From an optimization exercise on the open Yosys and OpenROAD flow, aimed at small area; shortcuts taken in it are not production practice.
Where RTL was checked, it was by simulation tests only, not by an equivalence proof against the original.
The series may have gaps, and a smaller design here may also do less where the tests do not look.
No functional check of the RTL was part of runs 5 to 7.
No activity file was given, so power comes from the tool's default toggle rates.

File: flow/run.sh
#!/bin/bash
# synth_recipe.tcl (not shown) runs the flow's synth.tcl, then flattens the netlist and writes it again
# the make line also repeats each setting of config.mk as NAME=value (left out here)
make -C /OpenROAD-flow-scripts/flow DESIGN_CONFIG=/design/flow/config.mk WORK_HOME=/design/flow/orfs CLKGATE_MAP_FILE= SYNTH_SCRIPT=/design/flow/synth_recipe.tcl finish
File: flow/config.mk
export PLATFORM = sky130hd
export DESIGN_NAME = rtcclock
export DESIGN_NICKNAME = rtcclock
export VERILOG_FILES = /design/flow/design.v
export SDC_FILE = /design/flow/constraint.sdc
export NUM_CORES = 4
export LEC_CHECK = 0
export CAP_MARGIN = 20
export CORE_MARGIN = 2
export CORE_UTILIZATION = 40
export SLEW_MARGIN = 20
File: flow/constraint.sdc
create_clock -name core_clock -period 10.0 [get_ports {i_clk}]
set_input_delay 2.0000 -clock core_clock [delete_from_list [all_inputs] [get_ports {i_clk}]]
set_output_delay 2.0000 -clock core_clock [all_outputs]
set_load 0.01 [all_outputs]
File: flow/design.v
`default_nettype none
module	hexmap(
		input	wire		i_clk,
		input	wire	[3:0]	i_hex,
		output	reg	[7:1]	o_map
	);
	always @(posedge i_clk)
		case(i_hex)
		4'h0:	o_map <= { 7'b1111110 };
		4'h1:	o_map <= { 7'b0110000 };
		4'h2:	o_map <= { 7'b1101101 };
		4'h3:	o_map <= { 7'b1111001 };
		4'h4:	o_map <= { 7'b0110011 };
		4'h5:	o_map <= { 7'b1011011 };
		4'h6:	o_map <= { 7'b1011111 };
		4'h7:	o_map <= { 7'b1110000 };
		4'h8:	o_map <= { 7'b1111111 };
		4'h9:	o_map <= { 7'b1111011 };
		4'ha:	o_map <= { 7'b1110111 };
		4'hb:	o_map <= { 7'b0011111 };  
		4'hc:	o_map <= { 7'b1001110 };
		4'hd:	o_map <= { 7'b0111101 };  
		4'he:	o_map <= { 7'b1001111 };
		4'hf:	o_map <= { 7'b1000111 };
		endcase
endmodule
`default_nettype	none
module	rtcbare #(
		parameter [0:0]	OPT_PREVALIDATED_INPUT = 1'b0
	) (	
		input	wire		i_clk, i_reset,
		input	wire		i_pps, i_wr,
		input	wire	[21:0]	i_data,
		input	wire	[2:0]	i_valid,
		output	wire	[21:0]	o_data,  
		output	wire		o_ppd
	);
	reg	[21:0]	bcd_clock, next_clock;
	reg	[5:0]	carry;
	reg		pre_ppd;
	reg	[2:0]	pre_valid;
	reg	[21:0]	pre_bcd_clock;
	reg	[2:0]	suppressed, suppress_count;
	always @(posedge i_clk)
	if (i_reset)
		pre_ppd <= 1'b0;
	else
		pre_ppd <= (bcd_clock == 22'h23_59_59);
	always @(posedge i_clk)
	if (i_reset)
	begin
		next_clock <= 22'h00_00_01;
		carry <= 0;
	end else begin
		carry[0] <= (bcd_clock[ 3: 0] >=  4'h9);
		carry[1] <= (bcd_clock[ 7: 4] >=  4'h5)&&( carry[  0]);
		carry[2] <= (bcd_clock[11: 8] >=  4'h9)&&(&carry[1:0]);
		carry[3] <= (bcd_clock[15:12] >=  4'h5)&&(&carry[2:0]);
		carry[4] <= (bcd_clock[19:16] >=  4'h9)&&(&carry[3:0]);
		carry[5] <= (bcd_clock[21:16] >= 6'h23)&&(&carry[3:0]);
		if (carry[0])
			next_clock[3:0] <= 4'h0;
		else
			next_clock[3:0] <= bcd_clock[3:0] + 4'h1;
		if (carry[1])
			next_clock[7:4] <= 4'h0;
		else if (carry[0])
			next_clock[7:4] <= bcd_clock[7:4] + 4'h1;
		else
			next_clock[7:4] <= bcd_clock[7:4];
		if (carry[2])
			next_clock[11:8] <= 4'h0;
		else if (carry[1])
			next_clock[11:8] <= bcd_clock[11:8] + 4'h1;
		else
			next_clock[11:8] <= bcd_clock[11:8];
		if (carry[3])
			next_clock[15:12] <= 4'h0;
		else if (carry[2])
			next_clock[15:12] <= bcd_clock[15:12] + 4'h1;
		else
			next_clock[15:12] <= bcd_clock[15:12];
		if ((carry[4])||(carry[5]))
			next_clock[19:16] <= 4'h0;
		else if (carry[3])
			next_clock[19:16] <= bcd_clock[19:16] + 4'h1;
		else
			next_clock[19:16] <= bcd_clock[19:16];
		if (carry[5])
			next_clock[21:20] <= 2'h0;
		else if (carry[4])
			next_clock[21:20] <= bcd_clock[21:20] + 2'h1;
		else
			next_clock[21:20] <= bcd_clock[21:20];
	end
	generate if (OPT_PREVALIDATED_INPUT)
	begin : NO_VALIDATION_REQUIRED
		always @(*)
		if (i_wr)
			pre_valid = i_valid;
		else
			pre_valid = 0;
		always @(*)
			pre_bcd_clock = i_data;
	end else begin : VALIDATE_INPUT_BCD
		always @(posedge i_clk)
		if (i_reset)
			pre_valid <= 0;
		else if (i_wr)
		begin
			pre_valid[0] <= (i_valid[0])&&(i_data[7:0] <= 8'h59)
					&&(i_data[3:0] <= 4'h9);
			pre_valid[1] <= (i_valid[1])&&(i_data[15:8] <= 8'h59)
					&&(i_data[11:8] <= 4'h9);
			pre_valid[2] <= (i_valid[2])&&(i_data[21:16] <= 6'h23)
					&&(i_data[19:16] <= 4'h9);
		end else
			pre_valid <= 0;
		always @(posedge i_clk)
			pre_bcd_clock <= i_data;
	end endgenerate
	always @(posedge i_clk)
	if (i_reset)
	begin
		suppressed <= 3'h7;
		suppress_count <= 3'h5;
	end else if (|pre_valid)
	begin
		suppressed[0] <= (suppressed[0])||(pre_valid[  0]!=1'b0);
		suppressed[1] <= (suppressed[1])||(pre_valid[1:0]!=2'b00);
		suppressed[2] <= (suppressed[2])||(pre_valid[2:0]!=3'b000);
		suppress_count <= 3'h5;
	end else if (suppress_count > 0)
		suppress_count <= suppress_count - 1;
	else
		suppressed <= 0;
	always @(posedge i_clk)
	if (i_reset)
		bcd_clock <= 0;
	else begin
		if (i_pps)
		begin
			if (!suppressed[0])
				bcd_clock[7:0] <= next_clock[7:0];
			if (!suppressed[1])
				bcd_clock[15:8] <= next_clock[15:8];
			if (!suppressed[2])
				bcd_clock[21:16] <= next_clock[21:16];
		end
		if (pre_valid[0])
			bcd_clock[7:0] <= pre_bcd_clock[7:0];
		if (pre_valid[1])
			bcd_clock[15:8] <= pre_bcd_clock[15:8];
		if (pre_valid[2])
			bcd_clock[21:16] <= pre_bcd_clock[21:16];
	end
	assign	o_data = bcd_clock;
	assign	o_ppd  = (pre_ppd)&&(i_pps);
endmodule
`default_nettype	none
module	rtctimer #(
		parameter		LGSUBCK = 2
	) (
		input	wire		i_clk, i_reset,
		input	wire		i_sub_ck,
		input	wire		i_wr,
		input	wire	[24:0]	i_data,
		input	wire	[2:0]	i_valid,
		input	wire		i_zero,
		output	wire	[31:0]	o_data,
		output	wire		o_interrupt
	);
	reg	[23:0]	bcd_timer;
	reg	[23:0]	next_timer;
	reg	[4:0]	tmr_carry, pre_tmr_carry;
	reg		last_tick;
	reg	tm_pre_pps, tm_int, tm_running, tm_alarm;
	wire	tm_stopped, tm_pps;
	reg	[(LGSUBCK-1):0]		tm_sub;
	always @(posedge i_clk)
	begin
		pre_tmr_carry[0] <= (bcd_timer[ 3: 0]== 4'h0);
		pre_tmr_carry[1] <= (bcd_timer[ 6: 4]== 3'h0); 
		pre_tmr_carry[2] <= (bcd_timer[11: 8]== 4'h0); 
		pre_tmr_carry[3] <= (bcd_timer[14:12]== 3'h0); 
		pre_tmr_carry[4] <= (bcd_timer[19:16]== 4'h0); 
		tmr_carry[0] <= pre_tmr_carry[0];
		tmr_carry[1] <= (&pre_tmr_carry[1:0]);
		tmr_carry[2] <= (&pre_tmr_carry[2:0]);
		tmr_carry[3] <= (&pre_tmr_carry[3:0]);
		tmr_carry[4] <= (&pre_tmr_carry[4:0]);
		last_tick <= (bcd_timer[23:1] == 0);
		next_timer <= 24'h00;
		if (tmr_carry[0])
			next_timer[3:0] <= 4'h9;
		else
			next_timer[ 3: 0] <= (bcd_timer[ 3: 0]-4'h1);
		if (tmr_carry[1])
			next_timer[6:4] <= 3'h5;
		else if (tmr_carry[0])
			next_timer[ 6: 4] <= (bcd_timer[ 6: 4]-3'h1);
		else
			next_timer[6:4] <= bcd_timer[6:4];
		if (tmr_carry[2])
			next_timer[11:8] <= 4'h9;
		else if (tmr_carry[1])
			next_timer[11:8] <= bcd_timer[11:8]-4'h1;
		else
			next_timer[11:8] <= bcd_timer[11:8];
		if (tmr_carry[3])
			next_timer[14:12] <= 3'h5;
		else if (tmr_carry[2])
			next_timer[14:12] <= (bcd_timer[14:12]-3'h1);
		else
			next_timer[14:12] <= bcd_timer[14:12];
		if (tmr_carry[4])
			next_timer[19:16] <= 4'h9;
		else if (tmr_carry[3])
			next_timer[19:16] <= bcd_timer[19:16]-4'h1;
		else
			next_timer[19:16] <= bcd_timer[19:16];
		if (tmr_carry[4])
			next_timer[23:20] <= (bcd_timer[23:20]-4'h1);
		else
			next_timer[23:20] <= bcd_timer[23:20];
	end
	assign	tm_stopped = !tm_running;
	always @(posedge i_clk)
	if ((i_reset)||((i_wr)&&(!tm_running)&&(&i_valid)&&(!i_zero)))
		tm_sub <= 0;
	else if ((i_sub_ck)&&(tm_running))
		tm_sub <= tm_sub + 1;
	always @(posedge i_clk)
	if ((i_reset)||((i_wr)&&(!tm_running)))
		tm_pre_pps <= 0;
	else if ((i_sub_ck)&&(tm_running))
		tm_pre_pps <= (&tm_sub[LGSUBCK-1:1])&&(!tm_sub[0]);
	else
		tm_pre_pps <= (&tm_sub);
	assign	tm_pps = (tm_pre_pps)&&(i_sub_ck);
	always @(posedge i_clk)
	if (i_reset)
	begin
		tm_alarm   <= 0;
		bcd_timer      <= 0;
		tm_running <= 0;
		tm_int     <= 0;
	end else begin
		if ((tm_pps)&&(tm_running))
			bcd_timer <= next_timer;
		if ((tm_running)&&(tm_pps))
		begin
			bcd_timer <= next_timer;
			if (last_tick)
				tm_alarm <= 1'b1;
		end
		bcd_timer[ 7] <= 1'b0;
		bcd_timer[15] <= 1'b0;
		tm_int <= (tm_running)&&(tm_pps)&&(!tm_alarm)&&(last_tick);
		if ((tm_pps)&&(last_tick))  
			tm_running <= 1'b0;
		else if (i_wr)
		begin
			if (tm_running)
				tm_running <= i_data[24];
			else if ((i_zero)&&(bcd_timer != 0))
				tm_running <= i_data[24];
			else
				tm_running <= (!i_zero)&&(&i_valid);
		end
		if ((i_wr)&&(tm_stopped))  
		begin
			if ((&i_valid)&&(!i_zero))
				bcd_timer[23:0] <= i_data[23:0];
			tm_alarm <= 1'b0;
		end
	end
	assign	o_interrupt = tm_int;
	assign	o_data = { 6'h00, tm_alarm, tm_running, bcd_timer };
	/*verilator lint_off UNUSED*/
	/*verilator lint_on UNUSED*/
endmodule
`default_nettype	none
module	rtcalarm #(
		parameter [0:0]		OPT_PREVALIDATED_INPUT = 1'b0,
		parameter [21:0]	OPT_INITIAL_ALARM_TIME = 0,
		parameter [0:0]		OPT_START_ENABLED = 0,
		parameter [0:0]		OPT_FIXED_ALARM_TIME = 0
	) (
		input	wire		i_clk, i_reset,
		input	wire	[21:0]	i_now,
		input	wire		i_wr,
		input	wire		i_clear, i_enable,
		input	wire	[21:0]	i_alarm_time,
		input	wire	[2:0]	i_valid,
		output	wire	[31:0]	o_data,
		output	wire		o_alarm
	);
	reg	[2:0]	pre_valid;
	reg	[21:0]	validated_alarm_time;
	reg	[21:0]		alarm_time, past_time;
	reg			enabled,	 
				tripped;	 
	always @(posedge i_clk)
	if (i_reset)
		enabled <= OPT_START_ENABLED;
	else if (i_wr)
		enabled <= i_enable;
	always @(posedge i_clk)
		past_time <= i_now;
	always @(posedge i_clk)
	if (i_reset)
		tripped <= 1'b0;
	else if ((enabled)&&(i_now == alarm_time)&&(i_now != past_time))
		tripped <= 1'b1;
	else if ((i_wr)&&(i_clear))
		tripped <= 1'b0;
	generate if (OPT_PREVALIDATED_INPUT)
	begin : INPUT_IS_VALID
		always @(*)
			pre_valid = ((!OPT_FIXED_ALARM_TIME)&&(i_wr))
					? i_valid : 0;
		always @(*)
			validated_alarm_time = i_valid;
	end else begin : CHECK_INPUT_VALIDITY
		always @(posedge i_clk)
		if ((i_reset)||(!i_wr)||(OPT_FIXED_ALARM_TIME))
			pre_valid <= 0;
		else begin
			pre_valid[0] <= (i_valid[0])
					&&(i_alarm_time[7:0] <= 8'h59)
					&&(i_alarm_time[3:0] <= 4'h9);
			pre_valid[1] <= (i_valid[1])
					&&(i_alarm_time[15:8] <= 8'h59)
					&&(i_alarm_time[11:8] <= 4'h9);
			pre_valid[2] <= (i_valid[2])
					&&(i_alarm_time[21:16] <= 6'h23)
					&&(i_alarm_time[19:16] <= 4'h9);
		end
		always @(posedge i_clk)
			validated_alarm_time <= i_alarm_time;
	end endgenerate
	always @(posedge i_clk)
	if (i_reset)
		alarm_time <= OPT_INITIAL_ALARM_TIME;
	else if (!OPT_FIXED_ALARM_TIME) begin
		if (pre_valid[0])  
			alarm_time[7:0]   <= validated_alarm_time[7:0];
		if (pre_valid[1])  
			alarm_time[15:8]  <= validated_alarm_time[15:8];
		if (pre_valid[2])  
			alarm_time[21:16] <= validated_alarm_time[21:16];
	end
	assign	o_data  = { 6'h0, tripped, enabled, 2'b00, alarm_time };
	assign	o_alarm = tripped;
	/*verilator lint_off UNUSED*/
	/*verilator lint_on UNUSED*/
endmodule
`default_nettype	none
module	rtcclock #(
		parameter	DEFAULT_SPEED = 32'd2814750,  
		parameter [0:0]	OPT_TIMER     = 1'b1,
				OPT_STOPWATCH = 1'b0,
				OPT_ALARM     = 1'b1
	) (
		input	wire		i_clk, i_reset,
		input	wire		i_wb_cyc, i_wb_stb, i_wb_we,
		input	wire	[2:0]	i_wb_addr,
		input	wire	[31:0]	i_wb_data,
		input	wire	[3:0]	i_wb_sel,
		output	reg	[31:0]	o_data,  
		output	reg	[31:0]	o_sseg,
		output	wire	[15:0]	o_led,
		output	wire		o_interrupt,
					o_ppd,
		input	wire		i_hack
	);
	reg	[31:0]	ckspeed;
	reg	[1:0]	clock_display;
	wire	[31:0]	timer_data, alarm_data;
	wire	[30:0]	stopwatch_data;
	wire	[21:0]	clock_data;
	wire		sp_sel;
	reg		ck_wr, tm_wr, al_wr;
	wire		tm_int, al_int;
	reg	[25:0]	wr_data;
	reg	[2:0]	wr_valid;
	reg		wr_zero;
	reg		ck_carry;
	reg	[39:0]	ck_counter;
	wire		ck_pps, ck_ppd;
	reg		ck_prepps, ck_ppm;
	reg	[7:0]	ck_sub;
	reg [21:0]	ck_last_clock;
	wire		sw_running;
	reg		r_hack_carry;
	reg	[29:0]	hack_time;
	reg	[39:0]	hack_counter;
	wire		tm_alarm;
	reg	[15:0]	h_sseg;
	reg	[3:1]	dmask;
	wire	[31:0]	w_sseg;
	wire		al_tripped;
	reg	[17:0]	ledreg;
	assign	sp_sel = ((i_wb_stb)&&(i_wb_addr[2:0]==3'b100));
	always @(posedge i_clk)
	if (i_reset)
	begin
		ck_wr <= 1'b0;
		tm_wr <= 1'b0;
		al_wr <= 1'b0;
	end else begin
		ck_wr <= ((i_wb_stb)&&(i_wb_addr==3'b000)&&(i_wb_we));
		tm_wr <= ((i_wb_stb)&&(i_wb_addr==3'b001)&&(i_wb_we));
		al_wr <= ((i_wb_stb)&&(i_wb_addr==3'b011)&&(i_wb_we));
	end
	always @(posedge i_clk)
	begin
		wr_data     <= i_wb_data[25:0];
		wr_valid[0] <= (i_wb_sel[0])&&(i_wb_data[3:0] <= 4'h9)
				&&(i_wb_data[7:4] <= 4'h5);
		wr_valid[1] <= (i_wb_sel[1])&&(i_wb_data[11:8] <= 4'h9)
				&&(i_wb_data[15:12] <= 4'h5);
		wr_valid[2] <= (i_wb_sel[2])&&(i_wb_data[19:16] <= 4'h9)
				&&(i_wb_data[21:16] <= 6'h23);
		wr_zero <= (i_wb_data[23:0] == 0);
	end
	always @(posedge i_clk)
	if (i_reset)
		clock_display <= 2'b00;
	else if((i_wb_stb)&&(i_wb_addr==3'b000)&&(i_wb_we)&&(i_wb_sel[3]))
		clock_display <= i_wb_data[25:24];
	always @(posedge i_clk)
	if (i_reset)
		{ ck_carry, ck_counter } <= 41'h0;
	else
		{ ck_carry, ck_counter } <= ck_counter + { 8'h00, ckspeed };
	assign	ck_pps = (ck_carry)&&(ck_prepps);
	always @(posedge i_clk)
	begin
		if (i_reset)
			ck_sub <= 8'h0;
		else if (ck_carry)
			ck_sub <= ck_sub + 8'h1;
		ck_prepps <= (ck_sub == 8'hff);
	end
	rtcbare clock(i_clk, i_reset, ck_pps,
		ck_wr, wr_data[21:0], wr_valid, clock_data, ck_ppd);
	always @(posedge i_clk)
		ck_ppm <= (clock_data[14:8] == 7'h59);
	always @(posedge i_clk)
		ck_last_clock <= clock_data[21:0];
	generate if (OPT_TIMER)
	begin : TIMER
		rtctimer #(.LGSUBCK(8))
			timer(i_clk, i_reset, ck_carry, tm_wr, wr_data[24:0],
				wr_valid, wr_zero, timer_data, tm_int);
	end else begin : NOTIMER
		assign	tm_int = 0;
		assign	timer_data = 0;
		/*verilator lint_off UNUSED*/
		wire	timer_unused;
		assign	timer_unused = tm_wr;
		/*verilator lint_on UNUSED*/
	end endgenerate
	generate if (OPT_STOPWATCH)
	begin
		reg	[2:0]	sw_ctrl;
		always @(posedge i_clk)
		if (i_reset)
			sw_ctrl <= 0;
		else if (i_wb_stb && i_wb_we && i_wb_sel[0] && i_wb_addr == 3'b010)
			sw_ctrl <= { i_wb_data[1:0], !i_wb_data[0] };
		else
			sw_ctrl <= 0;
		rtcstopwatch rtcstop(i_clk, i_reset, ckspeed,
			sw_ctrl[2], sw_ctrl[1], sw_ctrl[0],
			stopwatch_data, sw_running);
	end else begin
		assign	stopwatch_data = 0;
		assign	sw_running = 0;
	end endgenerate
	generate if (OPT_ALARM)
	begin : ALARM
		rtcalarm alarm(i_clk, i_reset, clock_data[21:0],
				al_wr, wr_data[25], wr_data[24], wr_data[21:0],
					wr_valid[2:0],
				alarm_data, al_int);
	end else begin : NO_ALARM
		assign	alarm_data = 0;
		assign	al_int = 0;
	end endgenerate
	always @(posedge i_clk)
	if (i_reset)
		ckspeed <= DEFAULT_SPEED;
	else if ((sp_sel)&&(i_wb_we))
		ckspeed <= i_wb_data;
	always @(posedge i_clk)
	if (i_reset)
	begin
		hack_time    <= 30'h0000;
		hack_counter <= 40'h0000;
		r_hack_carry <= 1'b0;
	end else if (i_hack)
	begin
		hack_time <= { clock_data[21:0], ck_sub };
		hack_counter <= ck_counter;
		r_hack_carry <= ck_carry;
	end else if (r_hack_carry)
	begin  
		hack_time <= { clock_data[21:0], ck_sub };
		r_hack_carry <= 1'b0;
	end
	assign	tm_alarm = timer_data[25];
	always @(posedge i_clk)
	case(clock_display)
	2'h1: begin
		h_sseg <= timer_data[15:0];
		if (tm_alarm) dmask <= 3'h7;
		else begin
			dmask[3] <= (12'h000 != timer_data[23:12]);  
			dmask[2] <= (16'h000 != timer_data[23: 8]);  
			dmask[1] <= (20'h000 != timer_data[23: 4]);  
		end end
	2'h2: begin
		h_sseg <= stopwatch_data[19:4];
		dmask[3] <= (12'h00  != stopwatch_data[27:16]);
		dmask[2] <= (16'h000 != stopwatch_data[27:12]);
		dmask[1] <= 1'b1;  
		end
	2'h3: begin
		h_sseg <= ck_last_clock[15:0];
		dmask[3:1] <= 3'h7;
		end
	default: begin  
		h_sseg <= { 2'b00, ck_last_clock[21:8] };
		dmask[2:1] <= 2'b11;
		dmask[3] <= (2'b00 != ck_last_clock[21:20]);
		end
	endcase
	assign	w_sseg[ 0] =  (!ck_sub[7]);
	assign	w_sseg[ 8] =  (clock_display == 2'h2);
	assign	w_sseg[16] = ((clock_display == 2'h0)
				&&(!ck_sub[7]))||(clock_display == 2'h3);
	assign	w_sseg[24] = 1'b0;
	hexmap	ha(i_clk, h_sseg[ 3: 0], w_sseg[ 7: 1]);
	hexmap	hb(i_clk, h_sseg[ 7: 4], w_sseg[15: 9]);
	hexmap	hc(i_clk, h_sseg[11: 8], w_sseg[23:17]);
	hexmap	hd(i_clk, h_sseg[15:12], w_sseg[31:25]);
	assign	al_tripped = alarm_data[25];
	always @(posedge i_clk)
	if ((tm_alarm || al_tripped)&&(ck_sub[7]))
		o_sseg <= 32'h0000;
	else
		o_sseg <= {
			(dmask[3])?w_sseg[31:24]:8'h00,
			(dmask[2])?w_sseg[23:16]:8'h00,
			(dmask[1])?w_sseg[15: 8]:8'h00,
			w_sseg[ 7: 0] };
	always @(posedge i_clk)
	if (i_reset)
		ledreg <= 18'h00;
	else if ((ck_pps)&&(ck_ppm))
		ledreg <= 18'h00;
	else if (ck_carry)
		ledreg <= ledreg + 18'h11;
	assign	o_led = (tm_alarm||al_tripped)?{ (16){ck_sub[7]}}:
			{ ledreg[17:10],
			ledreg[10], ledreg[11], ledreg[12], ledreg[13],
			ledreg[14], ledreg[15], ledreg[16], ledreg[17] };
	assign	o_interrupt = tm_int || al_int;
	assign	o_ppd = (ck_ppd)&&(ck_pps);
	always @(posedge i_clk)
	case(i_wb_addr[2:0])
	3'b000: o_data <= { 6'h00, clock_display, 2'b00, clock_data[21:0] };
	3'b001: o_data <= timer_data;
	3'b010: o_data <= { sw_running, stopwatch_data };
	3'b011: o_data <= alarm_data;
	3'b100: o_data <= ckspeed;
	3'b101: o_data <= { 2'b00, hack_time };
	3'b110: o_data <= hack_counter[39:8];
	3'b111: o_data <= { hack_counter[7:0], 24'h00 };
	endcase
	/*verilator lint_off UNUSED*/
	wire	unused;
	assign	unused = i_wb_cyc;
	/*verilator lint_on UNUSED*/
endmodule
==> flow_summary.json, run 1 <==
{
  "placedCellCount": 3042,
  "fmax_mhz": 236,
  "signal_buffers": 143,
  "cts_root_buf": "clkbuf_16",
  "ys_types": 87,
  "drive_gt1_share_pct": 7.35,
  "hold_viol": 0,
  "final_util_pct": 47.3,
  "grt_max_degree": 96,
  "grt.total_usage_pct": 22.4,
  "die_w_um": 238,
  "ant_nets": 0,
  "regArea_um2": 10300,
  "viasPerCell": 5.46,
  "worstHoldPathType": "reg2reg",
  "drc": 0,
  "synthFlopType": "dfxtp_1",
  "rsz0062_at_grt": "false",
  "n_all_inverters": 69,
  "clk-power_mw": 2.21,
  "combPwrFrac_pct": 10.2,
  "synth.yosys.seq_area_share_pct": 47.2,
  "clkCellAreaFrac_pct": 7.78,
  "clk_pin_slew_ps": 60,
  "drtIter0Drc": 1548,
  "cts_buffers": 56,
  "holdWs_ps": 356,
  "ir_drop_uv": 131,
  "portBuffers": 124,
  "outcome": "no timing/DRC/antenna violations",
  "final_max_slew_viol_count": 0,
  "worst_slew_pin_slew_ps": 1070,
  "min_to": "ALARM.alarm.validated_alarm_time[16]",
  "swShare_pct": 24.7,
  "synthCells": 2361,
  "netSwitchingPower_mw": 1.21,
  "antenna_found_initial": 3,
  "vias": 17200,
  "synthArstFlopShare_pct": 0,
  "dp_hpwl_um": 46100,
  "ys_top_cells_by_count": "dfxtp_1, nor2_1, nand2_1",
  "final_cells": 3146,
  "clkPwrFrac_pct": 45.1,
  "hold_depth": 0,
  "dominant_cells": "multi-input gates",
  "initial_core_util_pct": 40.6,
  "crit_path_end": "clock.suppress_count[1]",
  "post_cts_resized": 0,
  "power_density_nw_per_um2": 192,
  "final-nonclk-buf-share_pct": 5.34,
  "ios": 127,
  "seq-power_mw": 2.19,
  "nets": 2541,
  "h-tree-depth": 2,
  "synth-seq-cells": 517,
  "fin_crit_ps": 4240,
  "post_cts_buffers": 0,
  "multi_input_area_share_pct": 41.9,
  "seq_share_pct": 40.5
}
run 1: critical path: stages:
cell and delay [ps]:
buf_6 520, buf_4 800, buf_4 810, nor4_1 200
and2_1 200
run 1: metal layers:
metal | part of all wire [%] | wire length (µm) | global-route usage, %
met5 | 0.017 | 11 | 0
met4 | 3.6 | 2300 | 8.47
met3 | 7.8 | 5020 | 5.19
met2 | 45 | 28600 | 35.3
met1 | 44 | 28300 | 29.8
run 1: cell families (layout without fill, tap and decap cells):
| logic type | after synthesis | in the layout | synth area share [%] |
|---|---|---|---|
| AO/OA/AOI/OAI | 403 | 403 | 12.1 |
| XOR/XNOR | 116 | 116 | 4.63 |
| adder cells (fa/ha/maj) | 92 | 92 | 5.28 |
| buffers and inverters | 227 | 316 | 4.08 |
| flip-flops | 517 | 517 | 47.2 |
| multiplexers | 200 | 200 | 9.83 |
| other | 1 | 1 | 0.0171 |
| AND/OR/NAND/NOR | 805 | 805 | 16.9 |
run_1/clk_routes.png
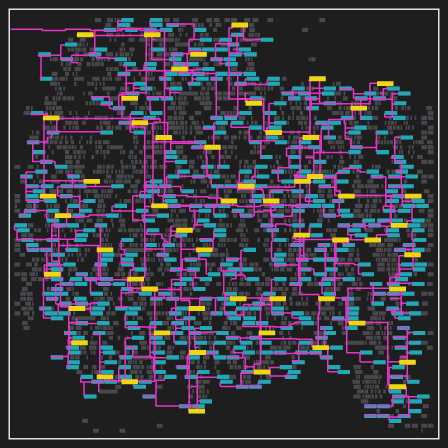
clock drivers: shown in yellow, count 56. clock wires: shown in magenta, length 6500 µm. flip-flops: shown in cyan, count 517.
Position of the flops: all over the die. There are 57 routed clock nets.

run_1/clocks.png
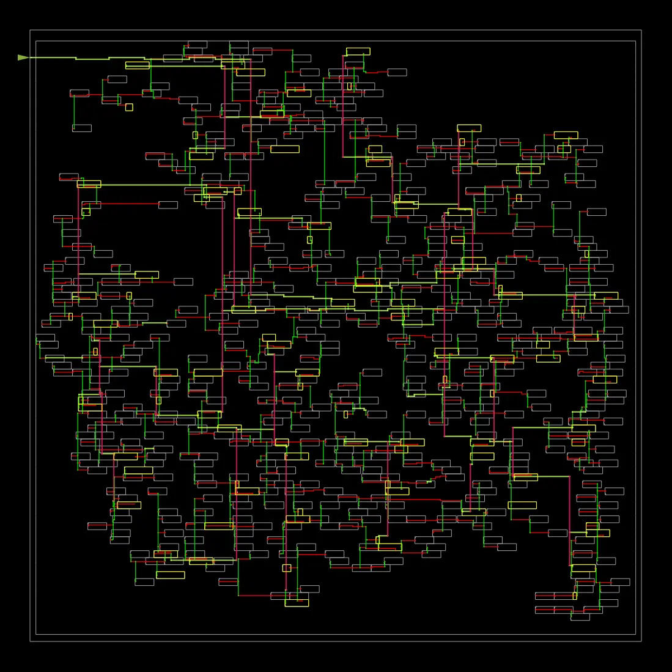
Clock Buffer Count: 80
Skew-Pair Late Insertion Delay: 610 ps
clk sink count: 517
FFs & Latches: 517

run_1/layer_met4.png
Cells faint in the background.
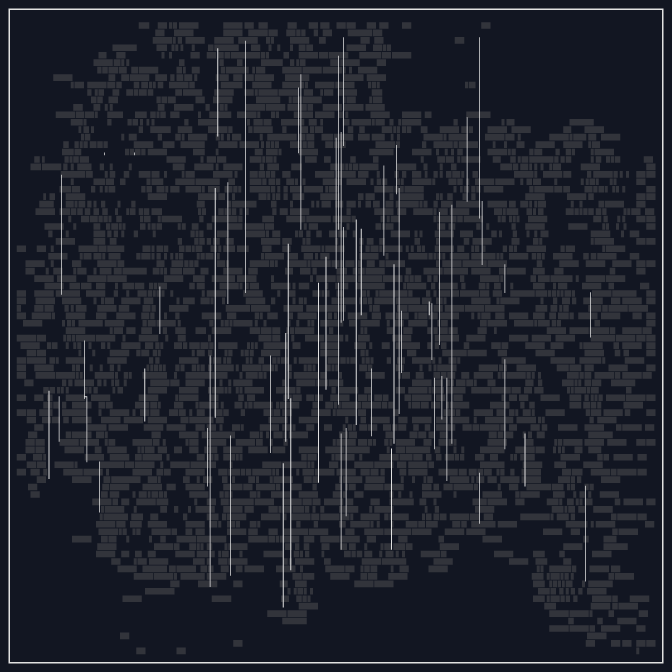
The layer holds 3.6% of the routed length. The longest straight run is 91.8 µm. The layer carries 2300 µm of wire.

run_1/wires.png
Two of the layers only.
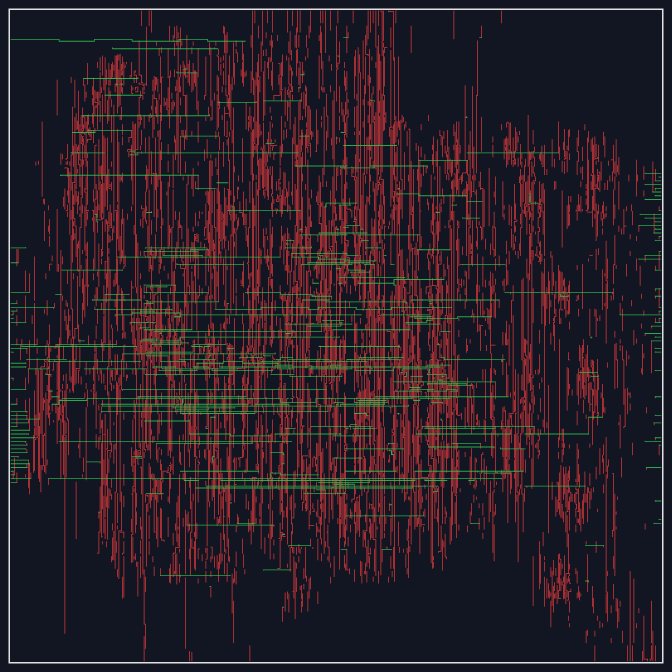
metal 2: shown in red, wire length 28.6 mm. metal 3: shown in green, wire length 5030 µm.

==> run 2: a larger rewrite; changed files in full <==
==> flow/design.v <==
`default_nettype none
module	hexmap(
		input	wire	[3:0]	i_hex,
		output	wire	[7:1]	o_map
	);
	wire	A = i_hex[0], B = i_hex[1], C = i_hex[2], D = i_hex[3];
	assign	o_map[7] = D | B | ~(C ^ A);			 
	assign	o_map[6] = ~C | ~(B ^ A);			 
	assign	o_map[5] = C | ~B | A;				 
	assign	o_map[4] = D | (~C & ~A) | (~C & B) | (B & ~A)
				| (C & ~B & A);			 
	assign	o_map[3] = ~A & (~C | B);			 
	assign	o_map[2] = D | (~B & ~A) | (C & ~B) | (C & ~A);	 
	assign	o_map[1] = D | (B ^ C) | (C & ~A);		 
endmodule
`default_nettype	none
module	rtcclock #(
		parameter	DEFAULT_SPEED = 32'd2814750  
	) (
		input	wire		i_clk, i_reset,
		input	wire		i_wb_cyc, i_wb_stb, i_wb_we,
		input	wire	[2:0]	i_wb_addr,
		input	wire	[31:0]	i_wb_data,
		input	wire	[3:0]	i_wb_sel,
		output	reg	[31:0]	o_data,
		output	wire	[31:0]	o_sseg,
		output	wire	[15:0]	o_led,
		output	wire		o_interrupt,
		output	wire		o_ppd,
		input	wire		i_hack
	);
	wire		wb_write = i_wb_stb && i_wb_we;
	reg		ck_wr, tm_wr, al_wr;
	reg	[25:0]	wr_data;
	reg	[2:0]	wr_valid;
	reg		wr_zero;
	reg	[1:0]	clock_display;
	always @(posedge i_clk)
	if (i_reset)
	begin
		ck_wr <= 1'b0;
		tm_wr <= 1'b0;
		al_wr <= 1'b0;
	end else begin
		ck_wr <= wb_write && (i_wb_addr == 3'b000);
		tm_wr <= wb_write && (i_wb_addr == 3'b001);
		al_wr <= wb_write && (i_wb_addr == 3'b011);
	end
	always @(posedge i_clk)
	begin
		wr_data     <= i_wb_data[25:0];
		wr_valid[0] <= (i_wb_sel[0])&&(i_wb_data[3:0] <= 4'h9)
				&&(i_wb_data[7:4] <= 4'h5);
		wr_valid[1] <= (i_wb_sel[1])&&(i_wb_data[11:8] <= 4'h9)
				&&(i_wb_data[15:12] <= 4'h5);
		wr_valid[2] <= (i_wb_sel[2])&&(i_wb_data[19:16] <= 4'h9)
				&&(i_wb_data[21:16] <= 6'h23);
		wr_zero <= (i_wb_data[23:0] == 0);
	end
	always @(posedge i_clk)
	if (i_reset)
		clock_display <= 2'b00;
	else if (wb_write && (i_wb_addr == 3'b000) && i_wb_sel[3])
		clock_display <= i_wb_data[25:24];
	reg	[21:0]	wr_data2;
	reg	[2:0]	ck_pv, al_pv;
	always @(posedge i_clk)
		wr_data2 <= wr_data[21:0];
	always @(posedge i_clk)
	if (i_reset)
	begin
		ck_pv <= 3'b0;
		al_pv <= 3'b0;
	end else begin
		ck_pv <= (ck_wr) ? wr_valid : 3'b0;
		al_pv <= (al_wr) ? wr_valid : 3'b0;
	end
	reg	[31:0]	ckspeed;
	reg	[39:0]	ck_counter;
	reg		ck_carry;
	reg	[7:0]	ck_sub;
	wire		ck_pps;
	always @(posedge i_clk)
	if (i_reset)
		ckspeed <= DEFAULT_SPEED;
	else if (wb_write && (i_wb_addr == 3'b100))
		ckspeed <= i_wb_data;
	always @(posedge i_clk)
	if (i_reset)
		{ ck_carry, ck_counter } <= 41'h0;
	else
		{ ck_carry, ck_counter } <= ck_counter + { 8'h00, ckspeed };
	always @(posedge i_clk)
	if (i_reset)
		ck_sub <= 8'h0;
	else if (ck_carry)
		ck_sub <= ck_sub + 8'h1;
	assign	ck_pps = ck_carry && (&ck_sub);
	reg	[6:0]	ck_sec, ck_min;
	reg	[5:0]	ck_hr;
	wire	[21:0]	clock_data;
	reg	[2:0]	suppressed, suppress_count;
	reg		pre_ppd, ck_ppm;
	reg	[6:0]	nx_sec, nx_min;
	reg	[5:0]	nx_hr;
	wire	[5:0]	ck_cy;
	assign	clock_data = { ck_hr, 1'b0, ck_min, 1'b0, ck_sec };
	assign	ck_cy[0] = ck_sec[3] && ck_sec[0];
	assign	ck_cy[1] = ck_cy[0] && ck_sec[6] && ck_sec[4];
	assign	ck_cy[2] = ck_cy[1] && ck_min[3] && ck_min[0];
	assign	ck_cy[3] = ck_cy[2] && ck_min[6] && ck_min[4];
	assign	ck_cy[4] = ck_cy[3] && ck_hr[3] && ck_hr[0];
	assign	ck_cy[5] = ck_cy[3] && ck_hr[5] && ck_hr[1] && ck_hr[0];
	always @(*)
	begin
		nx_sec[3:0] = (ck_cy[0]) ? 4'h0 : ck_sec[3:0] + 4'h1;
		nx_sec[6:4] = (ck_cy[1]) ? 3'h0
				: ck_sec[6:4] + { 2'b0, ck_cy[0] };
		nx_min[3:0] = (ck_cy[2]) ? 4'h0
				: ck_min[3:0] + { 3'b0, ck_cy[1] };
		nx_min[6:4] = (ck_cy[3]) ? 3'h0
				: ck_min[6:4] + { 2'b0, ck_cy[2] };
		nx_hr[3:0]  = (ck_cy[4] || ck_cy[5]) ? 4'h0
				: ck_hr[3:0] + { 3'b0, ck_cy[3] };
		nx_hr[5:4]  = (ck_cy[5]) ? 2'h0
				: ck_hr[5:4] + { 1'b0, ck_cy[4] };
	end
	always @(posedge i_clk)
	if (i_reset)
	begin
		suppressed <= 3'h7;
		suppress_count <= 3'h5;
	end else if (|ck_pv)
	begin
		suppressed[0] <= (suppressed[0])||(ck_pv[  0]!=1'b0);
		suppressed[1] <= (suppressed[1])||(ck_pv[1:0]!=2'b00);
		suppressed[2] <= (suppressed[2])||(ck_pv[2:0]!=3'b000);
		suppress_count <= 3'h5;
	end else if (suppress_count > 0)
		suppress_count <= suppress_count - 1;
	else
		suppressed <= 0;
	always @(posedge i_clk)
	if (i_reset)
	begin
		ck_sec <= 7'h0;
		ck_min <= 7'h0;
		ck_hr  <= 6'h0;
	end else begin
		if (ck_pps)
		begin
			if (!suppressed[0])
				ck_sec <= nx_sec;
			if (!suppressed[1])
				ck_min <= nx_min;
			if (!suppressed[2])
				ck_hr  <= nx_hr;
		end
		if (ck_pv[0])
			ck_sec <= wr_data2[6:0];
		if (ck_pv[1])
			ck_min <= wr_data2[14:8];
		if (ck_pv[2])
			ck_hr  <= wr_data2[21:16];
	end
	always @(posedge i_clk)
	if (i_reset)
		pre_ppd <= 1'b0;
	else
		pre_ppd <= ck_hr[5] && ck_hr[1] && ck_hr[0]
			&& ck_min[6] && ck_min[4] && ck_min[3] && ck_min[0]
			&& ck_sec[6] && ck_sec[4] && ck_sec[3] && ck_sec[0];
	always @(posedge i_clk)
		ck_ppm <= ck_min[6] && ck_min[4] && ck_min[3] && ck_min[0];
	reg	[6:0]	lst_sec, lst_min;
	reg	[5:0]	lst_hr;
	always @(posedge i_clk)
	begin
		lst_sec <= ck_sec;
		lst_min <= ck_min;
		lst_hr  <= ck_hr;
	end
	reg	[6:0]	tm_s, tm_m;
	reg	[7:0]	tm_h;
	reg	[6:0]	tn_s, tn_m;
	reg	[7:0]	tn_h;
	wire	[4:0]	tm_cy;
	wire	[23:0]	bcd_timer;
	wire		last_tick, tm_pps, tm_nonzero;
	reg	[7:0]	tm_sub;
	reg		tm_pre_pps, tm_int, tm_running, tm_alarm;
	assign	bcd_timer = { tm_h, 1'b0, tm_m, 1'b0, tm_s };
	assign	tm_cy[0] = (tm_s[3:0] == 4'h0);
	assign	tm_cy[1] = tm_cy[0] && (tm_s[6:4] == 3'h0);
	assign	tm_cy[2] = tm_cy[1] && (tm_m[3:0] == 4'h0);
	assign	tm_cy[3] = tm_cy[2] && (tm_m[6:4] == 3'h0);
	assign	tm_cy[4] = tm_cy[3] && (tm_h[3:0] == 4'h0);
	always @(*)
	begin
		tn_s[3:0] = (tm_cy[0]) ? 4'h9 : tm_s[3:0] - 4'h1;
		tn_s[6:4] = (tm_cy[1]) ? 3'h5 : tm_s[6:4] - { 2'b0, tm_cy[0] };
		tn_m[3:0] = (tm_cy[2]) ? 4'h9 : tm_m[3:0] - { 3'b0, tm_cy[1] };
		tn_m[6:4] = (tm_cy[3]) ? 3'h5 : tm_m[6:4] - { 2'b0, tm_cy[2] };
		tn_h[3:0] = (tm_cy[4]) ? 4'h9 : tm_h[3:0] - { 3'b0, tm_cy[3] };
		tn_h[7:4] = tm_h[7:4] - { 3'b0, tm_cy[4] };
	end
	assign	last_tick  = (tm_h == 0) && (tm_m == 0) && (tm_s[6:1] == 0);
	assign	tm_nonzero = last_tick ? tm_s[0] : 1'b1;
	always @(posedge i_clk)
	if ((i_reset)||((tm_wr)&&(!tm_running)&&(&wr_valid)&&(!wr_zero)))
		tm_sub <= 0;
	else if ((ck_carry)&&(tm_running))
		tm_sub <= tm_sub + 1;
	always @(posedge i_clk)
	if ((i_reset)||((tm_wr)&&(!tm_running)))
		tm_pre_pps <= 0;
	else if ((ck_carry)&&(tm_running))
		tm_pre_pps <= (&tm_sub[7:1])&&(!tm_sub[0]);
	else
		tm_pre_pps <= (&tm_sub);
	assign	tm_pps = (tm_pre_pps)&&(ck_carry);
	always @(posedge i_clk)
	if (i_reset)
	begin
		tm_alarm   <= 0;
		tm_s       <= 0;
		tm_m       <= 0;
		tm_h       <= 0;
		tm_running <= 0;
		tm_int     <= 0;
	end else begin
		if ((tm_running)&&(tm_pps))
		begin
			tm_s <= tn_s;
			tm_m <= tn_m;
			tm_h <= tn_h;
			if (last_tick)
				tm_alarm <= 1'b1;
		end
		tm_int <= (tm_running)&&(tm_pps)&&(!tm_alarm)&&(last_tick);
		if ((tm_pps)&&(last_tick))
			tm_running <= 1'b0;
		else if (tm_wr)
		begin
			if (tm_running)
				tm_running <= wr_data[24];
			else if ((wr_zero)&&(tm_nonzero))
				tm_running <= wr_data[24];
			else
				tm_running <= (!wr_zero)&&(&wr_valid);
		end
		if ((tm_wr)&&(!tm_running))
		begin
			if ((&wr_valid)&&(!wr_zero))
			begin
				tm_s <= wr_data[6:0];
				tm_m <= wr_data[14:8];
				tm_h <= wr_data[23:16];
			end
			tm_alarm <= 1'b0;
		end
	end
	reg	[6:0]	al_sec, al_min;
	reg	[5:0]	al_hr;
	reg		al_enabled, al_tripped;
	always @(posedge i_clk)
	if (i_reset)
		al_enabled <= 1'b0;
	else if (al_wr)
		al_enabled <= wr_data[24];
	always @(posedge i_clk)
	if (i_reset)
		al_tripped <= 1'b0;
	else if ((al_enabled)&&(ck_sec == al_sec)&&(ck_min == al_min)
			&&(ck_hr == al_hr)
			&&({ ck_hr, ck_min, ck_sec } != { lst_hr, lst_min, lst_sec }))
		al_tripped <= 1'b1;
	else if ((al_wr)&&(wr_data[25]))
		al_tripped <= 1'b0;
	always @(posedge i_clk)
	if (i_reset)
	begin
		al_sec <= 7'h0;
		al_min <= 7'h0;
		al_hr  <= 6'h0;
	end else begin
		if (al_pv[0])
			al_sec <= wr_data2[6:0];
		if (al_pv[1])
			al_min <= wr_data2[14:8];
		if (al_pv[2])
			al_hr  <= wr_data2[21:16];
	end
	reg		r_hack_carry;
	reg	[27:0]	hack_time;	 
	reg	[39:0]	hack_counter;
	always @(posedge i_clk)
	if (i_reset)
	begin
		hack_time    <= 28'h0;
		hack_counter <= 40'h0;
		r_hack_carry <= 1'b0;
	end else if (i_hack)
	begin
		hack_time <= { ck_hr, ck_min, ck_sec, ck_sub };
		hack_counter <= ck_counter;
		r_hack_carry <= ck_carry;
	end else if (r_hack_carry)
	begin
		hack_time <= { ck_hr, ck_min, ck_sec, ck_sub };
		r_hack_carry <= 1'b0;
	end
	reg	[13:0]	h_sseg, h_sseg1, h_sseg2;
	reg	[3:1]	dmask;
	reg	[3:0]	dig_en;
	reg		sg0, sg8, sg16;
	wire		blank;
	always @(posedge i_clk)
	case(clock_display)
	2'h1: begin
		h_sseg <= { tm_m[6:4], tm_m[3:0], tm_s[6:4], tm_s[3:0] };
		if (tm_alarm) dmask <= 3'h7;
		else begin
			dmask[3] <= (tm_h != 0) || (tm_m[6:4] != 0);
			dmask[2] <= (tm_h != 0) || (tm_m != 0);
			dmask[1] <= (tm_h != 0) || (tm_m != 0)
					|| (tm_s[6:4] != 0);
		end end
	2'h2: begin
		h_sseg <= 14'h0;
		dmask  <= 3'b001;
		end
	2'h3: begin
		h_sseg <= { lst_min[6:4], lst_min[3:0], lst_sec[6:4],
				lst_sec[3:0] };
		dmask <= 3'h7;
		end
	default: begin
		h_sseg <= { 1'b0, lst_hr[5:4], lst_hr[3:0], lst_min[6:4],
				lst_min[3:0] };
		dmask[2:1] <= 2'b11;
		dmask[3] <= (lst_hr[5:4] != 2'b00);
		end
	endcase
	assign	blank = (tm_alarm || al_tripped) && ck_sub[7];
	always @(posedge i_clk)
	begin
		h_sseg1 <= h_sseg;
		h_sseg2 <= h_sseg1;
		dig_en  <= (blank) ? 4'h0 : { dmask, 1'b1 };
		sg0     <= !ck_sub[7];
		sg8     <= !blank && dmask[1] && (clock_display == 2'h2);
		sg16    <= !blank && dmask[2] && (((clock_display == 2'h0)
				&& !ck_sub[7]) || (clock_display == 2'h3));
	end
	wire	[7:1]	seg0, seg1, seg2, seg3;
	hexmap	ha(h_sseg2[ 3: 0], seg0);
	hexmap	hb({ 1'b0, h_sseg2[ 6: 4] }, seg1);
	hexmap	hc(h_sseg2[10: 7], seg2);
	hexmap	hd({ 1'b0, h_sseg2[13:11] }, seg3);
	assign	o_sseg = {
			(dig_en[3]) ? seg3 : 7'h0, 1'b0,
			(dig_en[2]) ? seg2 : 7'h0, sg16,
			(dig_en[1]) ? seg1 : 7'h0, sg8,
			(dig_en[0]) ? seg0 : 7'h0, sg0 };
	reg	[9:0]	ledhi;
	wire	[7:0]	ledlo;
	wire	[8:0]	ledlo_next;
	assign	ledlo = ck_sub + { ck_sub[3:0], 4'h0 };
	assign	ledlo_next = { 1'b0, ledlo } + 9'h11;
	always @(posedge i_clk)
	if (i_reset)
		ledhi <= 10'h00;
	else if ((ck_pps)&&(ck_ppm))
		ledhi <= 10'h00;
	else if (ck_carry)
		ledhi <= ledhi + { 9'h0, ledlo_next[8] };
	assign	o_led = (tm_alarm||al_tripped) ? { (16){ck_sub[7]} } :
			{ ledhi[9:2],
			ledhi[2], ledhi[3], ledhi[4], ledhi[5],
			ledhi[6], ledhi[7], ledhi[8], ledhi[9] };
	assign	o_interrupt = tm_int || al_tripped;
	assign	o_ppd = (pre_ppd)&&(ck_pps);
	always @(posedge i_clk)
	case(i_wb_addr[2:0])
	3'b000: o_data <= { 6'h00, clock_display, 2'b00, clock_data };
	3'b001: o_data <= { 6'h00, tm_alarm, tm_running, bcd_timer };
	3'b010: o_data <= 32'h0;
	3'b011: o_data <= { 6'h00, al_tripped, al_enabled, 2'b00,
				al_hr, 1'b0, al_min, 1'b0, al_sec };
	3'b100: o_data <= ckspeed;
	3'b101: o_data <= { 2'b00, hack_time[27:22], 1'b0,
				hack_time[21:15], 1'b0, hack_time[14:0] };
	3'b110: o_data <= hack_counter[39:8];
	3'b111: o_data <= { hack_counter[7:0], 24'h00 };
	endcase
	/*verilator lint_off UNUSED*/
	wire	unused;
	assign	unused = &{ 1'b0, i_wb_cyc, wr_data[15], wr_data[7] };
	/*verilator lint_on UNUSED*/
endmodule
==> flow/config.mk <==
export PLATFORM = sky130hd
export DESIGN_NAME = rtcclock
export DESIGN_NICKNAME = rtcclock
export VERILOG_FILES = /design/flow/design.v
export SDC_FILE = /design/flow/constraint.sdc
export NUM_CORES = 4
export LEC_CHECK = 0
export CAP_MARGIN = 20
export CORE_MARGIN = 2
export CORE_UTILIZATION = 60
export CTS_BUF_LIST = sky130_fd_sc_hd__clkbuf_8
export CTS_CLUSTER_SIZE = 30
export SLEW_MARGIN = 20
run_2/metal_density.png
Scale bar: 50 µm. 35 x 35 tiles, from black (low) to pale yellow (high), scaled to the fullest tile. Values are wire area over tile area, all layers added.
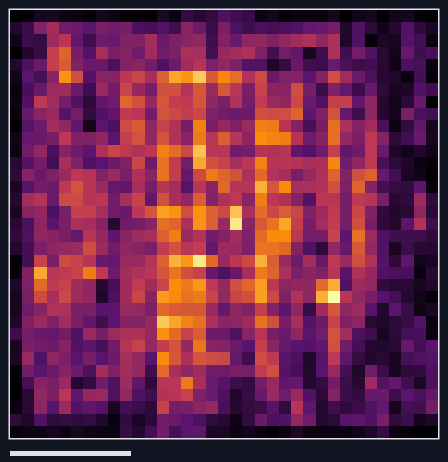
19% of the tiles are over half the peak. The fullest tile reaches 0.82. The mean over all tiles is 0.27. The densest ninth of the die: middle. 2.3% of the tiles are nearly empty.
Total Routing Usage GR: 32.9%
wire length per cell: 20.5 µm
DR vias: 15000
Routed WL: 51700 µm

run_2/clocks.png
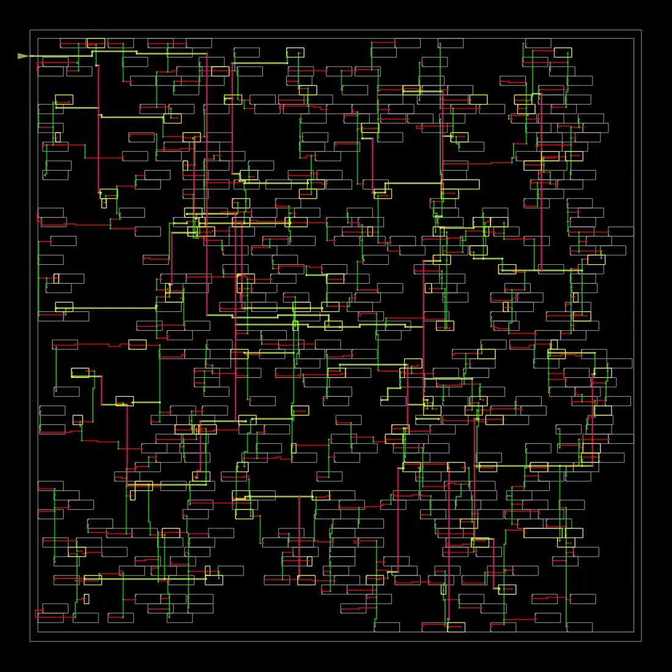
CTS Buf Count: 68
Clock Buffer Count: 87
Power Clock: 1.50 mW
FFs & Latches: 407

==> run 2 against run 1 <==
  * Largest cell class unchanged
  * Flip-flop and latch count down 110
  * Global-route usage up 11 points
  * Critical path type is now reg2out
  * Still clean
  * Area after synthesis down 19%
  * Die area down 45%
==> flow_summary.json, run 2 <==
{
  "hold_depth": 0,
  "synth.most_common_cell": "dfxtp_1",
  "nets": 2212,
  "yosysWarnings": 1,
  "final_max_slew_viol_count": 0,
  "clk-insertion-delay-late_ps": 600,
  "path_buf_inv": 2,
  "rsz0062_at_grt": "false",
  "ys_top_cells_by_count": "dfxtp_1, nand2_1, nor2_1",
  "fmax_mhz": 207,
  "clkPwrFrac_pct": 40.5,
  "drive_gt1_share_pct": 7.52,
  "ios": 127,
  "synth.avg_cell_area_um2": 8.96,
  "synthArstFlopShare_pct": 0,
  "synthCells": 1993,
  "drc": 0,
  "ys_types": 75,
  "cts_root_buf": "clkbuf_8",
  "portBuffers": 124,
  "cts.sinks": 407,
  "regToRegStartpoint": "ckspeed[0]",
  "worst_slew_pin_slew_ps": 1150,
  "outcome": "no timing/DRC/antenna violations",
  "post_cts_resized": 0,
  "crit_path_end": "o_ppd",
  "cp-start-kind": "flop",
  "final_util_pct": 69.9,
  "grt_max_degree": 102,
  "h-tree-depth": 3,
  "setup-tns-final_ps": 0,
  "synth_edf_count": 0,
  "wl_met3_um": 2910,
  "highest_layer": "met4",
  "fin_crit_ps": 4820,
  "finalCritPeriodShare_pct": 48.2,
  "synthFlopType": "dfxtp_1",
  "min_to": "h_sseg1[1]",
  "dp_hpwl_um": 37200,
  "initial_core_util_pct": 60.6,
  "die_w_um": 177,
  "synth-seq-cells": 407,
  "ant_nets": 0,
  "fillerInstances": 2421,
  "seq-power_mw": 1.75,
  "r2r_slack_ps": 6580,
  "viasPerCell": 5.94,
  "slowest_delay_ps": 530,
  "required_ps": 8000,
  "reg2reg_depth": 9,
  "wl_met1_um": 21400,
  "antenna_found_initial": 0,
  "worst_path_max_delay_cell": "clkdlybuf4s50_1",
  "area_growth_pct": 15.3,
  "pre_cts_ws_ps": 4970,
  "path_depth": 6,
  "combPwrFrac_pct": 12.2,
  "slew_headroom_pct": 22.5,
  "seq_power_share_pct": 47.2,
  "arrival_ps": 2820,
  "clk_pin_slew_ps": 60,
  "worstPathCellList": "ha_1, and3_1, nand4_1, inv_1, and2_1, clkdlybuf4s50_1",
  "netSwitchingPower_mw": 0.989,
  "worstHoldPathType": "reg2reg",
  "layout_commonest_cell": "dfxtp_1",
  "swShare_pct": 26.8,
  "ir_drop_uv": 116,
  "post_cts_buffers": 0,
  "crit_family": "buffers and inverters",
  "drtIter0Drc": 1200,
  "first_global_vias": 14000,
  "synth.yosys.seq_area_share_pct": 45.6,
  "hold_viol": 0,
  "final_cell_mix": "dfxtp_1, nand2_1, nor2_1, a21oi_1, clkdlybuf4s50_1",
  "power_density_nw_per_um2": 179,
  "wl_met2_um": 24500
}
run_2/layer_met4.png
Cells faint in the background.
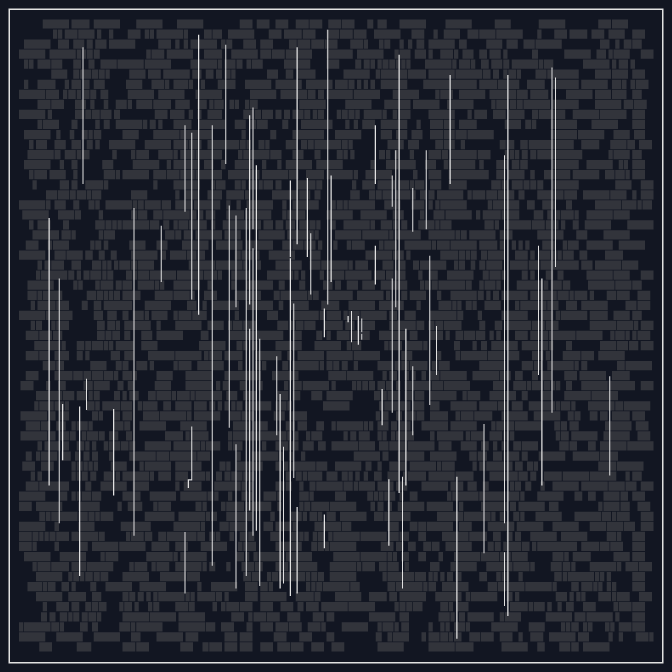
59 nets have wire on it. The longest straight run is 146 µm. The layer carries 2880 µm of wire. The layer holds 5.6% of the routed length.

[run 2: final cells by class]
cell class	instances	area [µm²]	area share [%]
Antenna cell	1	2.50	0.0122
Clock buffer	87	1200	5.81
Clock inverter	30	190	0.924
Inverter	56	210	1.02
Multi-Input combinational cell	1402	8970	43.5
Sequential cell	407	8150	39.6
Tap cell	390	488	2.37
Timing Repair Buffer	145	1390	6.75
[run 2: metal layers]
metal / vias to the layer above / global-route usage [%]
met3: 155 / 4.67
met4: 0 / 17.9
met2: 606 / 55.2
li1: 7132 / -
met5: - / 0
met1: 7073 / 40.8
[run 2: cells by family after synthesis]
logic type | share of synthesized area, %
compound gates | 14.4
xor+xnor | 4.66
mux | 7.09
buf+inv | 4.20
other cells | 0.0210
fa+ha+maj | 6.18
flops | 45.6
simple gates | 17.8
[run 2: per-stage QoR]
stage / hold slack [ps] / cells
global route: 330 / 2517
floorplan: 310 / 1993
finish: 324 / 2518
global placement: 311 / 2400
detailed placement: 312 / 2400
CTS: 325 / 2517
==> run 3, diff against run 2 <==
--- a/flow/config.mk
+++ b/flow/config.mk
@@ -8,6 +8,5 @@
 export CAP_MARGIN = 20
 export CORE_MARGIN = 2
-export CORE_UTILIZATION = 60
-export CTS_BUF_LIST = sky130_fd_sc_hd__clkbuf_8
-export CTS_CLUSTER_SIZE = 30
+export CORE_UTILIZATION = 40
+export CTS_BUF_LIST = sky130_fd_sc_hd__clkbuf_4
 export SLEW_MARGIN = 20
run_3/congestion.png
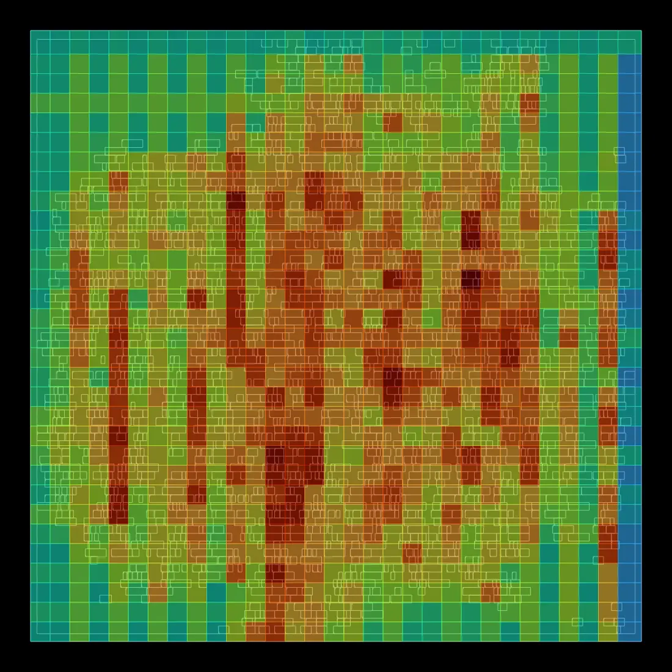
Finished Core Util: 47.2%
most used routing layer: met2
Total Routing Usage GR: 23.2%

run_3/clk_routes.png
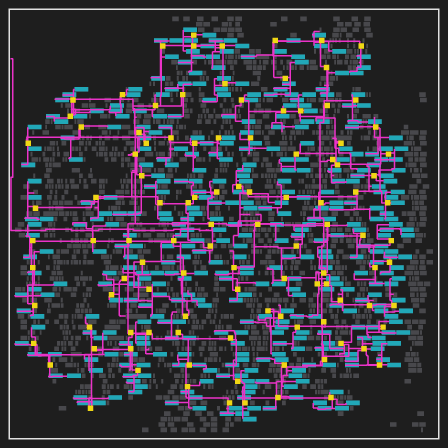
clock drivers: shown in yellow, count 107. flip-flops: shown in cyan, count 407. clock wires: shown in magenta, length 5560 µm.
Position of the flops: all over the die. There are 108 routed clock nets.

==> run 3 against run 2 <==
  * Die area is 49% higher
  * Synthesized cell count stayed put
  * Highest routed layer unchanged
  * Still clean on timing, DRC and antenna
  * Fmax decreased by 5.4%
  * Sequential power barely moved
  * Sequential share of layout area down 0.44 points
  * Critical endpoint unchanged
  * Via count is 0.90% higher
  * Power decreased by 0.76%
  * Worst hold slack worse by 13 ps
  * First-iteration DRC count decreased by 6.8%
  * Clock skew rose by 36 ps
  * Cell count increased by 11%
  * Combinational power is essentially flat
==> flow_summary.json, run 3 <==
{
  "worstPathCellList": "ha_1, and3_1, nand4_1, inv_1, and2_1, clkdlybuf4s50_1",
  "ys_types": 75,
  "cts_buffers": 107,
  "holdWs_ps": 310,
  "n_clock_buffer": 160,
  "power_density_nw_per_um2": 176,
  "die_w_um": 215,
  "post_cts_buffers": 0,
  "seq_power_share_pct": 47.6,
  "synth.avg_cell_area_um2": 8.96,
  "clkCellAreaFrac_pct": 6.58,
  "h-tree-depth": 3,
  "portBuffers": 124,
  "dominant_cells": "multi-input gates",
  "antenna_found_initial": 1,
  "viasPerCell": 5.42,
  "fillerInstances": 4334,
  "outcome": "no timing/DRC/antenna violations",
  "arrival_ps": 3100,
  "final-nonclk-buf-share_pct": 6.65,
  "clk_pin_slew_ps": 70,
  "grt_max_degree": 95,
  "signal_buffers": 145,
  "finalCritPeriodShare_pct": 51.0,
  "combPwrFrac_pct": 12.3,
  "ys_top_cells_by_count": "dfxtp_1, nand2_1, nor2_1",
  "synth.yosys.seq_area_share_pct": 45.6,
  "synthArstFlopShare_pct": 0,
  "cts_tree": "built",
  "first_global_vias": 14500,
  "swShare_pct": 27.1,
  "yosysWarnings": 1,
  "area_growth_pct": 16.6,
  "multi_input_area_share_pct": 43.1,
  "layout_commonest_cell": "dfxtp_1",
  "slew_headroom_pct": 27.0,
  "post_cts_resized": 0,
  "synthCells": 1993,
  "synthFlopType": "dfxtp_1",
  "nets": 2251,
  "setup-tns-final_ps": 0,
  "seq_share_pct": 39.1,
  "multi_input_area_um2": 8970,
  "initial_core_util_pct": 40.5,
  "ant_nets": 0,
  "ir_drop_uv": 98.9,
  "synth.most_common_cell": "dfxtp_1",
  "nMultiInputCombCells": 1402,
  "cts_root_buf": "clkbuf_4",
  "drive_gt1_share_pct": 10.5,
  "regArea_um2": 8150,
  "dp_hpwl_um": 39900,
  "max-clock-path-buffers": 3,
  "drtIter0Drc": 1119,
  "netSwitchingPower_mw": 0.995,
  "clk-insertion-delay-late_ps": 810,
  "diodes": 1,
  "hold_viol": 0,
  "ios": 127,
  "worst_path_max_delay_cell": "clkdlybuf4s50_1",
  "worst_slew_pin_slew_ps": 1080,
  "rsz0062_at_grt": "false",
  "synth_edf_count": 0,
  "cts.sinks": 407,
  "fin_crit_ps": 5100,
  "worstHoldPathType": "reg2reg",
  "n_all_inverters": 56,
  "clkPwrFrac_pct": 40.1,
  "seq_cells": 407,
  "path_buf_inv": 2,
  "seq-power_mw": 1.75,
  "synth-seq-cells": 407,
  "final_max_slew_viol_count": 0,
  "required_ps": 8000,
  "fmax_mhz": 196
}
run_3/wires.png
Two of the layers only.
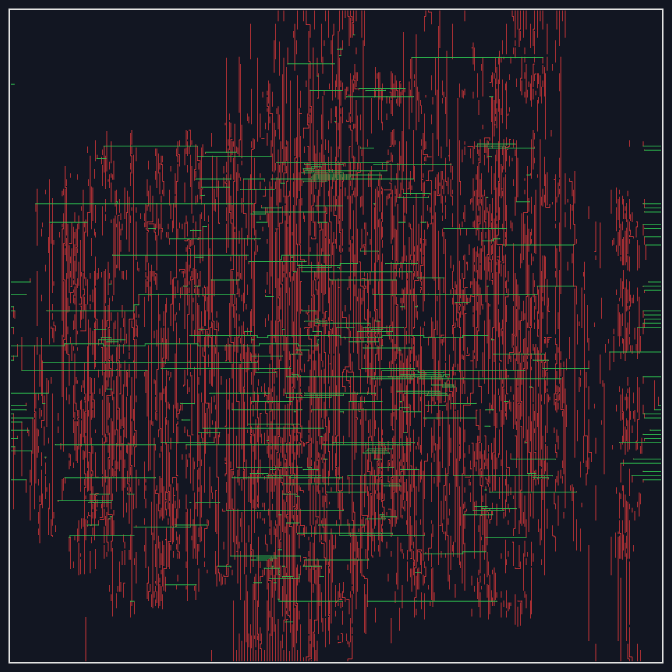
metal 3: shown in green, wire length 3380 µm. metal 2: shown in red, wire length 25.9 mm.
DR vias: 15100
Routed WL: 54700 µm
wire length per cell: 19.6 µm

[run 3: routing by layer]
layer	up-vias	track usage, %	share of wire [%]	wire length (µm)
li1	7264	-	-	-
met2	508	38.8	47	25900
met3	106	4.30	6.2	3380
met5	-	0	0	0
met4	0	12.0	4.6	2510
met1	7222	28.5	42	22900
[run 3: path summary, 6_finish.rpt]
check,startpoint,to,slack [ps],depth (start not counted)
setup / recovery,ck_sub[1],o_ppd,4900,6
hold / removal,h_sseg[1],h_sseg1[1],310,0
setup reg to reg,ckspeed[0],ck_counter[26],6710,9
hold reg to reg,h_sseg[1],h_sseg1[1],310,0
[run 3: per-stage QoR]
stage	setup slack [ps]	cells	power, mW	instance area (µm²)	utilization (%)
after floorplan	6430	1993	2.07	17900	-
after global placement	5390	2602	2.22	19500	44.1
after detailed placement	5360	2602	2.23	19500	44.1
after CTS	4860	2784	3.70	20800	47.2
after global routing	4790	2785	3.85	20800	47.2
final	4900	2785	3.67	20800	47.2
[run 3: cell families after synthesis]
family / share of synthesized area, %
fa+ha+maj: 6.18
compound gates: 14.4
buf+inv: 4.20
flops: 45.6
mux: 7.09
xor+xnor: 4.66
simple gates: 17.8
other cells: 0.0210
==> run 4, diff against run 3 <==
--- a/flow/config.mk
+++ b/flow/config.mk
@@ -9,4 +9,3 @@
 export CORE_MARGIN = 2
 export CORE_UTILIZATION = 40
-export CTS_BUF_LIST = sky130_fd_sc_hd__clkbuf_4
 export SLEW_MARGIN = 20
run_4/metal_density.png
Scale bar: 50 µm. 22 x 22 tiles, from black (low) to pale yellow (high), scaled to the fullest tile. Values are wire area over tile area, all layers added.
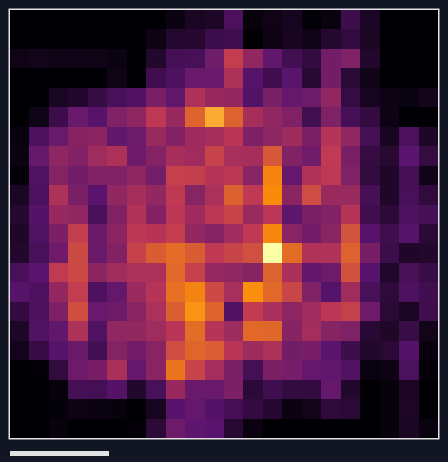
The mean over all tiles is 0.19. 15% of the tiles are nearly empty. The fullest tile reaches 0.73.

run_4/wires.png
Two of the layers only.
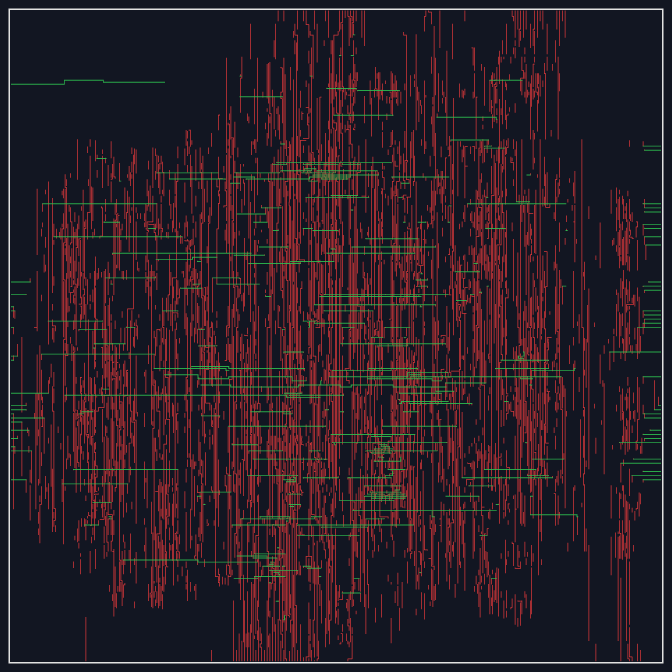
metal 3: shown in green, wire length 2980 µm. metal 2: shown in red, wire length 25.4 mm.
wire length per cell: 20.2 µm
DR vias: 14600

==> run 4 against run 3 <==
  * Worst hold slack improved by 13 ps
  * Area after synthesis is the same
  * Non-clock buffer count is the same
  * Register-to-register slack about the same
  * Clock power grew 16%
  * Clock skew is 25 ps lower
  * Critical endpoint unchanged
==> flow_summary.json, run 4 <==
{
  "outcome": "no timing/DRC/antenna violations",
  "portBuffers": 124,
  "design_area_um2": 21000,
  "h-tree-depth": 2,
  "dp_hpwl_um": 39900,
  "grt_max_degree": 95,
  "wl_met2_um": 25400,
  "place_area_um2": 19500,
  "cts_tree": "built",
  "min_from": "wr_data[5]",
  "clk_pin_slew_ps": 60,
  "rsz0062_at_grt": "false",
  "pre_cts_ws_ps": 5360,
  "ir_drop_uv": 147,
  "min_to": "wr_data2[5]",
  "grtUsageMet1_pct": 28.7,
  "drive_gt1_share_pct": 6.46,
  "grt_util_met3_pct": 3.30,
  "placedCellCount": 2602,
  "met2_usage_pct": 38.7,
  "worst_path_max_delay_cell": "clkdlybuf4s50_1",
  "regArea_um2": 8150,
  "arrival_ps": 2890,
  "area_growth_pct": 17.4,
  "cts_buffers": 44,
  "ant_nets": 0,
  "drtIter0Drc": 1150,
  "nets": 2188,
  "synth_edf_count": 0,
  "final_util_pct": 47.5,
  "final_cells": 2681,
  "wl_met1_um": 23100,
  "synth-seq-cells": 407,
  "final_max_slew_viol_count": 0,
  "viasPerCell": 5.46,
  "first_global_vias": 14000,
  "clk-insertion-delay-late_ps": 580,
  "grt-busiest-layer": "met2",
  "diodes": 0,
  "synth.most_common_cell": "dfxtp_1",
  "path_buf_inv": 2,
  "antenna_found_initial": 0,
  "worstPathCellList": "ha_1, and3_1, nand4_1, inv_1, and2_1, clkdlybuf4s50_1",
  "swShare_pct": 25.5,
  "finalCritPeriodShare_pct": 48.9,
  "die_w_um": 215,
  "worstHoldPathType": "reg2reg",
  "fin_crit_ps": 4890,
  "synthFlopType": "dfxtp_1",
  "synth.avg_cell_area_um2": 8.96,
  "cts.sinks": 407,
  "synth.yosys.seq_area_share_pct": 45.6,
  "fmax_mhz": 205
}
run_4/layer_met4.png
Cells faint in the background.
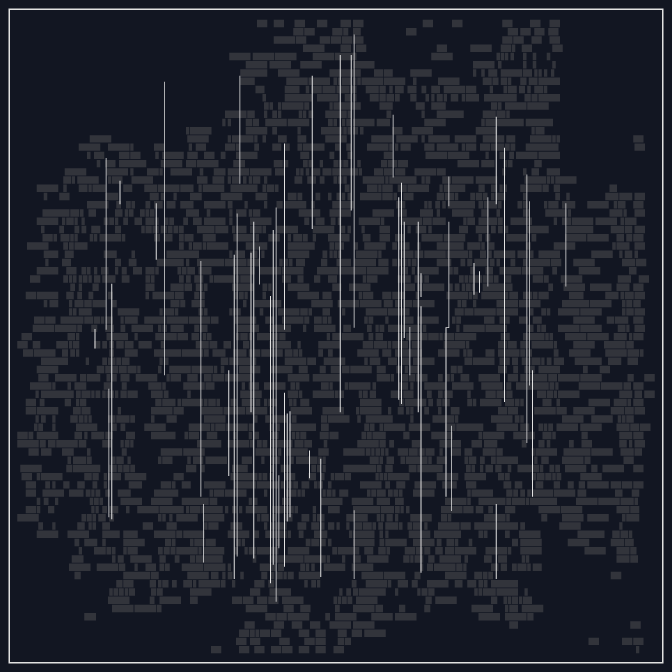
The layer holds 5.0% of the routed length. The longest straight run is 130 µm. 38 nets have wire on it. The wires run mostly vertical.
Routed WL: 54200 µm

run 4: final cells by class:
| type | count | area share (%) |
|---|---|---|
| clock buffer | 61 | 5.99 |
| clock inverter | 18 | 1.25 |
| inverter | 56 | 1.00 |
| multi-input combinational | 1402 | 42.8 |
| sequential | 407 | 38.9 |
| tap | 592 | 3.53 |
| timing repair buffer | 145 | 6.61 |
run 4: kinds of logic after synthesis:
kind of cell | share of synthesized area (%)
xor+xnor | 4.66
other cells | 0.0210
fa+ha+maj | 6.18
flops | 45.6
simple gates | 17.8
buf+inv | 4.20
compound gates | 14.4
mux | 7.09
run 4: how the worst max path moves through the flow:
stage | start | endpoint | slack (ps) | cells after the start
6_report | ck_sub[1] | o_ppd | 5110 | 6
5_1_grt | ck_sub[1] | o_ppd | 5020 | 6
4_1_cts | ck_sub[1] | o_ppd | 5120 | 6
3_5_place_dp | i_wb_addr[2] | ckspeed[11] | 5360 | 8
3_3_place_gp | i_wb_addr[2] | ckspeed[11] | 5390 | 8
2_1_floorplan | i_wb_addr[1] | o_data[26] | 6430 | 5
==> run 5, diff against run 4 <==
--- a/flow/design.v
+++ b/flow/design.v
@@ -68,9 +68,5 @@
 		wr_data2 <= wr_data[21:0];
 	always @(posedge i_clk)
-	if (i_reset)
 	begin
-		ck_pv <= 3'b0;
-		al_pv <= 3'b0;
-	end else begin
 		ck_pv <= (ck_wr) ? wr_valid : 3'b0;
 		al_pv <= (al_wr) ? wr_valid : 3'b0;
@@ -86,9 +82,20 @@
 	else if (wb_write && (i_wb_addr == 3'b100))
 		ckspeed <= i_wb_data;
+	wire	[39:0]	ck_addend = { 8'h00, ckspeed };
+	wire	[40:0]	ck_cc;
+	wire	[39:0]	ck_sum;
+	assign	ck_cc[0] = 1'b0;
+	genvar	gk;
+	generate for(gk=0; gk<40; gk=gk+1)
+	begin : CKADD
+		assign	ck_sum[gk] = ck_counter[gk] ^ ck_addend[gk] ^ ck_cc[gk];
+		assign	ck_cc[gk+1] = (ck_counter[gk] & ck_addend[gk])
+				| (ck_cc[gk] & (ck_counter[gk] ^ ck_addend[gk]));
+	end endgenerate
 	always @(posedge i_clk)
 	if (i_reset)
 		{ ck_carry, ck_counter } <= 41'h0;
 	else
-		{ ck_carry, ck_counter } <= ck_counter + { 8'h00, ckspeed };
+		{ ck_carry, ck_counter } <= { ck_cc[40], ck_sum };
 	always @(posedge i_clk)
 	if (i_reset)
@@ -165,7 +172,4 @@
 	end
 	always @(posedge i_clk)
-	if (i_reset)
-		pre_ppd <= 1'b0;
-	else
 		pre_ppd <= ck_hr[5] && ck_hr[1] && ck_hr[0]
 			&& ck_min[6] && ck_min[4] && ck_min[3] && ck_min[0]
@@ -296,10 +300,5 @@
 	reg	[39:0]	hack_counter;
 	always @(posedge i_clk)
-	if (i_reset)
-	begin
-		hack_time    <= 28'h0;
-		hack_counter <= 40'h0;
-		r_hack_carry <= 1'b0;
-	end else if (i_hack)
+	if ((i_reset)||(i_hack))
 	begin
 		hack_time <= { ck_hr, ck_min, ck_sec, ck_sub };
run_5/metal_density.png
Scale bar: 50 µm. 21 x 21 tiles, from black (low) to pale yellow (high), scaled to the fullest tile. Values are wire area over tile area, all layers added.
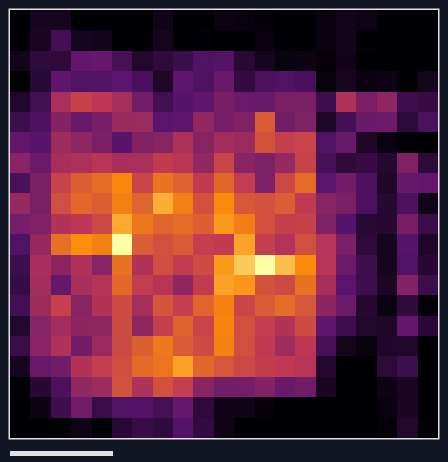
15% of the tiles are nearly empty. The fullest tile reaches 0.58. The mean over all tiles is 0.18. The densest ninth of the die: middle. 25% of the tiles are over half the peak.
wire length per cell: 21.2 µm
Total Routing Usage GR: 21.6%

run_5/clocks.png
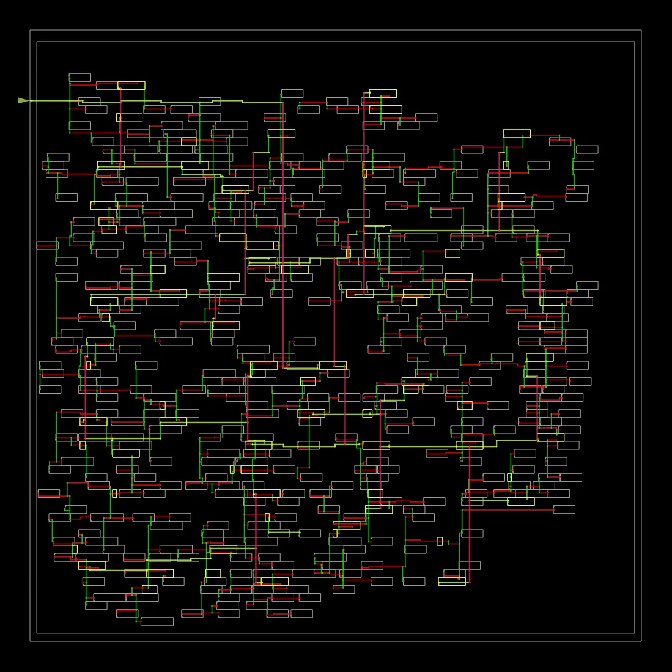
clk sink count: 407
CTS Buf Count: 44
Clock Buffer Count: 70
Skew-Pair Late Insertion Delay: 540 ps
Power Clock: 1.66 mW

==> run 5 against run 4 <==
  * Sequential power is 5% higher
  * Global-route usage is 1.4 points lower
  * Largest cell class is now registers
  * Sequential share of layout area is 5.4 points higher
  * Now fails the layout checks on negative setup slack
  * Flip-flop and latch count stayed put
==> flow_summary.json, run 5 <==
{
  "drv_cap": 0,
  "grt_overflow": 0,
  "regArea_um2": 8830,
  "max-clock-path-buffers": 3,
  "wirelength_um": 47400,
  "drive_gt1_share_pct": 10.9,
  "dp_hpwl_um": 33900,
  "internal_power_mw": 2.92,
  "setup-tns-final_ps": -26710,
  "synthFlopType": "dfxtp_1",
  "setup_violations": 14,
  "combPwrFrac_pct": 7.8,
  "ios": 127,
  "place_congestion": 0.883,
  "synth_edf_count": 68,
  "diodes": 0,
  "fillerInstances": 3732,
  "fin_crit_ps": 12870,
  "seq-power_mw": 1.84,
  "final_cells": 2233,
  "layout_commonest_cell": "dfxtp_1",
  "final_cell_mix": "dfxtp_1, nand2_1, clkdlybuf4s50_1, nor2_1, a21oi_1",
  "clkPwrFrac_pct": 43.7,
  "ys_top_cells_by_area": "dfxtp_1, edfxtp_1, ha_1, fa_1, mux2i_1",
  "violations": "negative setup slack",
  "finalCritPeriodShare_pct": 129,
  "first_global_vias": 11600,
  "slew_headroom_pct": 26.1,
  "seq_power_share_pct": 48.5,
  "drtIter0Drc": 1117,
  "yosysTopAreaCellShare_pct": 40.8,
  "p_total_mw": 3.80,
  "cp_max_fo": 2,
  "synth_fp_nets": 1710,
  "combinationalPower_mw": 0.298,
  "fp.dieH_um": 208,
  "pre_cts_ws_ps": -2860,
  "synth_area_um2": 16600,
  "row_count": 74,
  "synth.yosys.seq_area_share_pct": 53.1,
  "antenna_found_initial": 0,
  "outcome": "finished with violations",
  "worst_path_max_delay_cell": "fa_2",
  "design_area_um2": 20000,
  "setup.worst_path.class": "reg2reg",
  "holdWs_ps": 324,
  "clk_pin_slew_ps": 60,
  "power_density_nw_per_um2": 190,
  "required_ps": 10420,
  "rsz0062_at_grt": "true",
  "path_buf_inv": 2,
  "netSwitchingPower_mw": 0.879,
  "drc": 0,
  "area_growth_pct": 19.9,
  "ant_nets": 0,
  "grt_pass1_wl_um": 71600,
  "post_cts_buffers": 0,
  "ys_types": 71,
  "vias": 12000,
  "portBuffers": 124,
  "worstHoldPathType": "reg2reg",
  "core-area_um2": 40900,
  "power-top-group": "sequential cells",
  "cpMostUsedCell": "fa_2",
  "final_max_slew_viol_count": 0,
  "worst_slew_pin_slew_ps": 1110,
  "arrival_ps": 13290,
  "layout_setup_ws_ps": -2870,
  "initial_core_util_pct": 40.7,
  "synthCells": 1571,
  "cts_root_buf": "clkbuf_16",
  "synth_top_area_cell": "dfxtp_1",
  "h-tree-depth": 2,
  "hold_viol": 0,
  "placedCellCount": 2152,
  "synthArstFlopShare_pct": 0,
  "ir_drop_uv": 133,
  "slowest_delay_ps": 370,
  "grt_max_degree": 71,
  "place_area_um2": 18400,
  "viasPerCell": 5.37,
  "yosysWarnings": 1,
  "synth-seq-cells": 407,
  "cts_tree": "built",
  "synth.avg_cell_area_um2": 10.6,
  "die_area_um2": 43200,
  "fin_worst_skew_ps": 18.4,
  "ys_top_cells_by_count": "dfxtp_1, nand2_1, nor2_1",
  "crit_family": "adder cells",
  "swShare_pct": 23.1,
  "die_w_um": 208,
  "synth.most_common_cell": "dfxtp_1",
  "leakage_nw": 7.64,
  "fmax_mhz": 77.7,
  "nets": 1805,
  "ctsHoldBuffers": 0,
  "post_cts_resized": 0,
  "cp-start-kind": "flop",
  "multi_input_area_um2": 7320,
  "end_kind": "flop",
  "first_pass_iters": 6
}
run_5/congestion.png
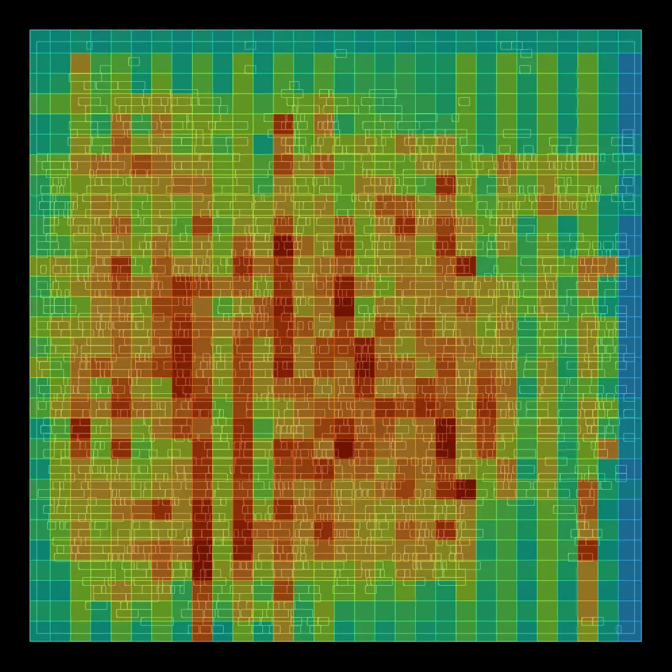
grt met1 use: 29.5%
GRT met2 Usage: 34.9%
GR Util met3: 2.88%
Finished Core Util: 48.8%

## run 5: cell families (layout without fill, tap and decap cells)
logic type	Yosys count	count (layout)	synth area share, %
muxes	88	88	5.81
adders and majority gates	94	94	8.51
other	1	1	0.0225
and+or+nand+nor	508	508	15.3
DFF	407	407	53.1
xor gates and xnor gates	69	69	3.63
buffers and inverters	160	290	4.18
AOI/OAI and AO/OA	244	244	9.43
## run 5: final cells by class
| cell class | count | area share [%] |
|---|---|---|
| flip-flops and latches | 407 | 44.3 |
| repair buffers | 150 | 7.11 |
| clock inverters | 11 | 0.577 |
| inverters | 59 | 1.11 |
| multi-input cells | 1004 | 36.7 |
| clock buffers | 70 | 6.92 |
| well taps | 532 | 3.34 |
## run 5: final timing paths
path	startpoint	to	slack, ps	cells after the start
min	h_sseg[1]	h_sseg1[1]	320	0
min reg2reg	h_sseg[1]	h_sseg1[1]	320	0
max	ck_counter[0]	ck_counter[39]	-2870	43
max reg2reg	ck_counter[0]	ck_counter[39]	-2870	43
## run 5: per-layer routing
metal,routed length [µm],GRT usage (%),vias up
li1,-,-,5629
met1,21000,29.5,5828
met2,21800,34.9,454
met3,2950,2.88,84
met4,1670,7.87,0
met5,0,0,-
==> run 6, diff against run 5 <==
--- a/flow/design.v
+++ b/flow/design.v
@@ -73,6 +73,9 @@
 	end
 	reg	[31:0]	ckspeed;
-	reg	[39:0]	ck_counter;
-	reg		ck_carry;
+	localparam	LOW = 18;
+	reg	[LOW-1:0]	ck_lo;
+	reg	[39-LOW:0]	ck_hi;
+	reg		ck_mid, ck_hc;
+	wire		ck_carry, ck_late;
 	reg	[7:0]	ck_sub;
 	wire		ck_pps;
@@ -83,19 +86,35 @@
 		ckspeed <= i_wb_data;
 	wire	[39:0]	ck_addend = { 8'h00, ckspeed };
+	wire	[39:0]	ck_now = { ck_hi, ck_lo };
 	wire	[40:0]	ck_cc;
 	wire	[39:0]	ck_sum;
-	assign	ck_cc[0] = 1'b0;
 	genvar	gk;
 	generate for(gk=0; gk<40; gk=gk+1)
 	begin : CKADD
-		assign	ck_sum[gk] = ck_counter[gk] ^ ck_addend[gk] ^ ck_cc[gk];
-		assign	ck_cc[gk+1] = (ck_counter[gk] & ck_addend[gk])
-				| (ck_cc[gk] & (ck_counter[gk] ^ ck_addend[gk]));
+		wire	cin;
+		if (gk == 0)
+			assign	cin = 1'b0;
+		else if (gk == LOW)
+			assign	cin = ck_mid;
+		else
+			assign	cin = ck_cc[gk];
+		assign	ck_sum[gk] = ck_now[gk] ^ ck_addend[gk] ^ cin;
+		assign	ck_cc[gk+1] = (ck_now[gk] & ck_addend[gk])
+				| (cin & (ck_now[gk] ^ ck_addend[gk]));
 	end endgenerate
 	always @(posedge i_clk)
 	if (i_reset)
-		{ ck_carry, ck_counter } <= 41'h0;
-	else
-		{ ck_carry, ck_counter } <= { ck_cc[40], ck_sum };
+	begin
+		ck_lo  <= 0;
+		ck_hi  <= 0;
+		ck_mid <= 1'b0;
+		ck_hc  <= 1'b0;
+	end else begin
+		{ ck_mid, ck_lo } <= { ck_cc[LOW], ck_sum[LOW-1:0] };
+		ck_hi <= ck_sum[39:LOW];
+		ck_hc <= ck_cc[40] && !ck_late;
+	end
+	assign	ck_late  = ck_mid && (&ck_hi);
+	assign	ck_carry = ck_hc || ck_late;
 	always @(posedge i_clk)
 	if (i_reset)
@@ -298,10 +317,23 @@
 	reg		r_hack_carry;
 	reg	[27:0]	hack_time;	 
-	reg	[39:0]	hack_counter;
+	reg	[LOW-1:0]	hack_lo;
+	reg	[39-LOW:0]	hack_hi;
+	reg		hack_mid;
+	wire	[39-LOW:0]	hack_hi_inc;
+	wire	[40-LOW:0]	hack_ic;
+	wire	[39:0]	hack_counter = { hack_hi_inc, hack_lo };
+	assign	hack_ic[0] = hack_mid;
+	generate for(gk=0; gk<40-LOW; gk=gk+1)
+	begin : HACKINC
+		assign	hack_hi_inc[gk] = hack_hi[gk] ^ hack_ic[gk];
+		assign	hack_ic[gk+1]   = hack_hi[gk] & hack_ic[gk];
+	end endgenerate
 	always @(posedge i_clk)
 	if ((i_reset)||(i_hack))
 	begin
 		hack_time <= { ck_hr, ck_min, ck_sec, ck_sub };
-		hack_counter <= ck_counter;
+		hack_lo  <= ck_lo;
+		hack_hi  <= ck_hi;
+		hack_mid <= ck_mid;
 		r_hack_carry <= ck_carry;
 	end else if (r_hack_carry)
==> flow/flow/run.sh (new file) <==
#!/bin/bash
# Standard layout, with smaller port buffers and a clock tree of larger
# sink clusters.  The make output goes to make.log in this folder; ORFS's
# own per-step logs stay under orfs/logs.
set -euo pipefail
bash standard.sh \
  BUFFER_PORTS_ARGS="-buffer_cell sky130_fd_sc_hd__buf_1" \
  CTS_ARGS="-sink_clustering_enable -repair_clock_nets -sink_clustering_size 20 -sink_clustering_max_diameter 80 -buf_list sky130_fd_sc_hd__clkbuf_16 -dont_use_dummy_load" \
  finish > make.log 2>&1
==> flow/standard.sh (new file) <==
#!/bin/bash
# synth_recipe.tcl (not shown) runs the flow's synth.tcl, then flattens the netlist and writes it again
# the make line also repeats each setting of config.mk as NAME=value (left out here)
make -C /OpenROAD-flow-scripts/flow DESIGN_CONFIG=/design/flow/config.mk WORK_HOME=/design/flow/orfs CLKGATE_MAP_FILE= SYNTH_SCRIPT=/design/flow/synth_recipe.tcl "${@:-finish}"
--- a/flow/config.mk
+++ b/flow/config.mk
@@ -6,4 +6,6 @@
 export NUM_CORES = 4
 export LEC_CHECK = 0
+export ABC_AREA = 1
+export ABC_CLOCK_PERIOD_IN_PS = 10000
 export CAP_MARGIN = 20
 export CORE_MARGIN = 2
removed: flow/run.sh
run_6/wires.png
Two of the layers only.
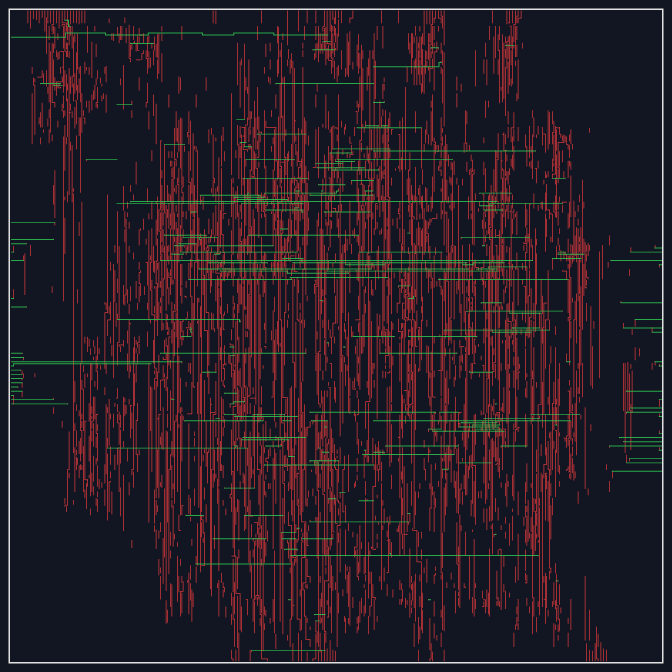
metal 2: shown in red, wire length 21.8 mm. metal 3: shown in green, wire length 2990 µm.
Routed WL: 47800 µm
Total Routing Usage GR: 21.6%
DR vias: 12800
wire length per cell: 19.6 µm

run_6/congestion.png
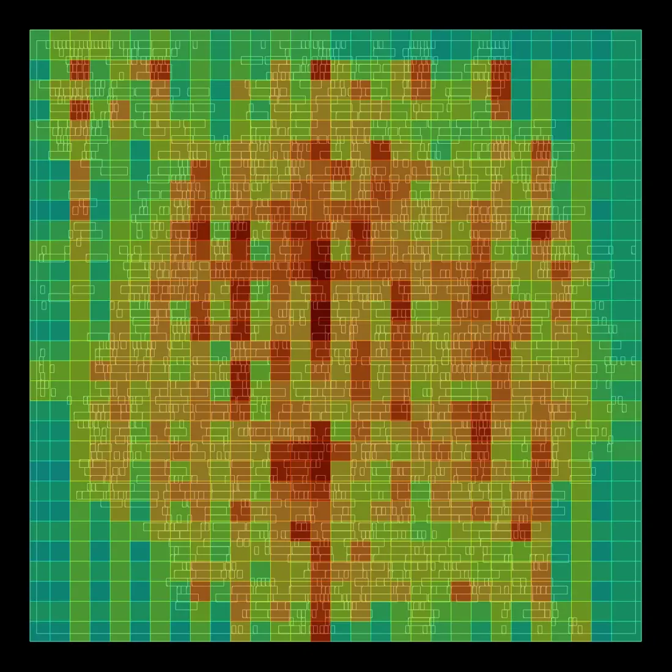
GRT met2 Usage: 34.6%
grt met1 use: 29.7%
GR Util met3: 3.61%
Finished Core Util: 43.9%

==> run 6 against run 5 <==
  * Now clean on timing, DRC and antenna
  * Area after synthesis rose by 2.4%
  * Via count up 6.6%
  * Combinational power fell by 17%
  * Clock skew is 28 ps higher
  * Worst hold slack got worse by 0.55 ps
  * First-iteration DRC count fell by 25%
  * Global-route usage about the same
  * Worst setup slack improved by 5200 ps
  * Cell count grew 9.5%
==> flow_summary.json, run 6 <==
{
  "outcome": "no timing/DRC/antenna violations",
  "row_count": 75,
  "placedCellCount": 2418,
  "dp_hpwl_um": 35600,
  "first_global_vias": 12300,
  "initial_core_util_pct": 40.5,
  "design_area_um2": 18500,
  "synth-seq-cells": 409,
  "nMultiInputCombCells": 1096,
  "grt_max_degree": 102,
  "worst_slew_pin_slew_ps": 1070,
  "grt_pass1_wl_um": 72600,
  "clkCellAreaFrac_pct": 3.53,
  "signal_buffers": 129,
  "n_clock_buffer": 26,
  "core-area_um2": 42000,
  "fmax_mhz": 130,
  "tap_cells": 539,
  "fp.dieH_um": 210,
  "dominant_cells": "registers",
  "pre_cts_ws_ps": 2380,
  "setup_violations": 0,
  "viasPerCell": 5.23,
  "final_max_slew_viol_count": 0,
  "end_kind": "flop",
  "leakage_nw": 7.61,
  "die_area_um2": 44300,
  "synthCells": 1824,
  "area_growth_pct": 8.30,
  "yosysTopAreaCellShare_pct": 39.9,
  "max-clock-path-buffers": 3,
  "slew_headroom_pct": 28.7,
  "first_pass_iters": 5,
  "final-nonclk-buf-share_pct": 2.73,
  "fillerInstances": 4121,
  "ant_nets": 0,
  "seq_share_pct": 48.1,
  "clk-insertion-delay-late_ps": 580,
  "layout_commonest_cell": "dfxtp_1",
  "hold_viol": 0,
  "drv_cap": 0,
  "cpMostUsedCell": "fa_1",
  "nets": 2067,
  "synth_area_um2": 17000,
  "path_buf_inv": 3,
  "yosysWarnings": 1,
  "synthFlopType": "dfxtp_1",
  "synth.most_common_cell": "dfxtp_1"
}
run_6/layer_met4.png
Cells faint in the background.
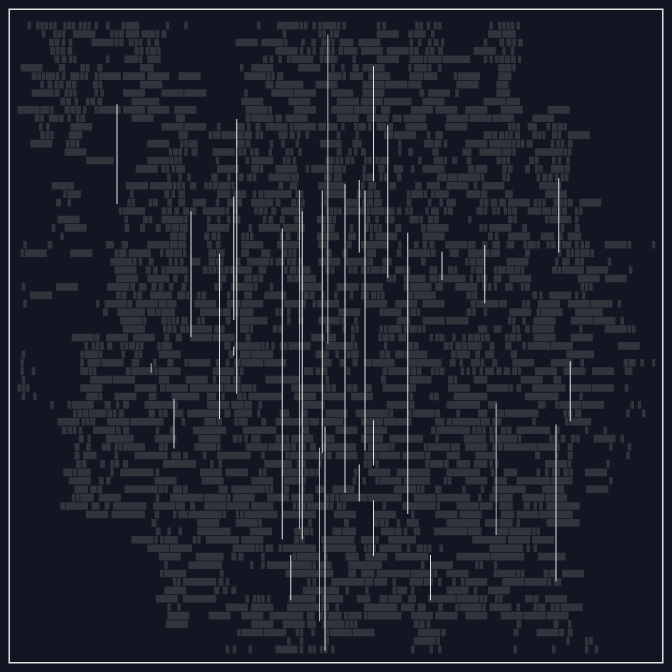
The layer holds 3.2% of the routed length. The longest straight run is 109 µm. The wires run mostly vertical. The layer carries 1520 µm of wire. 22 nets have wire on it.

## run 6: path summary, 6_finish.rpt
| kind | from | end | slack [ps] | cells past startpoint |
|---|---|---|---|---|
| min | h_sseg[1] | h_sseg1[1] | 320 | 0 |
| max reg2reg | ck_hi[0] | ck_hi[21] | 2330 | 26 |
| max | ck_hi[0] | ck_hi[21] | 2330 | 26 |
| min reg2reg | h_sseg[1] | h_sseg1[1] | 320 | 0 |
## run 6: per-layer routing
layer	global-route usage [%]	share of wire [%]	routed length, µm
met5	0	0.033	16
met4	7.14	3.2	1520
met3	3.61	6.2	2990
met2	34.6	45	21800
met1	29.7	45	21600
## run 6: kinds of logic after synthesis
group,after synthesis,synth area share (%)
other,1,0.0220
XOR/XNOR,45,2.31
AO/OA/AOI/OAI,361,12.7
buffers and inverters,319,7.95
adder cells (fa/ha/maj),115,9.85
AND/OR/NAND/NOR,574,15.0
flip-flops,409,52.1
## run 6: power breakdown
part	internal, mW	leakage (nW)	switching (mW)
logic	0.0900	3.76	0.156
registers	1.78	3.53	0.0668
clock network	0.459	0.320	0.536
==> run 7, diff against run 6 <==
==> flow/flow/run.sh (replaced) <==
#!/bin/bash
# Standard layout, with smaller port buffers and a clock tree of larger
# sink clusters.  The make output goes to make.log in this folder; ORFS's
# own per-step logs stay under orfs/logs.
set -euo pipefail
bash standard.sh \
  BUFFER_PORTS_ARGS="-buffer_cell sky130_fd_sc_hd__buf_1" \
  CTS_ARGS="-sink_clustering_enable -repair_clock_nets -sink_clustering_size 16 -sink_clustering_max_diameter 60 -buf_list sky130_fd_sc_hd__clkbuf_8 -dont_use_dummy_load" \
  finish > make.log 2>&1
--- a/flow/config.mk
+++ b/flow/config.mk
@@ -6,6 +6,4 @@
 export NUM_CORES = 4
 export LEC_CHECK = 0
-export ABC_AREA = 1
-export ABC_CLOCK_PERIOD_IN_PS = 10000
 export CAP_MARGIN = 20
 export CORE_MARGIN = 2
run_7/congestion.png
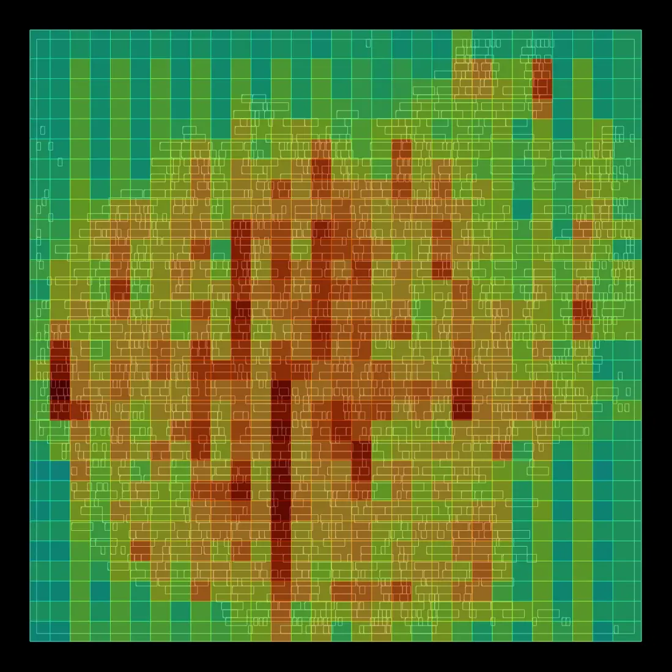
Finished Core Util: 43.7%
wire length per cell: 21.5 µm
GRT met2 Usage: 33.8%
Total Routing Usage GR: 22.0%
GR Util met3: 2.80%

run_7/metal_density.png
Scale bar: 50 µm. 21 x 21 tiles, from black (low) to pale yellow (high), scaled to the fullest tile. Values are wire area over tile area, all layers added.
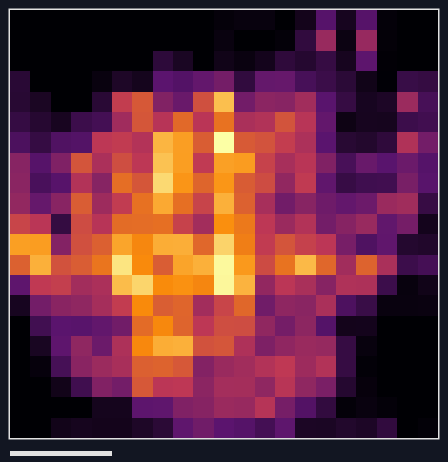
The densest ninth of the die: middle. The mean over all tiles is 0.18. The fullest tile reaches 0.55. 18% of the tiles are nearly empty. 25% of the tiles are over half the peak.

==> run 7 against run 6 <==
  * Highest routed layer is now met4
  * Register-to-register slack got worse by 130 ps
  * Utilization decreased by 0.16 points
  * Fmax decreased by 1.7%
  * Largest cell class unchanged
  * Sequential power about the same
  * Clock skew increased by 12 ps
  * Via count decreased by 3.4%
  * Non-clock buffer count increased by 9
  * Sequential share of layout area increased by 0.39 points
  * Wire length increased by 0.23%
  * Synthesized cell count decreased by 12%
  * Clock power decreased by 15%
==> flow_summary.json, run 7 <==
{
  "post_cts_resized": 0,
  "clk-power_mw": 0.846,
  "fillerInstances": 4050,
  "grt_max_degree": 78,
  "grt-busiest-layer": "met2",
  "wirelength_um": 48000,
  "yosysTopAreaCellShare_pct": 40.1,
  "final_cells": 2231,
  "synth.most_common_cell": "dfxtp_1",
  "max-clock-path-buffers": 3,
  "power-top-group": "sequential cells",
  "nets": 1854,
  "vias": 12300,
  "ant_nets": 0,
  "placedCellCount": 2195,
  "hold_viol": 0,
  "wl_met1_um": 22100,
  "viasPerCell": 5.54,
  "wl_met2_um": 21100,
  "path_buf_inv": 2,
  "seq_power_share_pct": 63.0,
  "cts_buffers": 36,
  "yosysWarnings": 1,
  "path_depth": 25,
  "layout_commonest_cell": "dfxtp_1",
  "combPwrFrac_pct": 8.1,
  "clkPwrFrac_pct": 28.9,
  "fmax_mhz": 128,
  "grtUsageMet1_pct": 32.0,
  "combinationalPower_mw": 0.239,
  "synthFlopType": "dfxtp_1",
  "fp.dieH_um": 210,
  "synth_area_um2": 17000,
  "row_count": 75,
  "clk-insertion-delay-late_ps": 600,
  "synth.yosys.seq_area_share_pct": 52.4,
  "die_area_um2": 44100,
  "design_area_um2": 18300,
  "core-area_um2": 41900,
  "drv_cap": 0,
  "seq-power_mw": 1.84,
  "synth_fp_nets": 1771,
  "worst_slew_pin_slew_ps": 1050,
  "first_pass_iters": 7,
  "internal_power_mw": 2.20,
  "wl_met3_um": 3220,
  "final_max_slew_viol_count": 0,
  "synth.avg_cell_area_um2": 10.5,
  "slowest_delay_ps": 440,
  "slew_headroom_pct": 29.7,
  "setup_violations": 0,
  "swShare_pct": 24.8,
  "highest_layer": "met4",
  "antenna_found_initial": 4,
  "leakage_nw": 7.06,
  "end_kind": "flop",
  "pre_cts_ws_ps": 2330,
  "netSwitchingPower_mw": 0.726,
  "cpMostUsedCell": "fa_1",
  "synthCells": 1611,
  "synth-seq-cells": 409,
  "p_total_mw": 2.93,
  "setup-tns-final_ps": 0,
  "hold_depth": 0,
  "reg2reg_depth": 25,
  "initial_core_util_pct": 40.5,
  "outcome": "no timing/DRC/antenna violations",
  "first_global_vias": 12000,
  "area_growth_pct": 7.94,
  "dp_hpwl_um": 35000
}
run_7/layer_met4.png
Cells faint in the background.
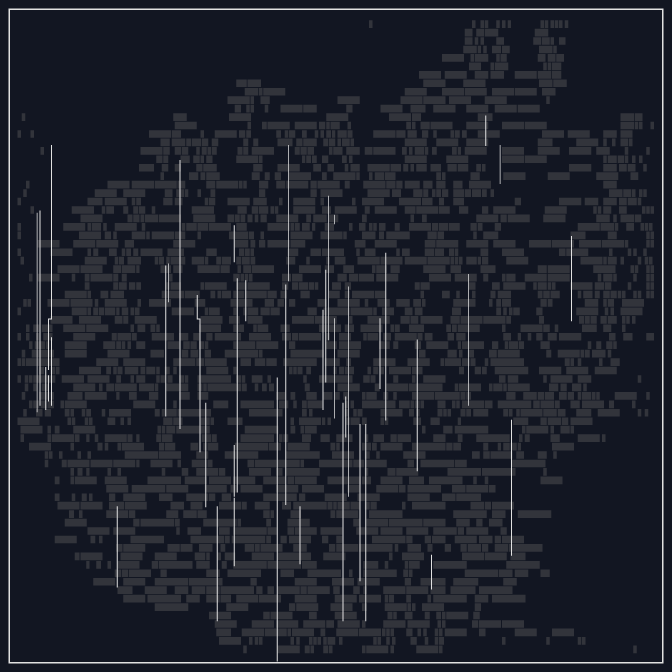
The layer carries 1570 µm of wire. 29 nets have wire on it. The wires run mostly vertical.

-- run 7: changes by cell type in the layout (fill, tap and decap cells not counted), sizes merged, moves of 43 or more --
cell   change
inv      -186
nand2     -83
o21ai     -57
mux2i     +52
nor2b     +49
nor2      -44
a21oi     -43
-- run 7: path summary, 6_finish.rpt --
path	start	endpoint	slack (ps)
worst min-delay path	h_sseg1[12]	h_sseg2[12]	310
worst max register to register	ck_hi[0]	ck_hi[21]	2200
worst min register to register	h_sseg1[12]	h_sseg2[12]	310
worst max-delay path	ck_hi[0]	ck_hi[21]	2200
-- run 7: kinds of logic (layout without fill, tap and decap cells) --
logic type	Yosys count	after routing	share of synthesized area [%]
AOI/OAI and AO/OA	256	256	9.85
xor gates and xnor gates	74	74	3.82
adders and majority gates	115	115	9.90
buffers and inverters	149	230	3.67
DFF	409	409	52.4
muxes	74	74	4.86
other	1	1	0.0221
and+or+nand+nor	533	533	15.5
-- run 7: final cells by class --
type                       count  share of cell area [%]
clock buffer                  36                    2.71
sequential                   409                    48.5
multi-input combinational   1053                    40.8
tap                          539                    3.68
inverter                      56                    1.15
timing repair buffer         138                    3.16
==> run 8, diff against run 7 <==
--- a/flow/design.v
+++ b/flow/design.v
@@ -14,4 +14,21 @@
 	assign	o_map[1] = D | (B ^ C) | (C & ~A);		 
 endmodule
+`default_nettype none
+module	rtcinc #(
+		parameter	W = 8
+	) (
+		input	wire	[W-1:0]	i_a,
+		input	wire		i_ci,
+		output	wire	[W-1:0]	o_sum
+	);
+	wire	[W:0]	c;
+	assign	c[0] = i_ci;
+	genvar	k;
+	generate for(k=0; k<W; k=k+1)
+	begin : RIPPLE
+		assign	o_sum[k] = i_a[k] ^ c[k];
+		assign	c[k+1]   = i_a[k] & c[k];
+	end endgenerate
+endmodule
 `default_nettype	none
 module	rtcclock #(
@@ -117,9 +134,11 @@
 	assign	ck_late  = ck_mid && (&ck_hi);
 	assign	ck_carry = ck_hc || ck_late;
+	wire	[7:0]	ck_sub_inc;
+	assign ck_sub_inc = ck_sub + 8'h1;
 	always @(posedge i_clk)
 	if (i_reset)
 		ck_sub <= 8'h0;
 	else if (ck_carry)
-		ck_sub <= ck_sub + 8'h1;
+		ck_sub <= ck_sub_inc;
 	assign	ck_pps = ck_carry && (&ck_sub);
 	reg	[6:0]	ck_sec, ck_min;
@@ -230,11 +249,13 @@
 	assign	last_tick  = (tm_h == 0) && (tm_m == 0) && (tm_s[6:1] == 0);
 	assign	tm_nonzero = last_tick ? tm_s[0] : 1'b1;
+	wire	[7:0]	tm_sub_inc;
+	assign tm_sub_inc = tm_sub + 8'h1;
 	always @(posedge i_clk)
 	if ((i_reset)||((tm_wr)&&(!tm_running)&&(&wr_valid)&&(!wr_zero)))
 		tm_sub <= 0;
 	else if ((ck_carry)&&(tm_running))
-		tm_sub <= tm_sub + 1;
+		tm_sub <= tm_sub_inc;
 	always @(posedge i_clk)
-	if ((i_reset)||((tm_wr)&&(!tm_running)))
+	if ((tm_wr)&&(!tm_running))
 		tm_pre_pps <= 0;
 	else if ((ck_carry)&&(tm_running))
@@ -244,4 +265,6 @@
 	assign	tm_pps = (tm_pre_pps)&&(ck_carry);
 	always @(posedge i_clk)
+		tm_int <= (tm_running)&&(tm_pps)&&(!tm_alarm)&&(last_tick);
+	always @(posedge i_clk)
 	if (i_reset)
 	begin
@@ -251,5 +274,4 @@
 		tm_h       <= 0;
 		tm_running <= 0;
-		tm_int     <= 0;
 	end else begin
 		if ((tm_running)&&(tm_pps))
@@ -261,5 +283,4 @@
 				tm_alarm <= 1'b1;
 		end
-		tm_int <= (tm_running)&&(tm_pps)&&(!tm_alarm)&&(last_tick);
 		if ((tm_pps)&&(last_tick))
 			tm_running <= 1'b0;
@@ -398,4 +419,6 @@
 	wire	[7:0]	ledlo;
 	wire	[8:0]	ledlo_next;
+	wire	[9:0]	ledhi_inc;
+	assign ledhi_inc = ledhi + { 9'h0, ledlo_next[8] };
 	assign	ledlo = ck_sub + { ck_sub[3:0], 4'h0 };
 	assign	ledlo_next = { 1'b0, ledlo } + 9'h11;
@@ -406,5 +429,5 @@
 		ledhi <= 10'h00;
 	else if (ck_carry)
-		ledhi <= ledhi + { 9'h0, ledlo_next[8] };
+		ledhi <= ledhi_inc;
 	assign	o_led = (tm_alarm||al_tripped) ? { (16){ck_sub[7]} } :
 			{ ledhi[9:2],
==> flow/flow/run.sh (replaced) <==
#!/bin/bash
# Own layout flow: the standard flow (standard.sh), with three changes.
#  1. After the standard synthesis, the combinational logic between the
#     registers is mapped again with an area-oriented ABC script (remap.sh).
#     Registers, adder cells and tie cells are kept as the standard
#     synthesis made them, with their names.
#  2. Ports are buffered with sky130_fd_sc_hd__buf_1 instead of the default.
#  3. The clock tree uses larger sink clusters and no dummy loads.
# Each tool's full output goes to a log file in this folder (synth.log,
# remap.log, layout.log); ORFS's own step logs stay under orfs/logs.
set -euo pipefail
HERE=$(pwd)
RES=$HERE/orfs/results/$FLOW_PLATFORM/rtcclock/base
VARS=(
  "BUFFER_PORTS_ARGS=-buffer_cell sky130_fd_sc_hd__buf_1"
  "CTS_ARGS=-sink_clustering_enable -repair_clock_nets -sink_clustering_size 26 -sink_clustering_max_diameter 120 -buf_list sky130_fd_sc_hd__clkbuf_16 -dont_use_dummy_load"
)

bash standard.sh "${VARS[@]}" synth > synth.log 2>&1

cp "$RES/1_2_yosys.v" "$HERE/standard_synth.v"
bash flow/remap.sh "$HERE/standard_synth.v" "$HERE/remapped.v" > remap.log 2>&1
cp "$HERE/remapped.v" "$RES/1_2_yosys.v"
rm -f "$RES/1_synth.odb" "$RES/1_synth.sdc"

bash standard.sh "${VARS[@]}" finish > layout.log 2>&1
==> flow/flow/remap.sh (new file) <==
#!/bin/bash
# remap.sh IN.v OUT.v: maps the combinational logic of a synthesized netlist
# again with an area-oriented ABC script.  Flip-flops, adder cells and tie
# cells stay as they are, with their instance names.
set -euo pipefail
IN=$1; OUT=$2
LIB=$FLOW_HOME/platforms/$FLOW_PLATFORM/lib/sky130_fd_sc_hd__tt_025C_1v80.lib
# The platform's don't-use cells (DONT_USE_CELLS) that are in the library
DONTUSE=$(grep -oE 'cell *\( *"?sky130_fd_sc_hd__(lpflow_[a-z0-9_]+|probec?_p_8)' "$LIB" \
  | sed -E 's/.*(sky130_fd_sc_hd__[a-z0-9_]+)/-dont_use \1/' | tr '\n' ' ')
cat > remap.ys <<EOY
read_liberty -ignore_miss_func $LIB
read_verilog $IN
hierarchy -top $FLOW_TOP
setattr -mod -set keep_hierarchy 1 sky130_fd_sc_hd__df* sky130_fd_sc_hd__edf* sky130_fd_sc_hd__fa_* sky130_fd_sc_hd__ha_* sky130_fd_sc_hd__conb_*
flatten
opt_clean
abc -liberty $LIB $DONTUSE -script +strash;dc2;dc2;dch,-f;amap,-m,-F,3,-A,8,-C,2000;topo
opt_clean
splitnets
opt_clean -purge
hilomap -singleton -hicell sky130_fd_sc_hd__conb_1 HI -locell sky130_fd_sc_hd__conb_1 LO
insbuf -buf sky130_fd_sc_hd__buf_1 A X
select $FLOW_TOP
write_verilog -noattr -nohex -nodec -selected $OUT
EOY
yosys -s remap.ys
# The result must be made of library cells only
yosys -p "read_liberty -lib $LIB; read_verilog $OUT; hierarchy -check -top $FLOW_TOP; check -assert -mapped; stat -liberty $LIB"
run_8/clk_routes.png
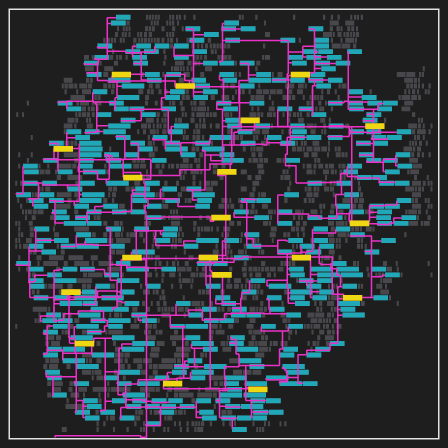
clock wires: shown in magenta, length 4310 µm. clock drivers: shown in yellow, count 19. flip-flops: shown in cyan, count 409.
There are 20 routed clock nets. Position of the flops: all over the die.
clk_skew: 24.8 ps
Clk pwr share: 28.9%
Power Clock: 0.846 mW

run_8/clocks.png
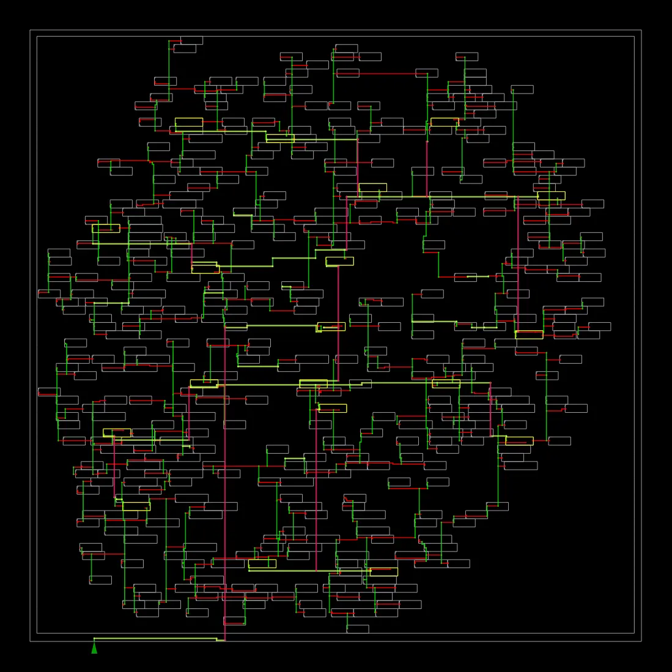
Clock Buffer Count: 19
CTS Buf Count: 19
clk sink count: 409

==> run 8 against run 7 <==
  * Worst setup slack better by 150 ps
  * Clock-buffer cell count down 17
  * First-iteration DRC count up 20%
  * Utilization up 0.88 points
  * Synthesized cell count down 4.3%
  * Sequential power about the same
  * Die area down 6.1%
  * Wire length up 2.7%
  * Global-route usage up 1.6 points
  * Highest routed layer unchanged
==> flow_summary.json, run 8 <==
{
  "nets": 1851,
  "arrival_ps": 8050,
  "worstHoldPathType": "reg2reg",
  "cts_tree": "built",
  "slowest_delay_ps": 480,
  "clk-insertion-delay-late_ps": 540,
  "wl_met3_um": 4230,
  "fin_crit_ps": 7660,
  "h-tree-depth": 1,
  "grt.total_usage_pct": 23.6,
  "layout_commonest_cell": "dfxtp_1",
  "setup.worst_path.class": "reg2reg",
  "clk_pin_slew_ps": 100,
  "worst_slew_pin_slew_ps": 1080,
  "setup-tns-final_ps": 0,
  "ios": 127,
  "layout_setup_ws_ps": 2340,
  "synth.avg_cell_area_um2": 10.3,
  "synth_fp_nets": 1702,
  "grt_overflow": 0,
  "core-area_um2": 39500,
  "hold_depth": 0,
  "wirelength_um": 49300,
  "wire_per_inst_um": 22.2,
  "antenna_found_initial": 0,
  "yosysWarnings": 1,
  "ir_drop_uv": 93.7,
  "cp_max_fo": 3,
  "leakage_nw": 6.44,
  "reg2reg_depth": 25,
  "wl_met1_um": 21600,
  "place_congestion": 0.917,
  "highest_layer": "met4",
  "slew_headroom_pct": 27.9,
  "ctsHoldBuffers": 0,
  "synthCells": 1542,
  "holdWs_ps": 332,
  "cp-start-kind": "flop",
  "outcome": "no timing/DRC/antenna violations",
  "wl_met2_um": 21700,
  "final_util_pct": 44.6,
  "hold_viol": 0,
  "final_cell_mix": "dfxtp_1, clkinv_1, nor2_1, buf_1, o21ai_0",
  "end_kind": "flop",
  "vias": 12600,
  "viasPerCell": 5.68,
  "finalCritPeriodShare_pct": 76.6,
  "dp_hpwl_um": 37200,
  "drtIter0Drc": 1508,
  "rsz0062_at_grt": "false",
  "max-clock-path-buffers": 3,
  "worst_path_max_delay_cell": "fa_1",
  "initial_core_util_pct": 40.3,
  "cts_root_buf": "clkbuf_16",
  "post_cts_buffers": 0,
  "portBuffers": 124,
  "fmax_mhz": 131,
  "power_density_nw_per_um2": 166,
  "grt_pass1_wl_um": 73000,
  "first_pass_iters": 6,
  "grt_max_degree": 48,
  "area_growth_pct": 10.7,
  "cpMostUsedCell": "fa_1",
  "drv_cap": 0,
  "first_global_vias": 11500,
  "diodes": 0,
  "drc": 0,
  "fp.dieH_um": 203,
  "die_area_um2": 41400,
  "die_w_um": 203,
  "drive_gt1_share_pct": 2.31,
  "post_cts_resized": 0,
  "setup_violations": 0,
  "pre_cts_ws_ps": 2380,
  "ant_nets": 0,
  "synth_area_um2": 15900,
  "r2r_slack_ps": 2340,
  "required_ps": 10400,
  "row_count": 73,
  "final_max_slew_viol_count": 0
}
run_8/layer_met4.png
Cells faint in the background.
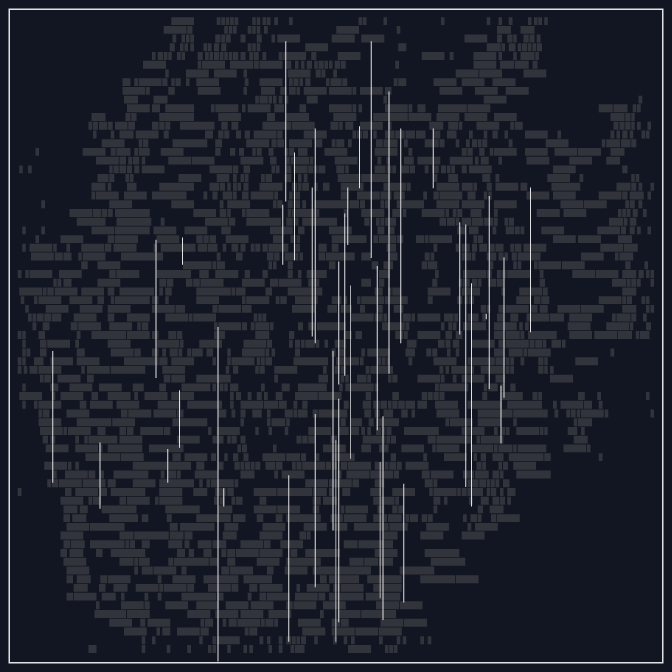
The wires run mostly vertical. 31 nets have wire on it. The layer carries 1720 µm of wire. The longest straight run is 104 µm. The layer holds 3.5% of the routed length.

[run 8: final timing paths]
check             startpoint          to
setup / recovery    ck_hi[0]   ck_hi[21]
hold / removal    h_sseg1[0]  h_sseg2[0]
setup reg to reg    ck_hi[0]   ck_hi[21]
hold reg to reg   h_sseg1[0]  h_sseg2[0]
[run 8: metrics by stage]
stage	total power, mW	cells	instance area, µm²
floorplan	1.98	1542	15900
global placement	2.11	2194	17100
detailed placement	2.12	2195	17100
CTS	2.94	2214	17600
global route	3.03	2214	17600
finish	2.93	2214	17600
[run 8: routing by layer]
metal  GRT usage (%)  vias up
li1                -     5862
met1            33.9     6039
met2            36.6      594
met3            3.39       81
met4            8.03        0
met5               0        -
[run 8: critical path: cells and delay by family (launching register included)]
kind	cells	cell delay, ps
fa+ha+maj	22	6930
buf+inv	2	120
flops	1	350
simple gates	1	130
[run 8: final cells by class]
type	count	area [µm²]
inverter	183	687
timing repair buffer	140	609
sequential	409	8880
fill	3858	21900
tap	525	657
multi-input combinational	938	6300
clock buffer	19	475
[run 8: where the power goes]
group	switching, mW	internal (mW)
combinational	0.149	0.0929
sequential	0.0657	1.77
clock	0.503	0.343
total	0.718	2.21
==> run 9, diff against run 8 <==
--- a/flow/flow/run.sh
+++ b/flow/flow/run.sh
@@ -14,5 +14,5 @@
 VARS=(
   "BUFFER_PORTS_ARGS=-buffer_cell sky130_fd_sc_hd__buf_1"
-  "CTS_ARGS=-sink_clustering_enable -repair_clock_nets -sink_clustering_size 26 -sink_clustering_max_diameter 120 -buf_list sky130_fd_sc_hd__clkbuf_16 -dont_use_dummy_load"
+  "CTS_ARGS=-sink_clustering_enable -repair_clock_nets -sink_clustering_size 20 -sink_clustering_max_diameter 80 -buf_list sky130_fd_sc_hd__clkbuf_16 -dont_use_dummy_load"
 )
 
--- a/flow/flow/remap.sh
+++ b/flow/flow/remap.sh
@@ -16,10 +16,10 @@
 flatten
 opt_clean
-abc -liberty $LIB $DONTUSE -script +strash;dc2;dc2;dch,-f;amap,-m,-F,3,-A,8,-C,2000;topo
+abc -liberty $LIB $DONTUSE -script +strash;dc2;dc2;dch,-f;amap;topo
 opt_clean
 splitnets
 opt_clean -purge
 hilomap -singleton -hicell sky130_fd_sc_hd__conb_1 HI -locell sky130_fd_sc_hd__conb_1 LO
-insbuf -buf sky130_fd_sc_hd__buf_1 A X
+insbuf -buf sky130_fd_sc_hd__buf_4 A X
 select $FLOW_TOP
 write_verilog -noattr -nohex -nodec -selected $OUT
run_9/congestion.png
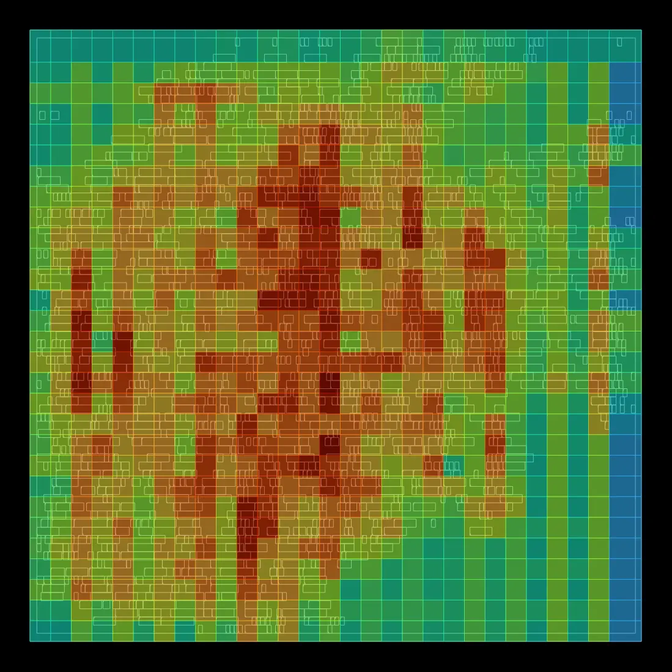
Finished Core Util: 44.8%
grt met1 use: 31.5%
wire length per cell: 22.1 µm
Total Routing Usage GR: 23.4%

run_9/clocks.png
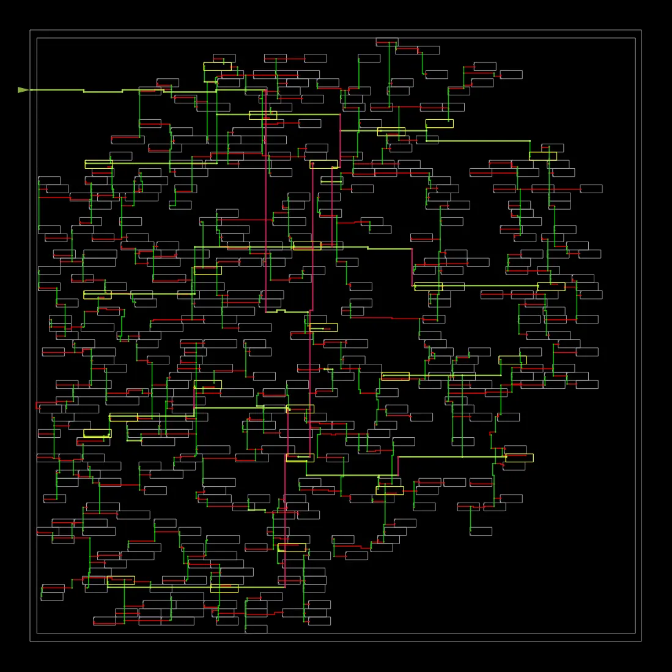
Power Clock: 0.975 mW
FFs & Latches: 409
Skew-Pair Late Insertion Delay: 560 ps
CTS Buf Count: 25

==> run 9 against run 8 <==
  * Sequential share of layout area down 0.43 points
  * Worst setup slack better by 64 ps
  * Worst hold slack worse by 23 ps
  * Global-route usage down 0.20 points
  * First-iteration DRC count down 4.3%
  * Cell area up 0.87%
  * Flip-flop and latch count unchanged
  * Combinational power down 2%
  * Cell count up 0.99%
  * Utilization up 0.18 points
  * Critical endpoint unchanged
==> flow_summary.json, run 9 <==
{
  "die_w_um": 204,
  "place_area_um2": 17100,
  "dp_hpwl_um": 37000,
  "drtIter0Drc": 1443,
  "slowest_delay_ps": 460,
  "rsz0062_at_grt": "false",
  "synth_area_um2": 16000,
  "core-area_um2": 39600,
  "synthCells": 1559,
  "leakage_nw": 6.50,
  "internal_power_mw": 2.31,
  "post_cts_resized": 0,
  "row_count": 73,
  "max-clock-path-buffers": 3,
  "vias": 12800,
  "initial_core_util_pct": 40.3,
  "setup_violations": 0,
  "design_area_um2": 17800,
  "worst_slew_pin_slew_ps": 1150,
  "nets": 1871,
  "required_ps": 10430,
  "die_area_um2": 41600,
  "holdWs_ps": 309,
  "power_density_nw_per_um2": 172,
  "layout_commonest_cell": "dfxtp_1",
  "fillerInstances": 3798,
  "cpMostUsedCell": "fa_1",
  "place_congestion": 0.947,
  "netSwitchingPower_mw": 0.742,
  "layout_setup_ws_ps": 2410,
  "cp_max_fo": 3,
  "crit_family": "adder cells",
  "arrival_ps": 8020,
  "drc": 0,
  "grt_overflow": 0,
  "drv_cap": 0,
  "cp-start-kind": "flop",
  "fin_crit_ps": 7590,
  "slew_headroom_pct": 23.5,
  "final_max_slew_viol_count": 0,
  "antenna_found_initial": 1,
  "ios": 127,
  "cts_root_buf": "clkbuf_16",
  "fp.dieH_um": 204,
  "outcome": "no timing/DRC/antenna violations",
  "finalCritPeriodShare_pct": 75.9,
  "first_global_vias": 12000,
  "hold_viol": 0,
  "cts.sinks": 409,
  "synth_fp_nets": 1719,
  "pre_cts_ws_ps": 2470,
  "ant_nets": 0,
  "end_kind": "flop",
  "fmax_mhz": 132,
  "setup.worst_path.class": "reg2reg",
  "viasPerCell": 5.74,
  "r2r_slack_ps": 2410,
  "wirelength_um": 49300,
  "post_cts_buffers": 0,
  "clk_pin_slew_ps": 80,
  "grt_max_degree": 58,
  "final_cells": 2236,
  "worstHoldPathType": "reg2reg",
  "synth.avg_cell_area_um2": 10.3,
  "placedCellCount": 2209,
  "first_pass_iters": 6,
  "worst_path_max_delay_cell": "fa_1",
  "setup-tns-final_ps": 0,
  "combPwrFrac_pct": 7.8,
  "cts_tree": "built",
  "portBuffers": 124,
  "p_total_mw": 3.05,
  "drive_gt1_share_pct": 2.34,
  "h-tree-depth": 1,
  "grt_pass1_wl_um": 73500,
  "ir_drop_uv": 121,
  "seq_power_share_pct": 60.2,
  "area_growth_pct": 11.0,
  "ctsHoldBuffers": 0,
  "final_cell_mix": "dfxtp_1, nor2_1, clkinv_1, buf_1, nand2_1",
  "swShare_pct": 24.3,
  "yosysWarnings": 1,
  "path_buf_inv": 2
}
run_9/clk_routes.png
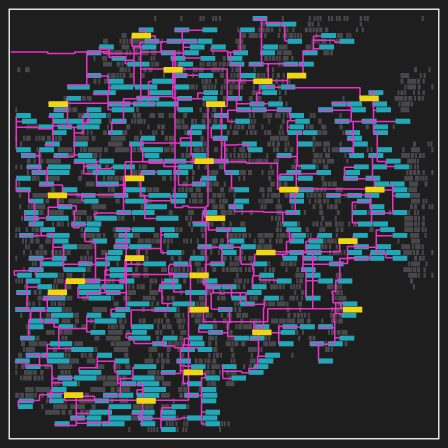
clock drivers: shown in yellow, count 25. flip-flops: shown in cyan, count 409. clock wires: shown in magenta, length 4500 µm.
There are 26 routed clock nets. Position of the flops: all over the die.
clk_skew: 23.0 ps
Clk pwr share: 32.0%

-- run 9: per-layer routing --
layer	vias up	part of all wire, %	track usage, %
met1	6149	42	31.5
met5	-	0	0
met2	661	45	37.2
met4	0	4.0	9.34
li1	5916	-	-
met3	104	9.1	4.53
-- run 9: final cells by class --
cell class | count | area [µm²] | share of cell area, %
inverter | 179 | 672 | 3.78
timing repair buffer | 137 | 564 | 3.18
sequential | 409 | 8880 | 50.0
antenna | 2 | 5.00 | 0.0282
tap | 525 | 657 | 3.70
multi-input combinational | 959 | 6350 | 35.8
clock buffer | 25 | 626 | 3.52
-- run 9: final timing paths --
kind,from,end,cells after the start
worst min register to register,h_sseg1[11],h_sseg2[11],0
worst min-delay path,h_sseg1[11],h_sseg2[11],0
worst max-delay path,ck_hi[0],ck_hi[21],25
worst max register to register,ck_hi[0],ck_hi[21],25
-- run 9: power groups by stage --
| stage | logic [mW] | registers, mW | clock network, mW |
|---|---|---|---|
| after floorplan | 0.128 | 1.86 | 0 |
| after global placement | 0.229 | 1.87 | 0 |
| after detailed placement | 0.232 | 1.88 | 0 |
| after CTS | 0.237 | 1.84 | 0.989 |
| after global routing | 0.265 | 1.85 | 1.05 |
| final | 0.238 | 1.84 | 0.975 |

==> notes/layouts.md <==
Pictures saved along the way, in no particular order.

Clock network drawn from the DEF.
shot_01.png
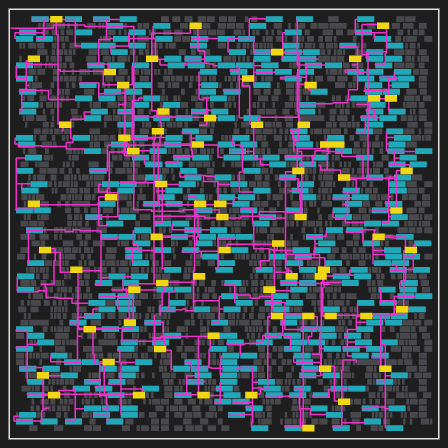
shot_02.png
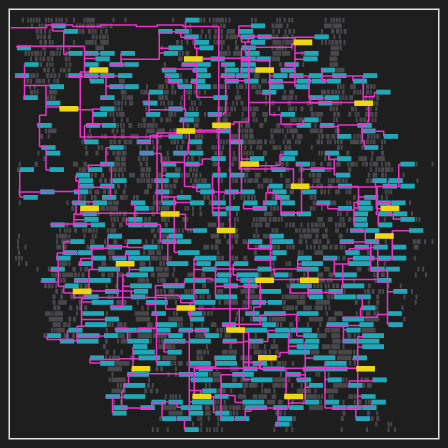
shot_03.png
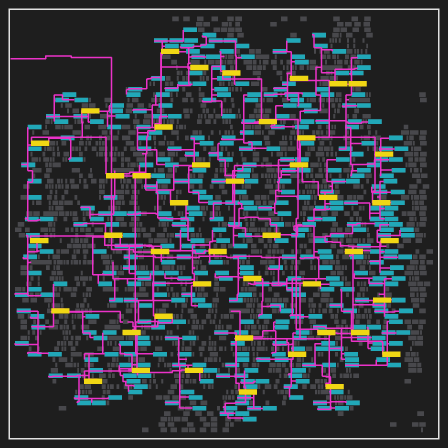
shot_04.png
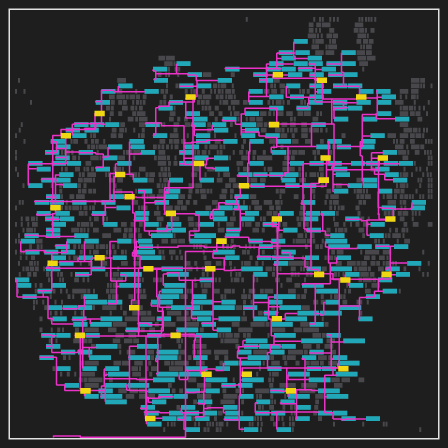
shot_05.png
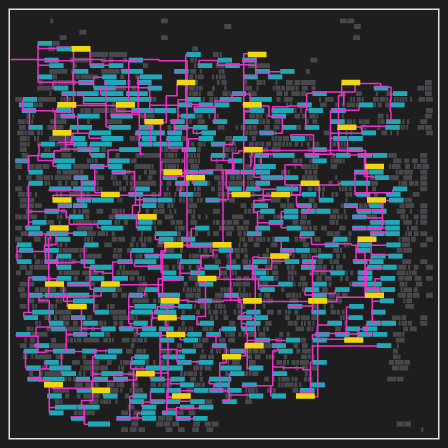
| from | picture |
|---|---|
| run 5 | shot_05.png |
| run 4 | shot_03.png |
| run 2 | shot_01.png |
| run 6 | shot_02.png |
| run 7 | shot_04.png |


==> layout pictures side by side <==
The clock network.
picture 1
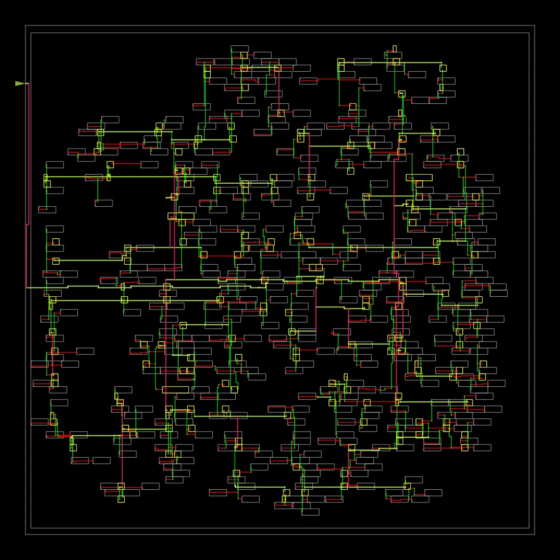
picture 2
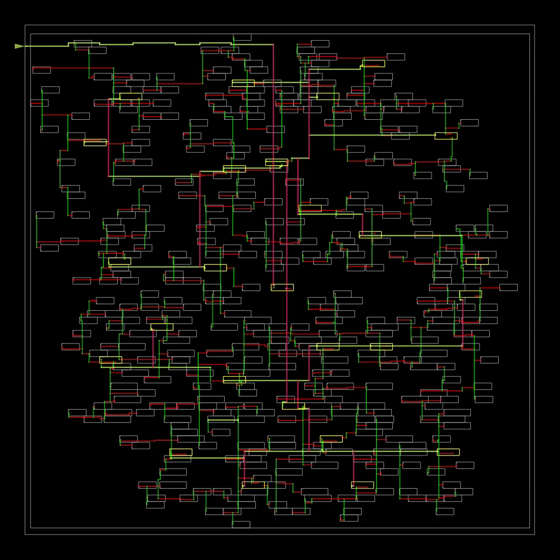
picture 3
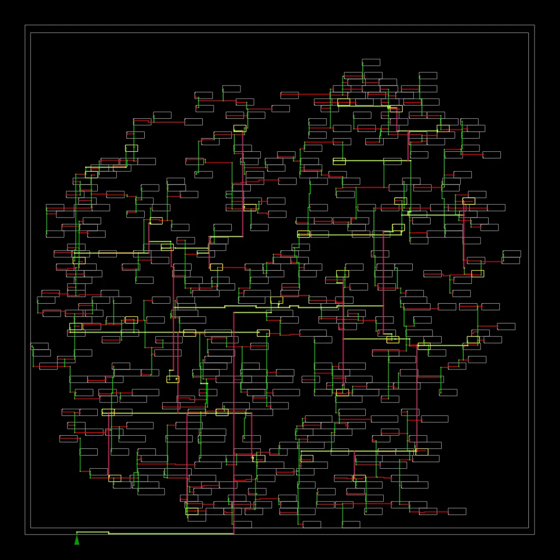
run 3 -> picture 1
run 7 -> picture 3
run 6 -> picture 2

-- port drivers added, routing unchanged --
How much do the figures lean on ideal ports? The routed layouts below were timed once more, with nothing changed but the port constraints. Step 1 assumes that a clkbuf_16 drives the clock port and a buf_2 every other input. Step 2 moves the port delays by t, midway between the first and last clock arrival at a register: inputs arrive t later, outputs are due t later. That takes back most of the time a late clock gives input paths. Three values: ideal, step 1, step 2; two values: the first two.
| run | shift t [ns] | setup WS [ns] | hold WS [ns] | clock arrival spread, ns | worst data-port slew with drivers (ns) |
|---|---|---|---|---|---|
| run 1 | 0.661 | 5.764 / 5.749 / 5.124 | 0.356 / 0.356 / 0.356 | 0.022 / 0.021 | 0.04 |
| run 2 | 0.633 | 5.177 / 5.126 / 4.880 | 0.324 / 0.324 / 0.324 | 0.025 / 0.025 | 0.04 |
| run 3 | 0.832 | 4.902 / 4.855 / 5.272 | 0.310 / 0.310 / 0.310 | 0.056 / 0.055 | 0.05 |
| run 4 | 0.615 | 5.113 / 5.059 / 5.249 | 0.324 / 0.324 / 0.324 | 0.033 / 0.033 | 0.05 |
| run 5 | 0.591 | -2.870 / -2.870 / -2.870 | 0.324 / 0.324 / 0.324 | 0.021 / 0.021 | 0.04 |
| run 6 | 0.615 | 2.332 / 2.332 / 2.332 | 0.323 / 0.323 / 0.323 | 0.047 / 0.047 | 0.09 |
| run 7 | 0.613 | 2.197 / 2.197 / 2.197 | 0.311 / 0.311 / 0.311 | 0.059 / 0.059 | 0.05 |
| run 8 | 0.581 | 2.342 / 2.342 / 2.342 | 0.332 / 0.332 / 0.332 | 0.026 / 0.025 | 0.04 |
| run 9 | 0.605 | 2.406 / 2.406 / 2.406 | 0.309 / 0.309 / 0.309 | 0.032 / 0.032 | 0.05 |
The setup slack of run 1, which loses most, moves by -0.015 ns with the drivers and by -0.640 ns with both steps.
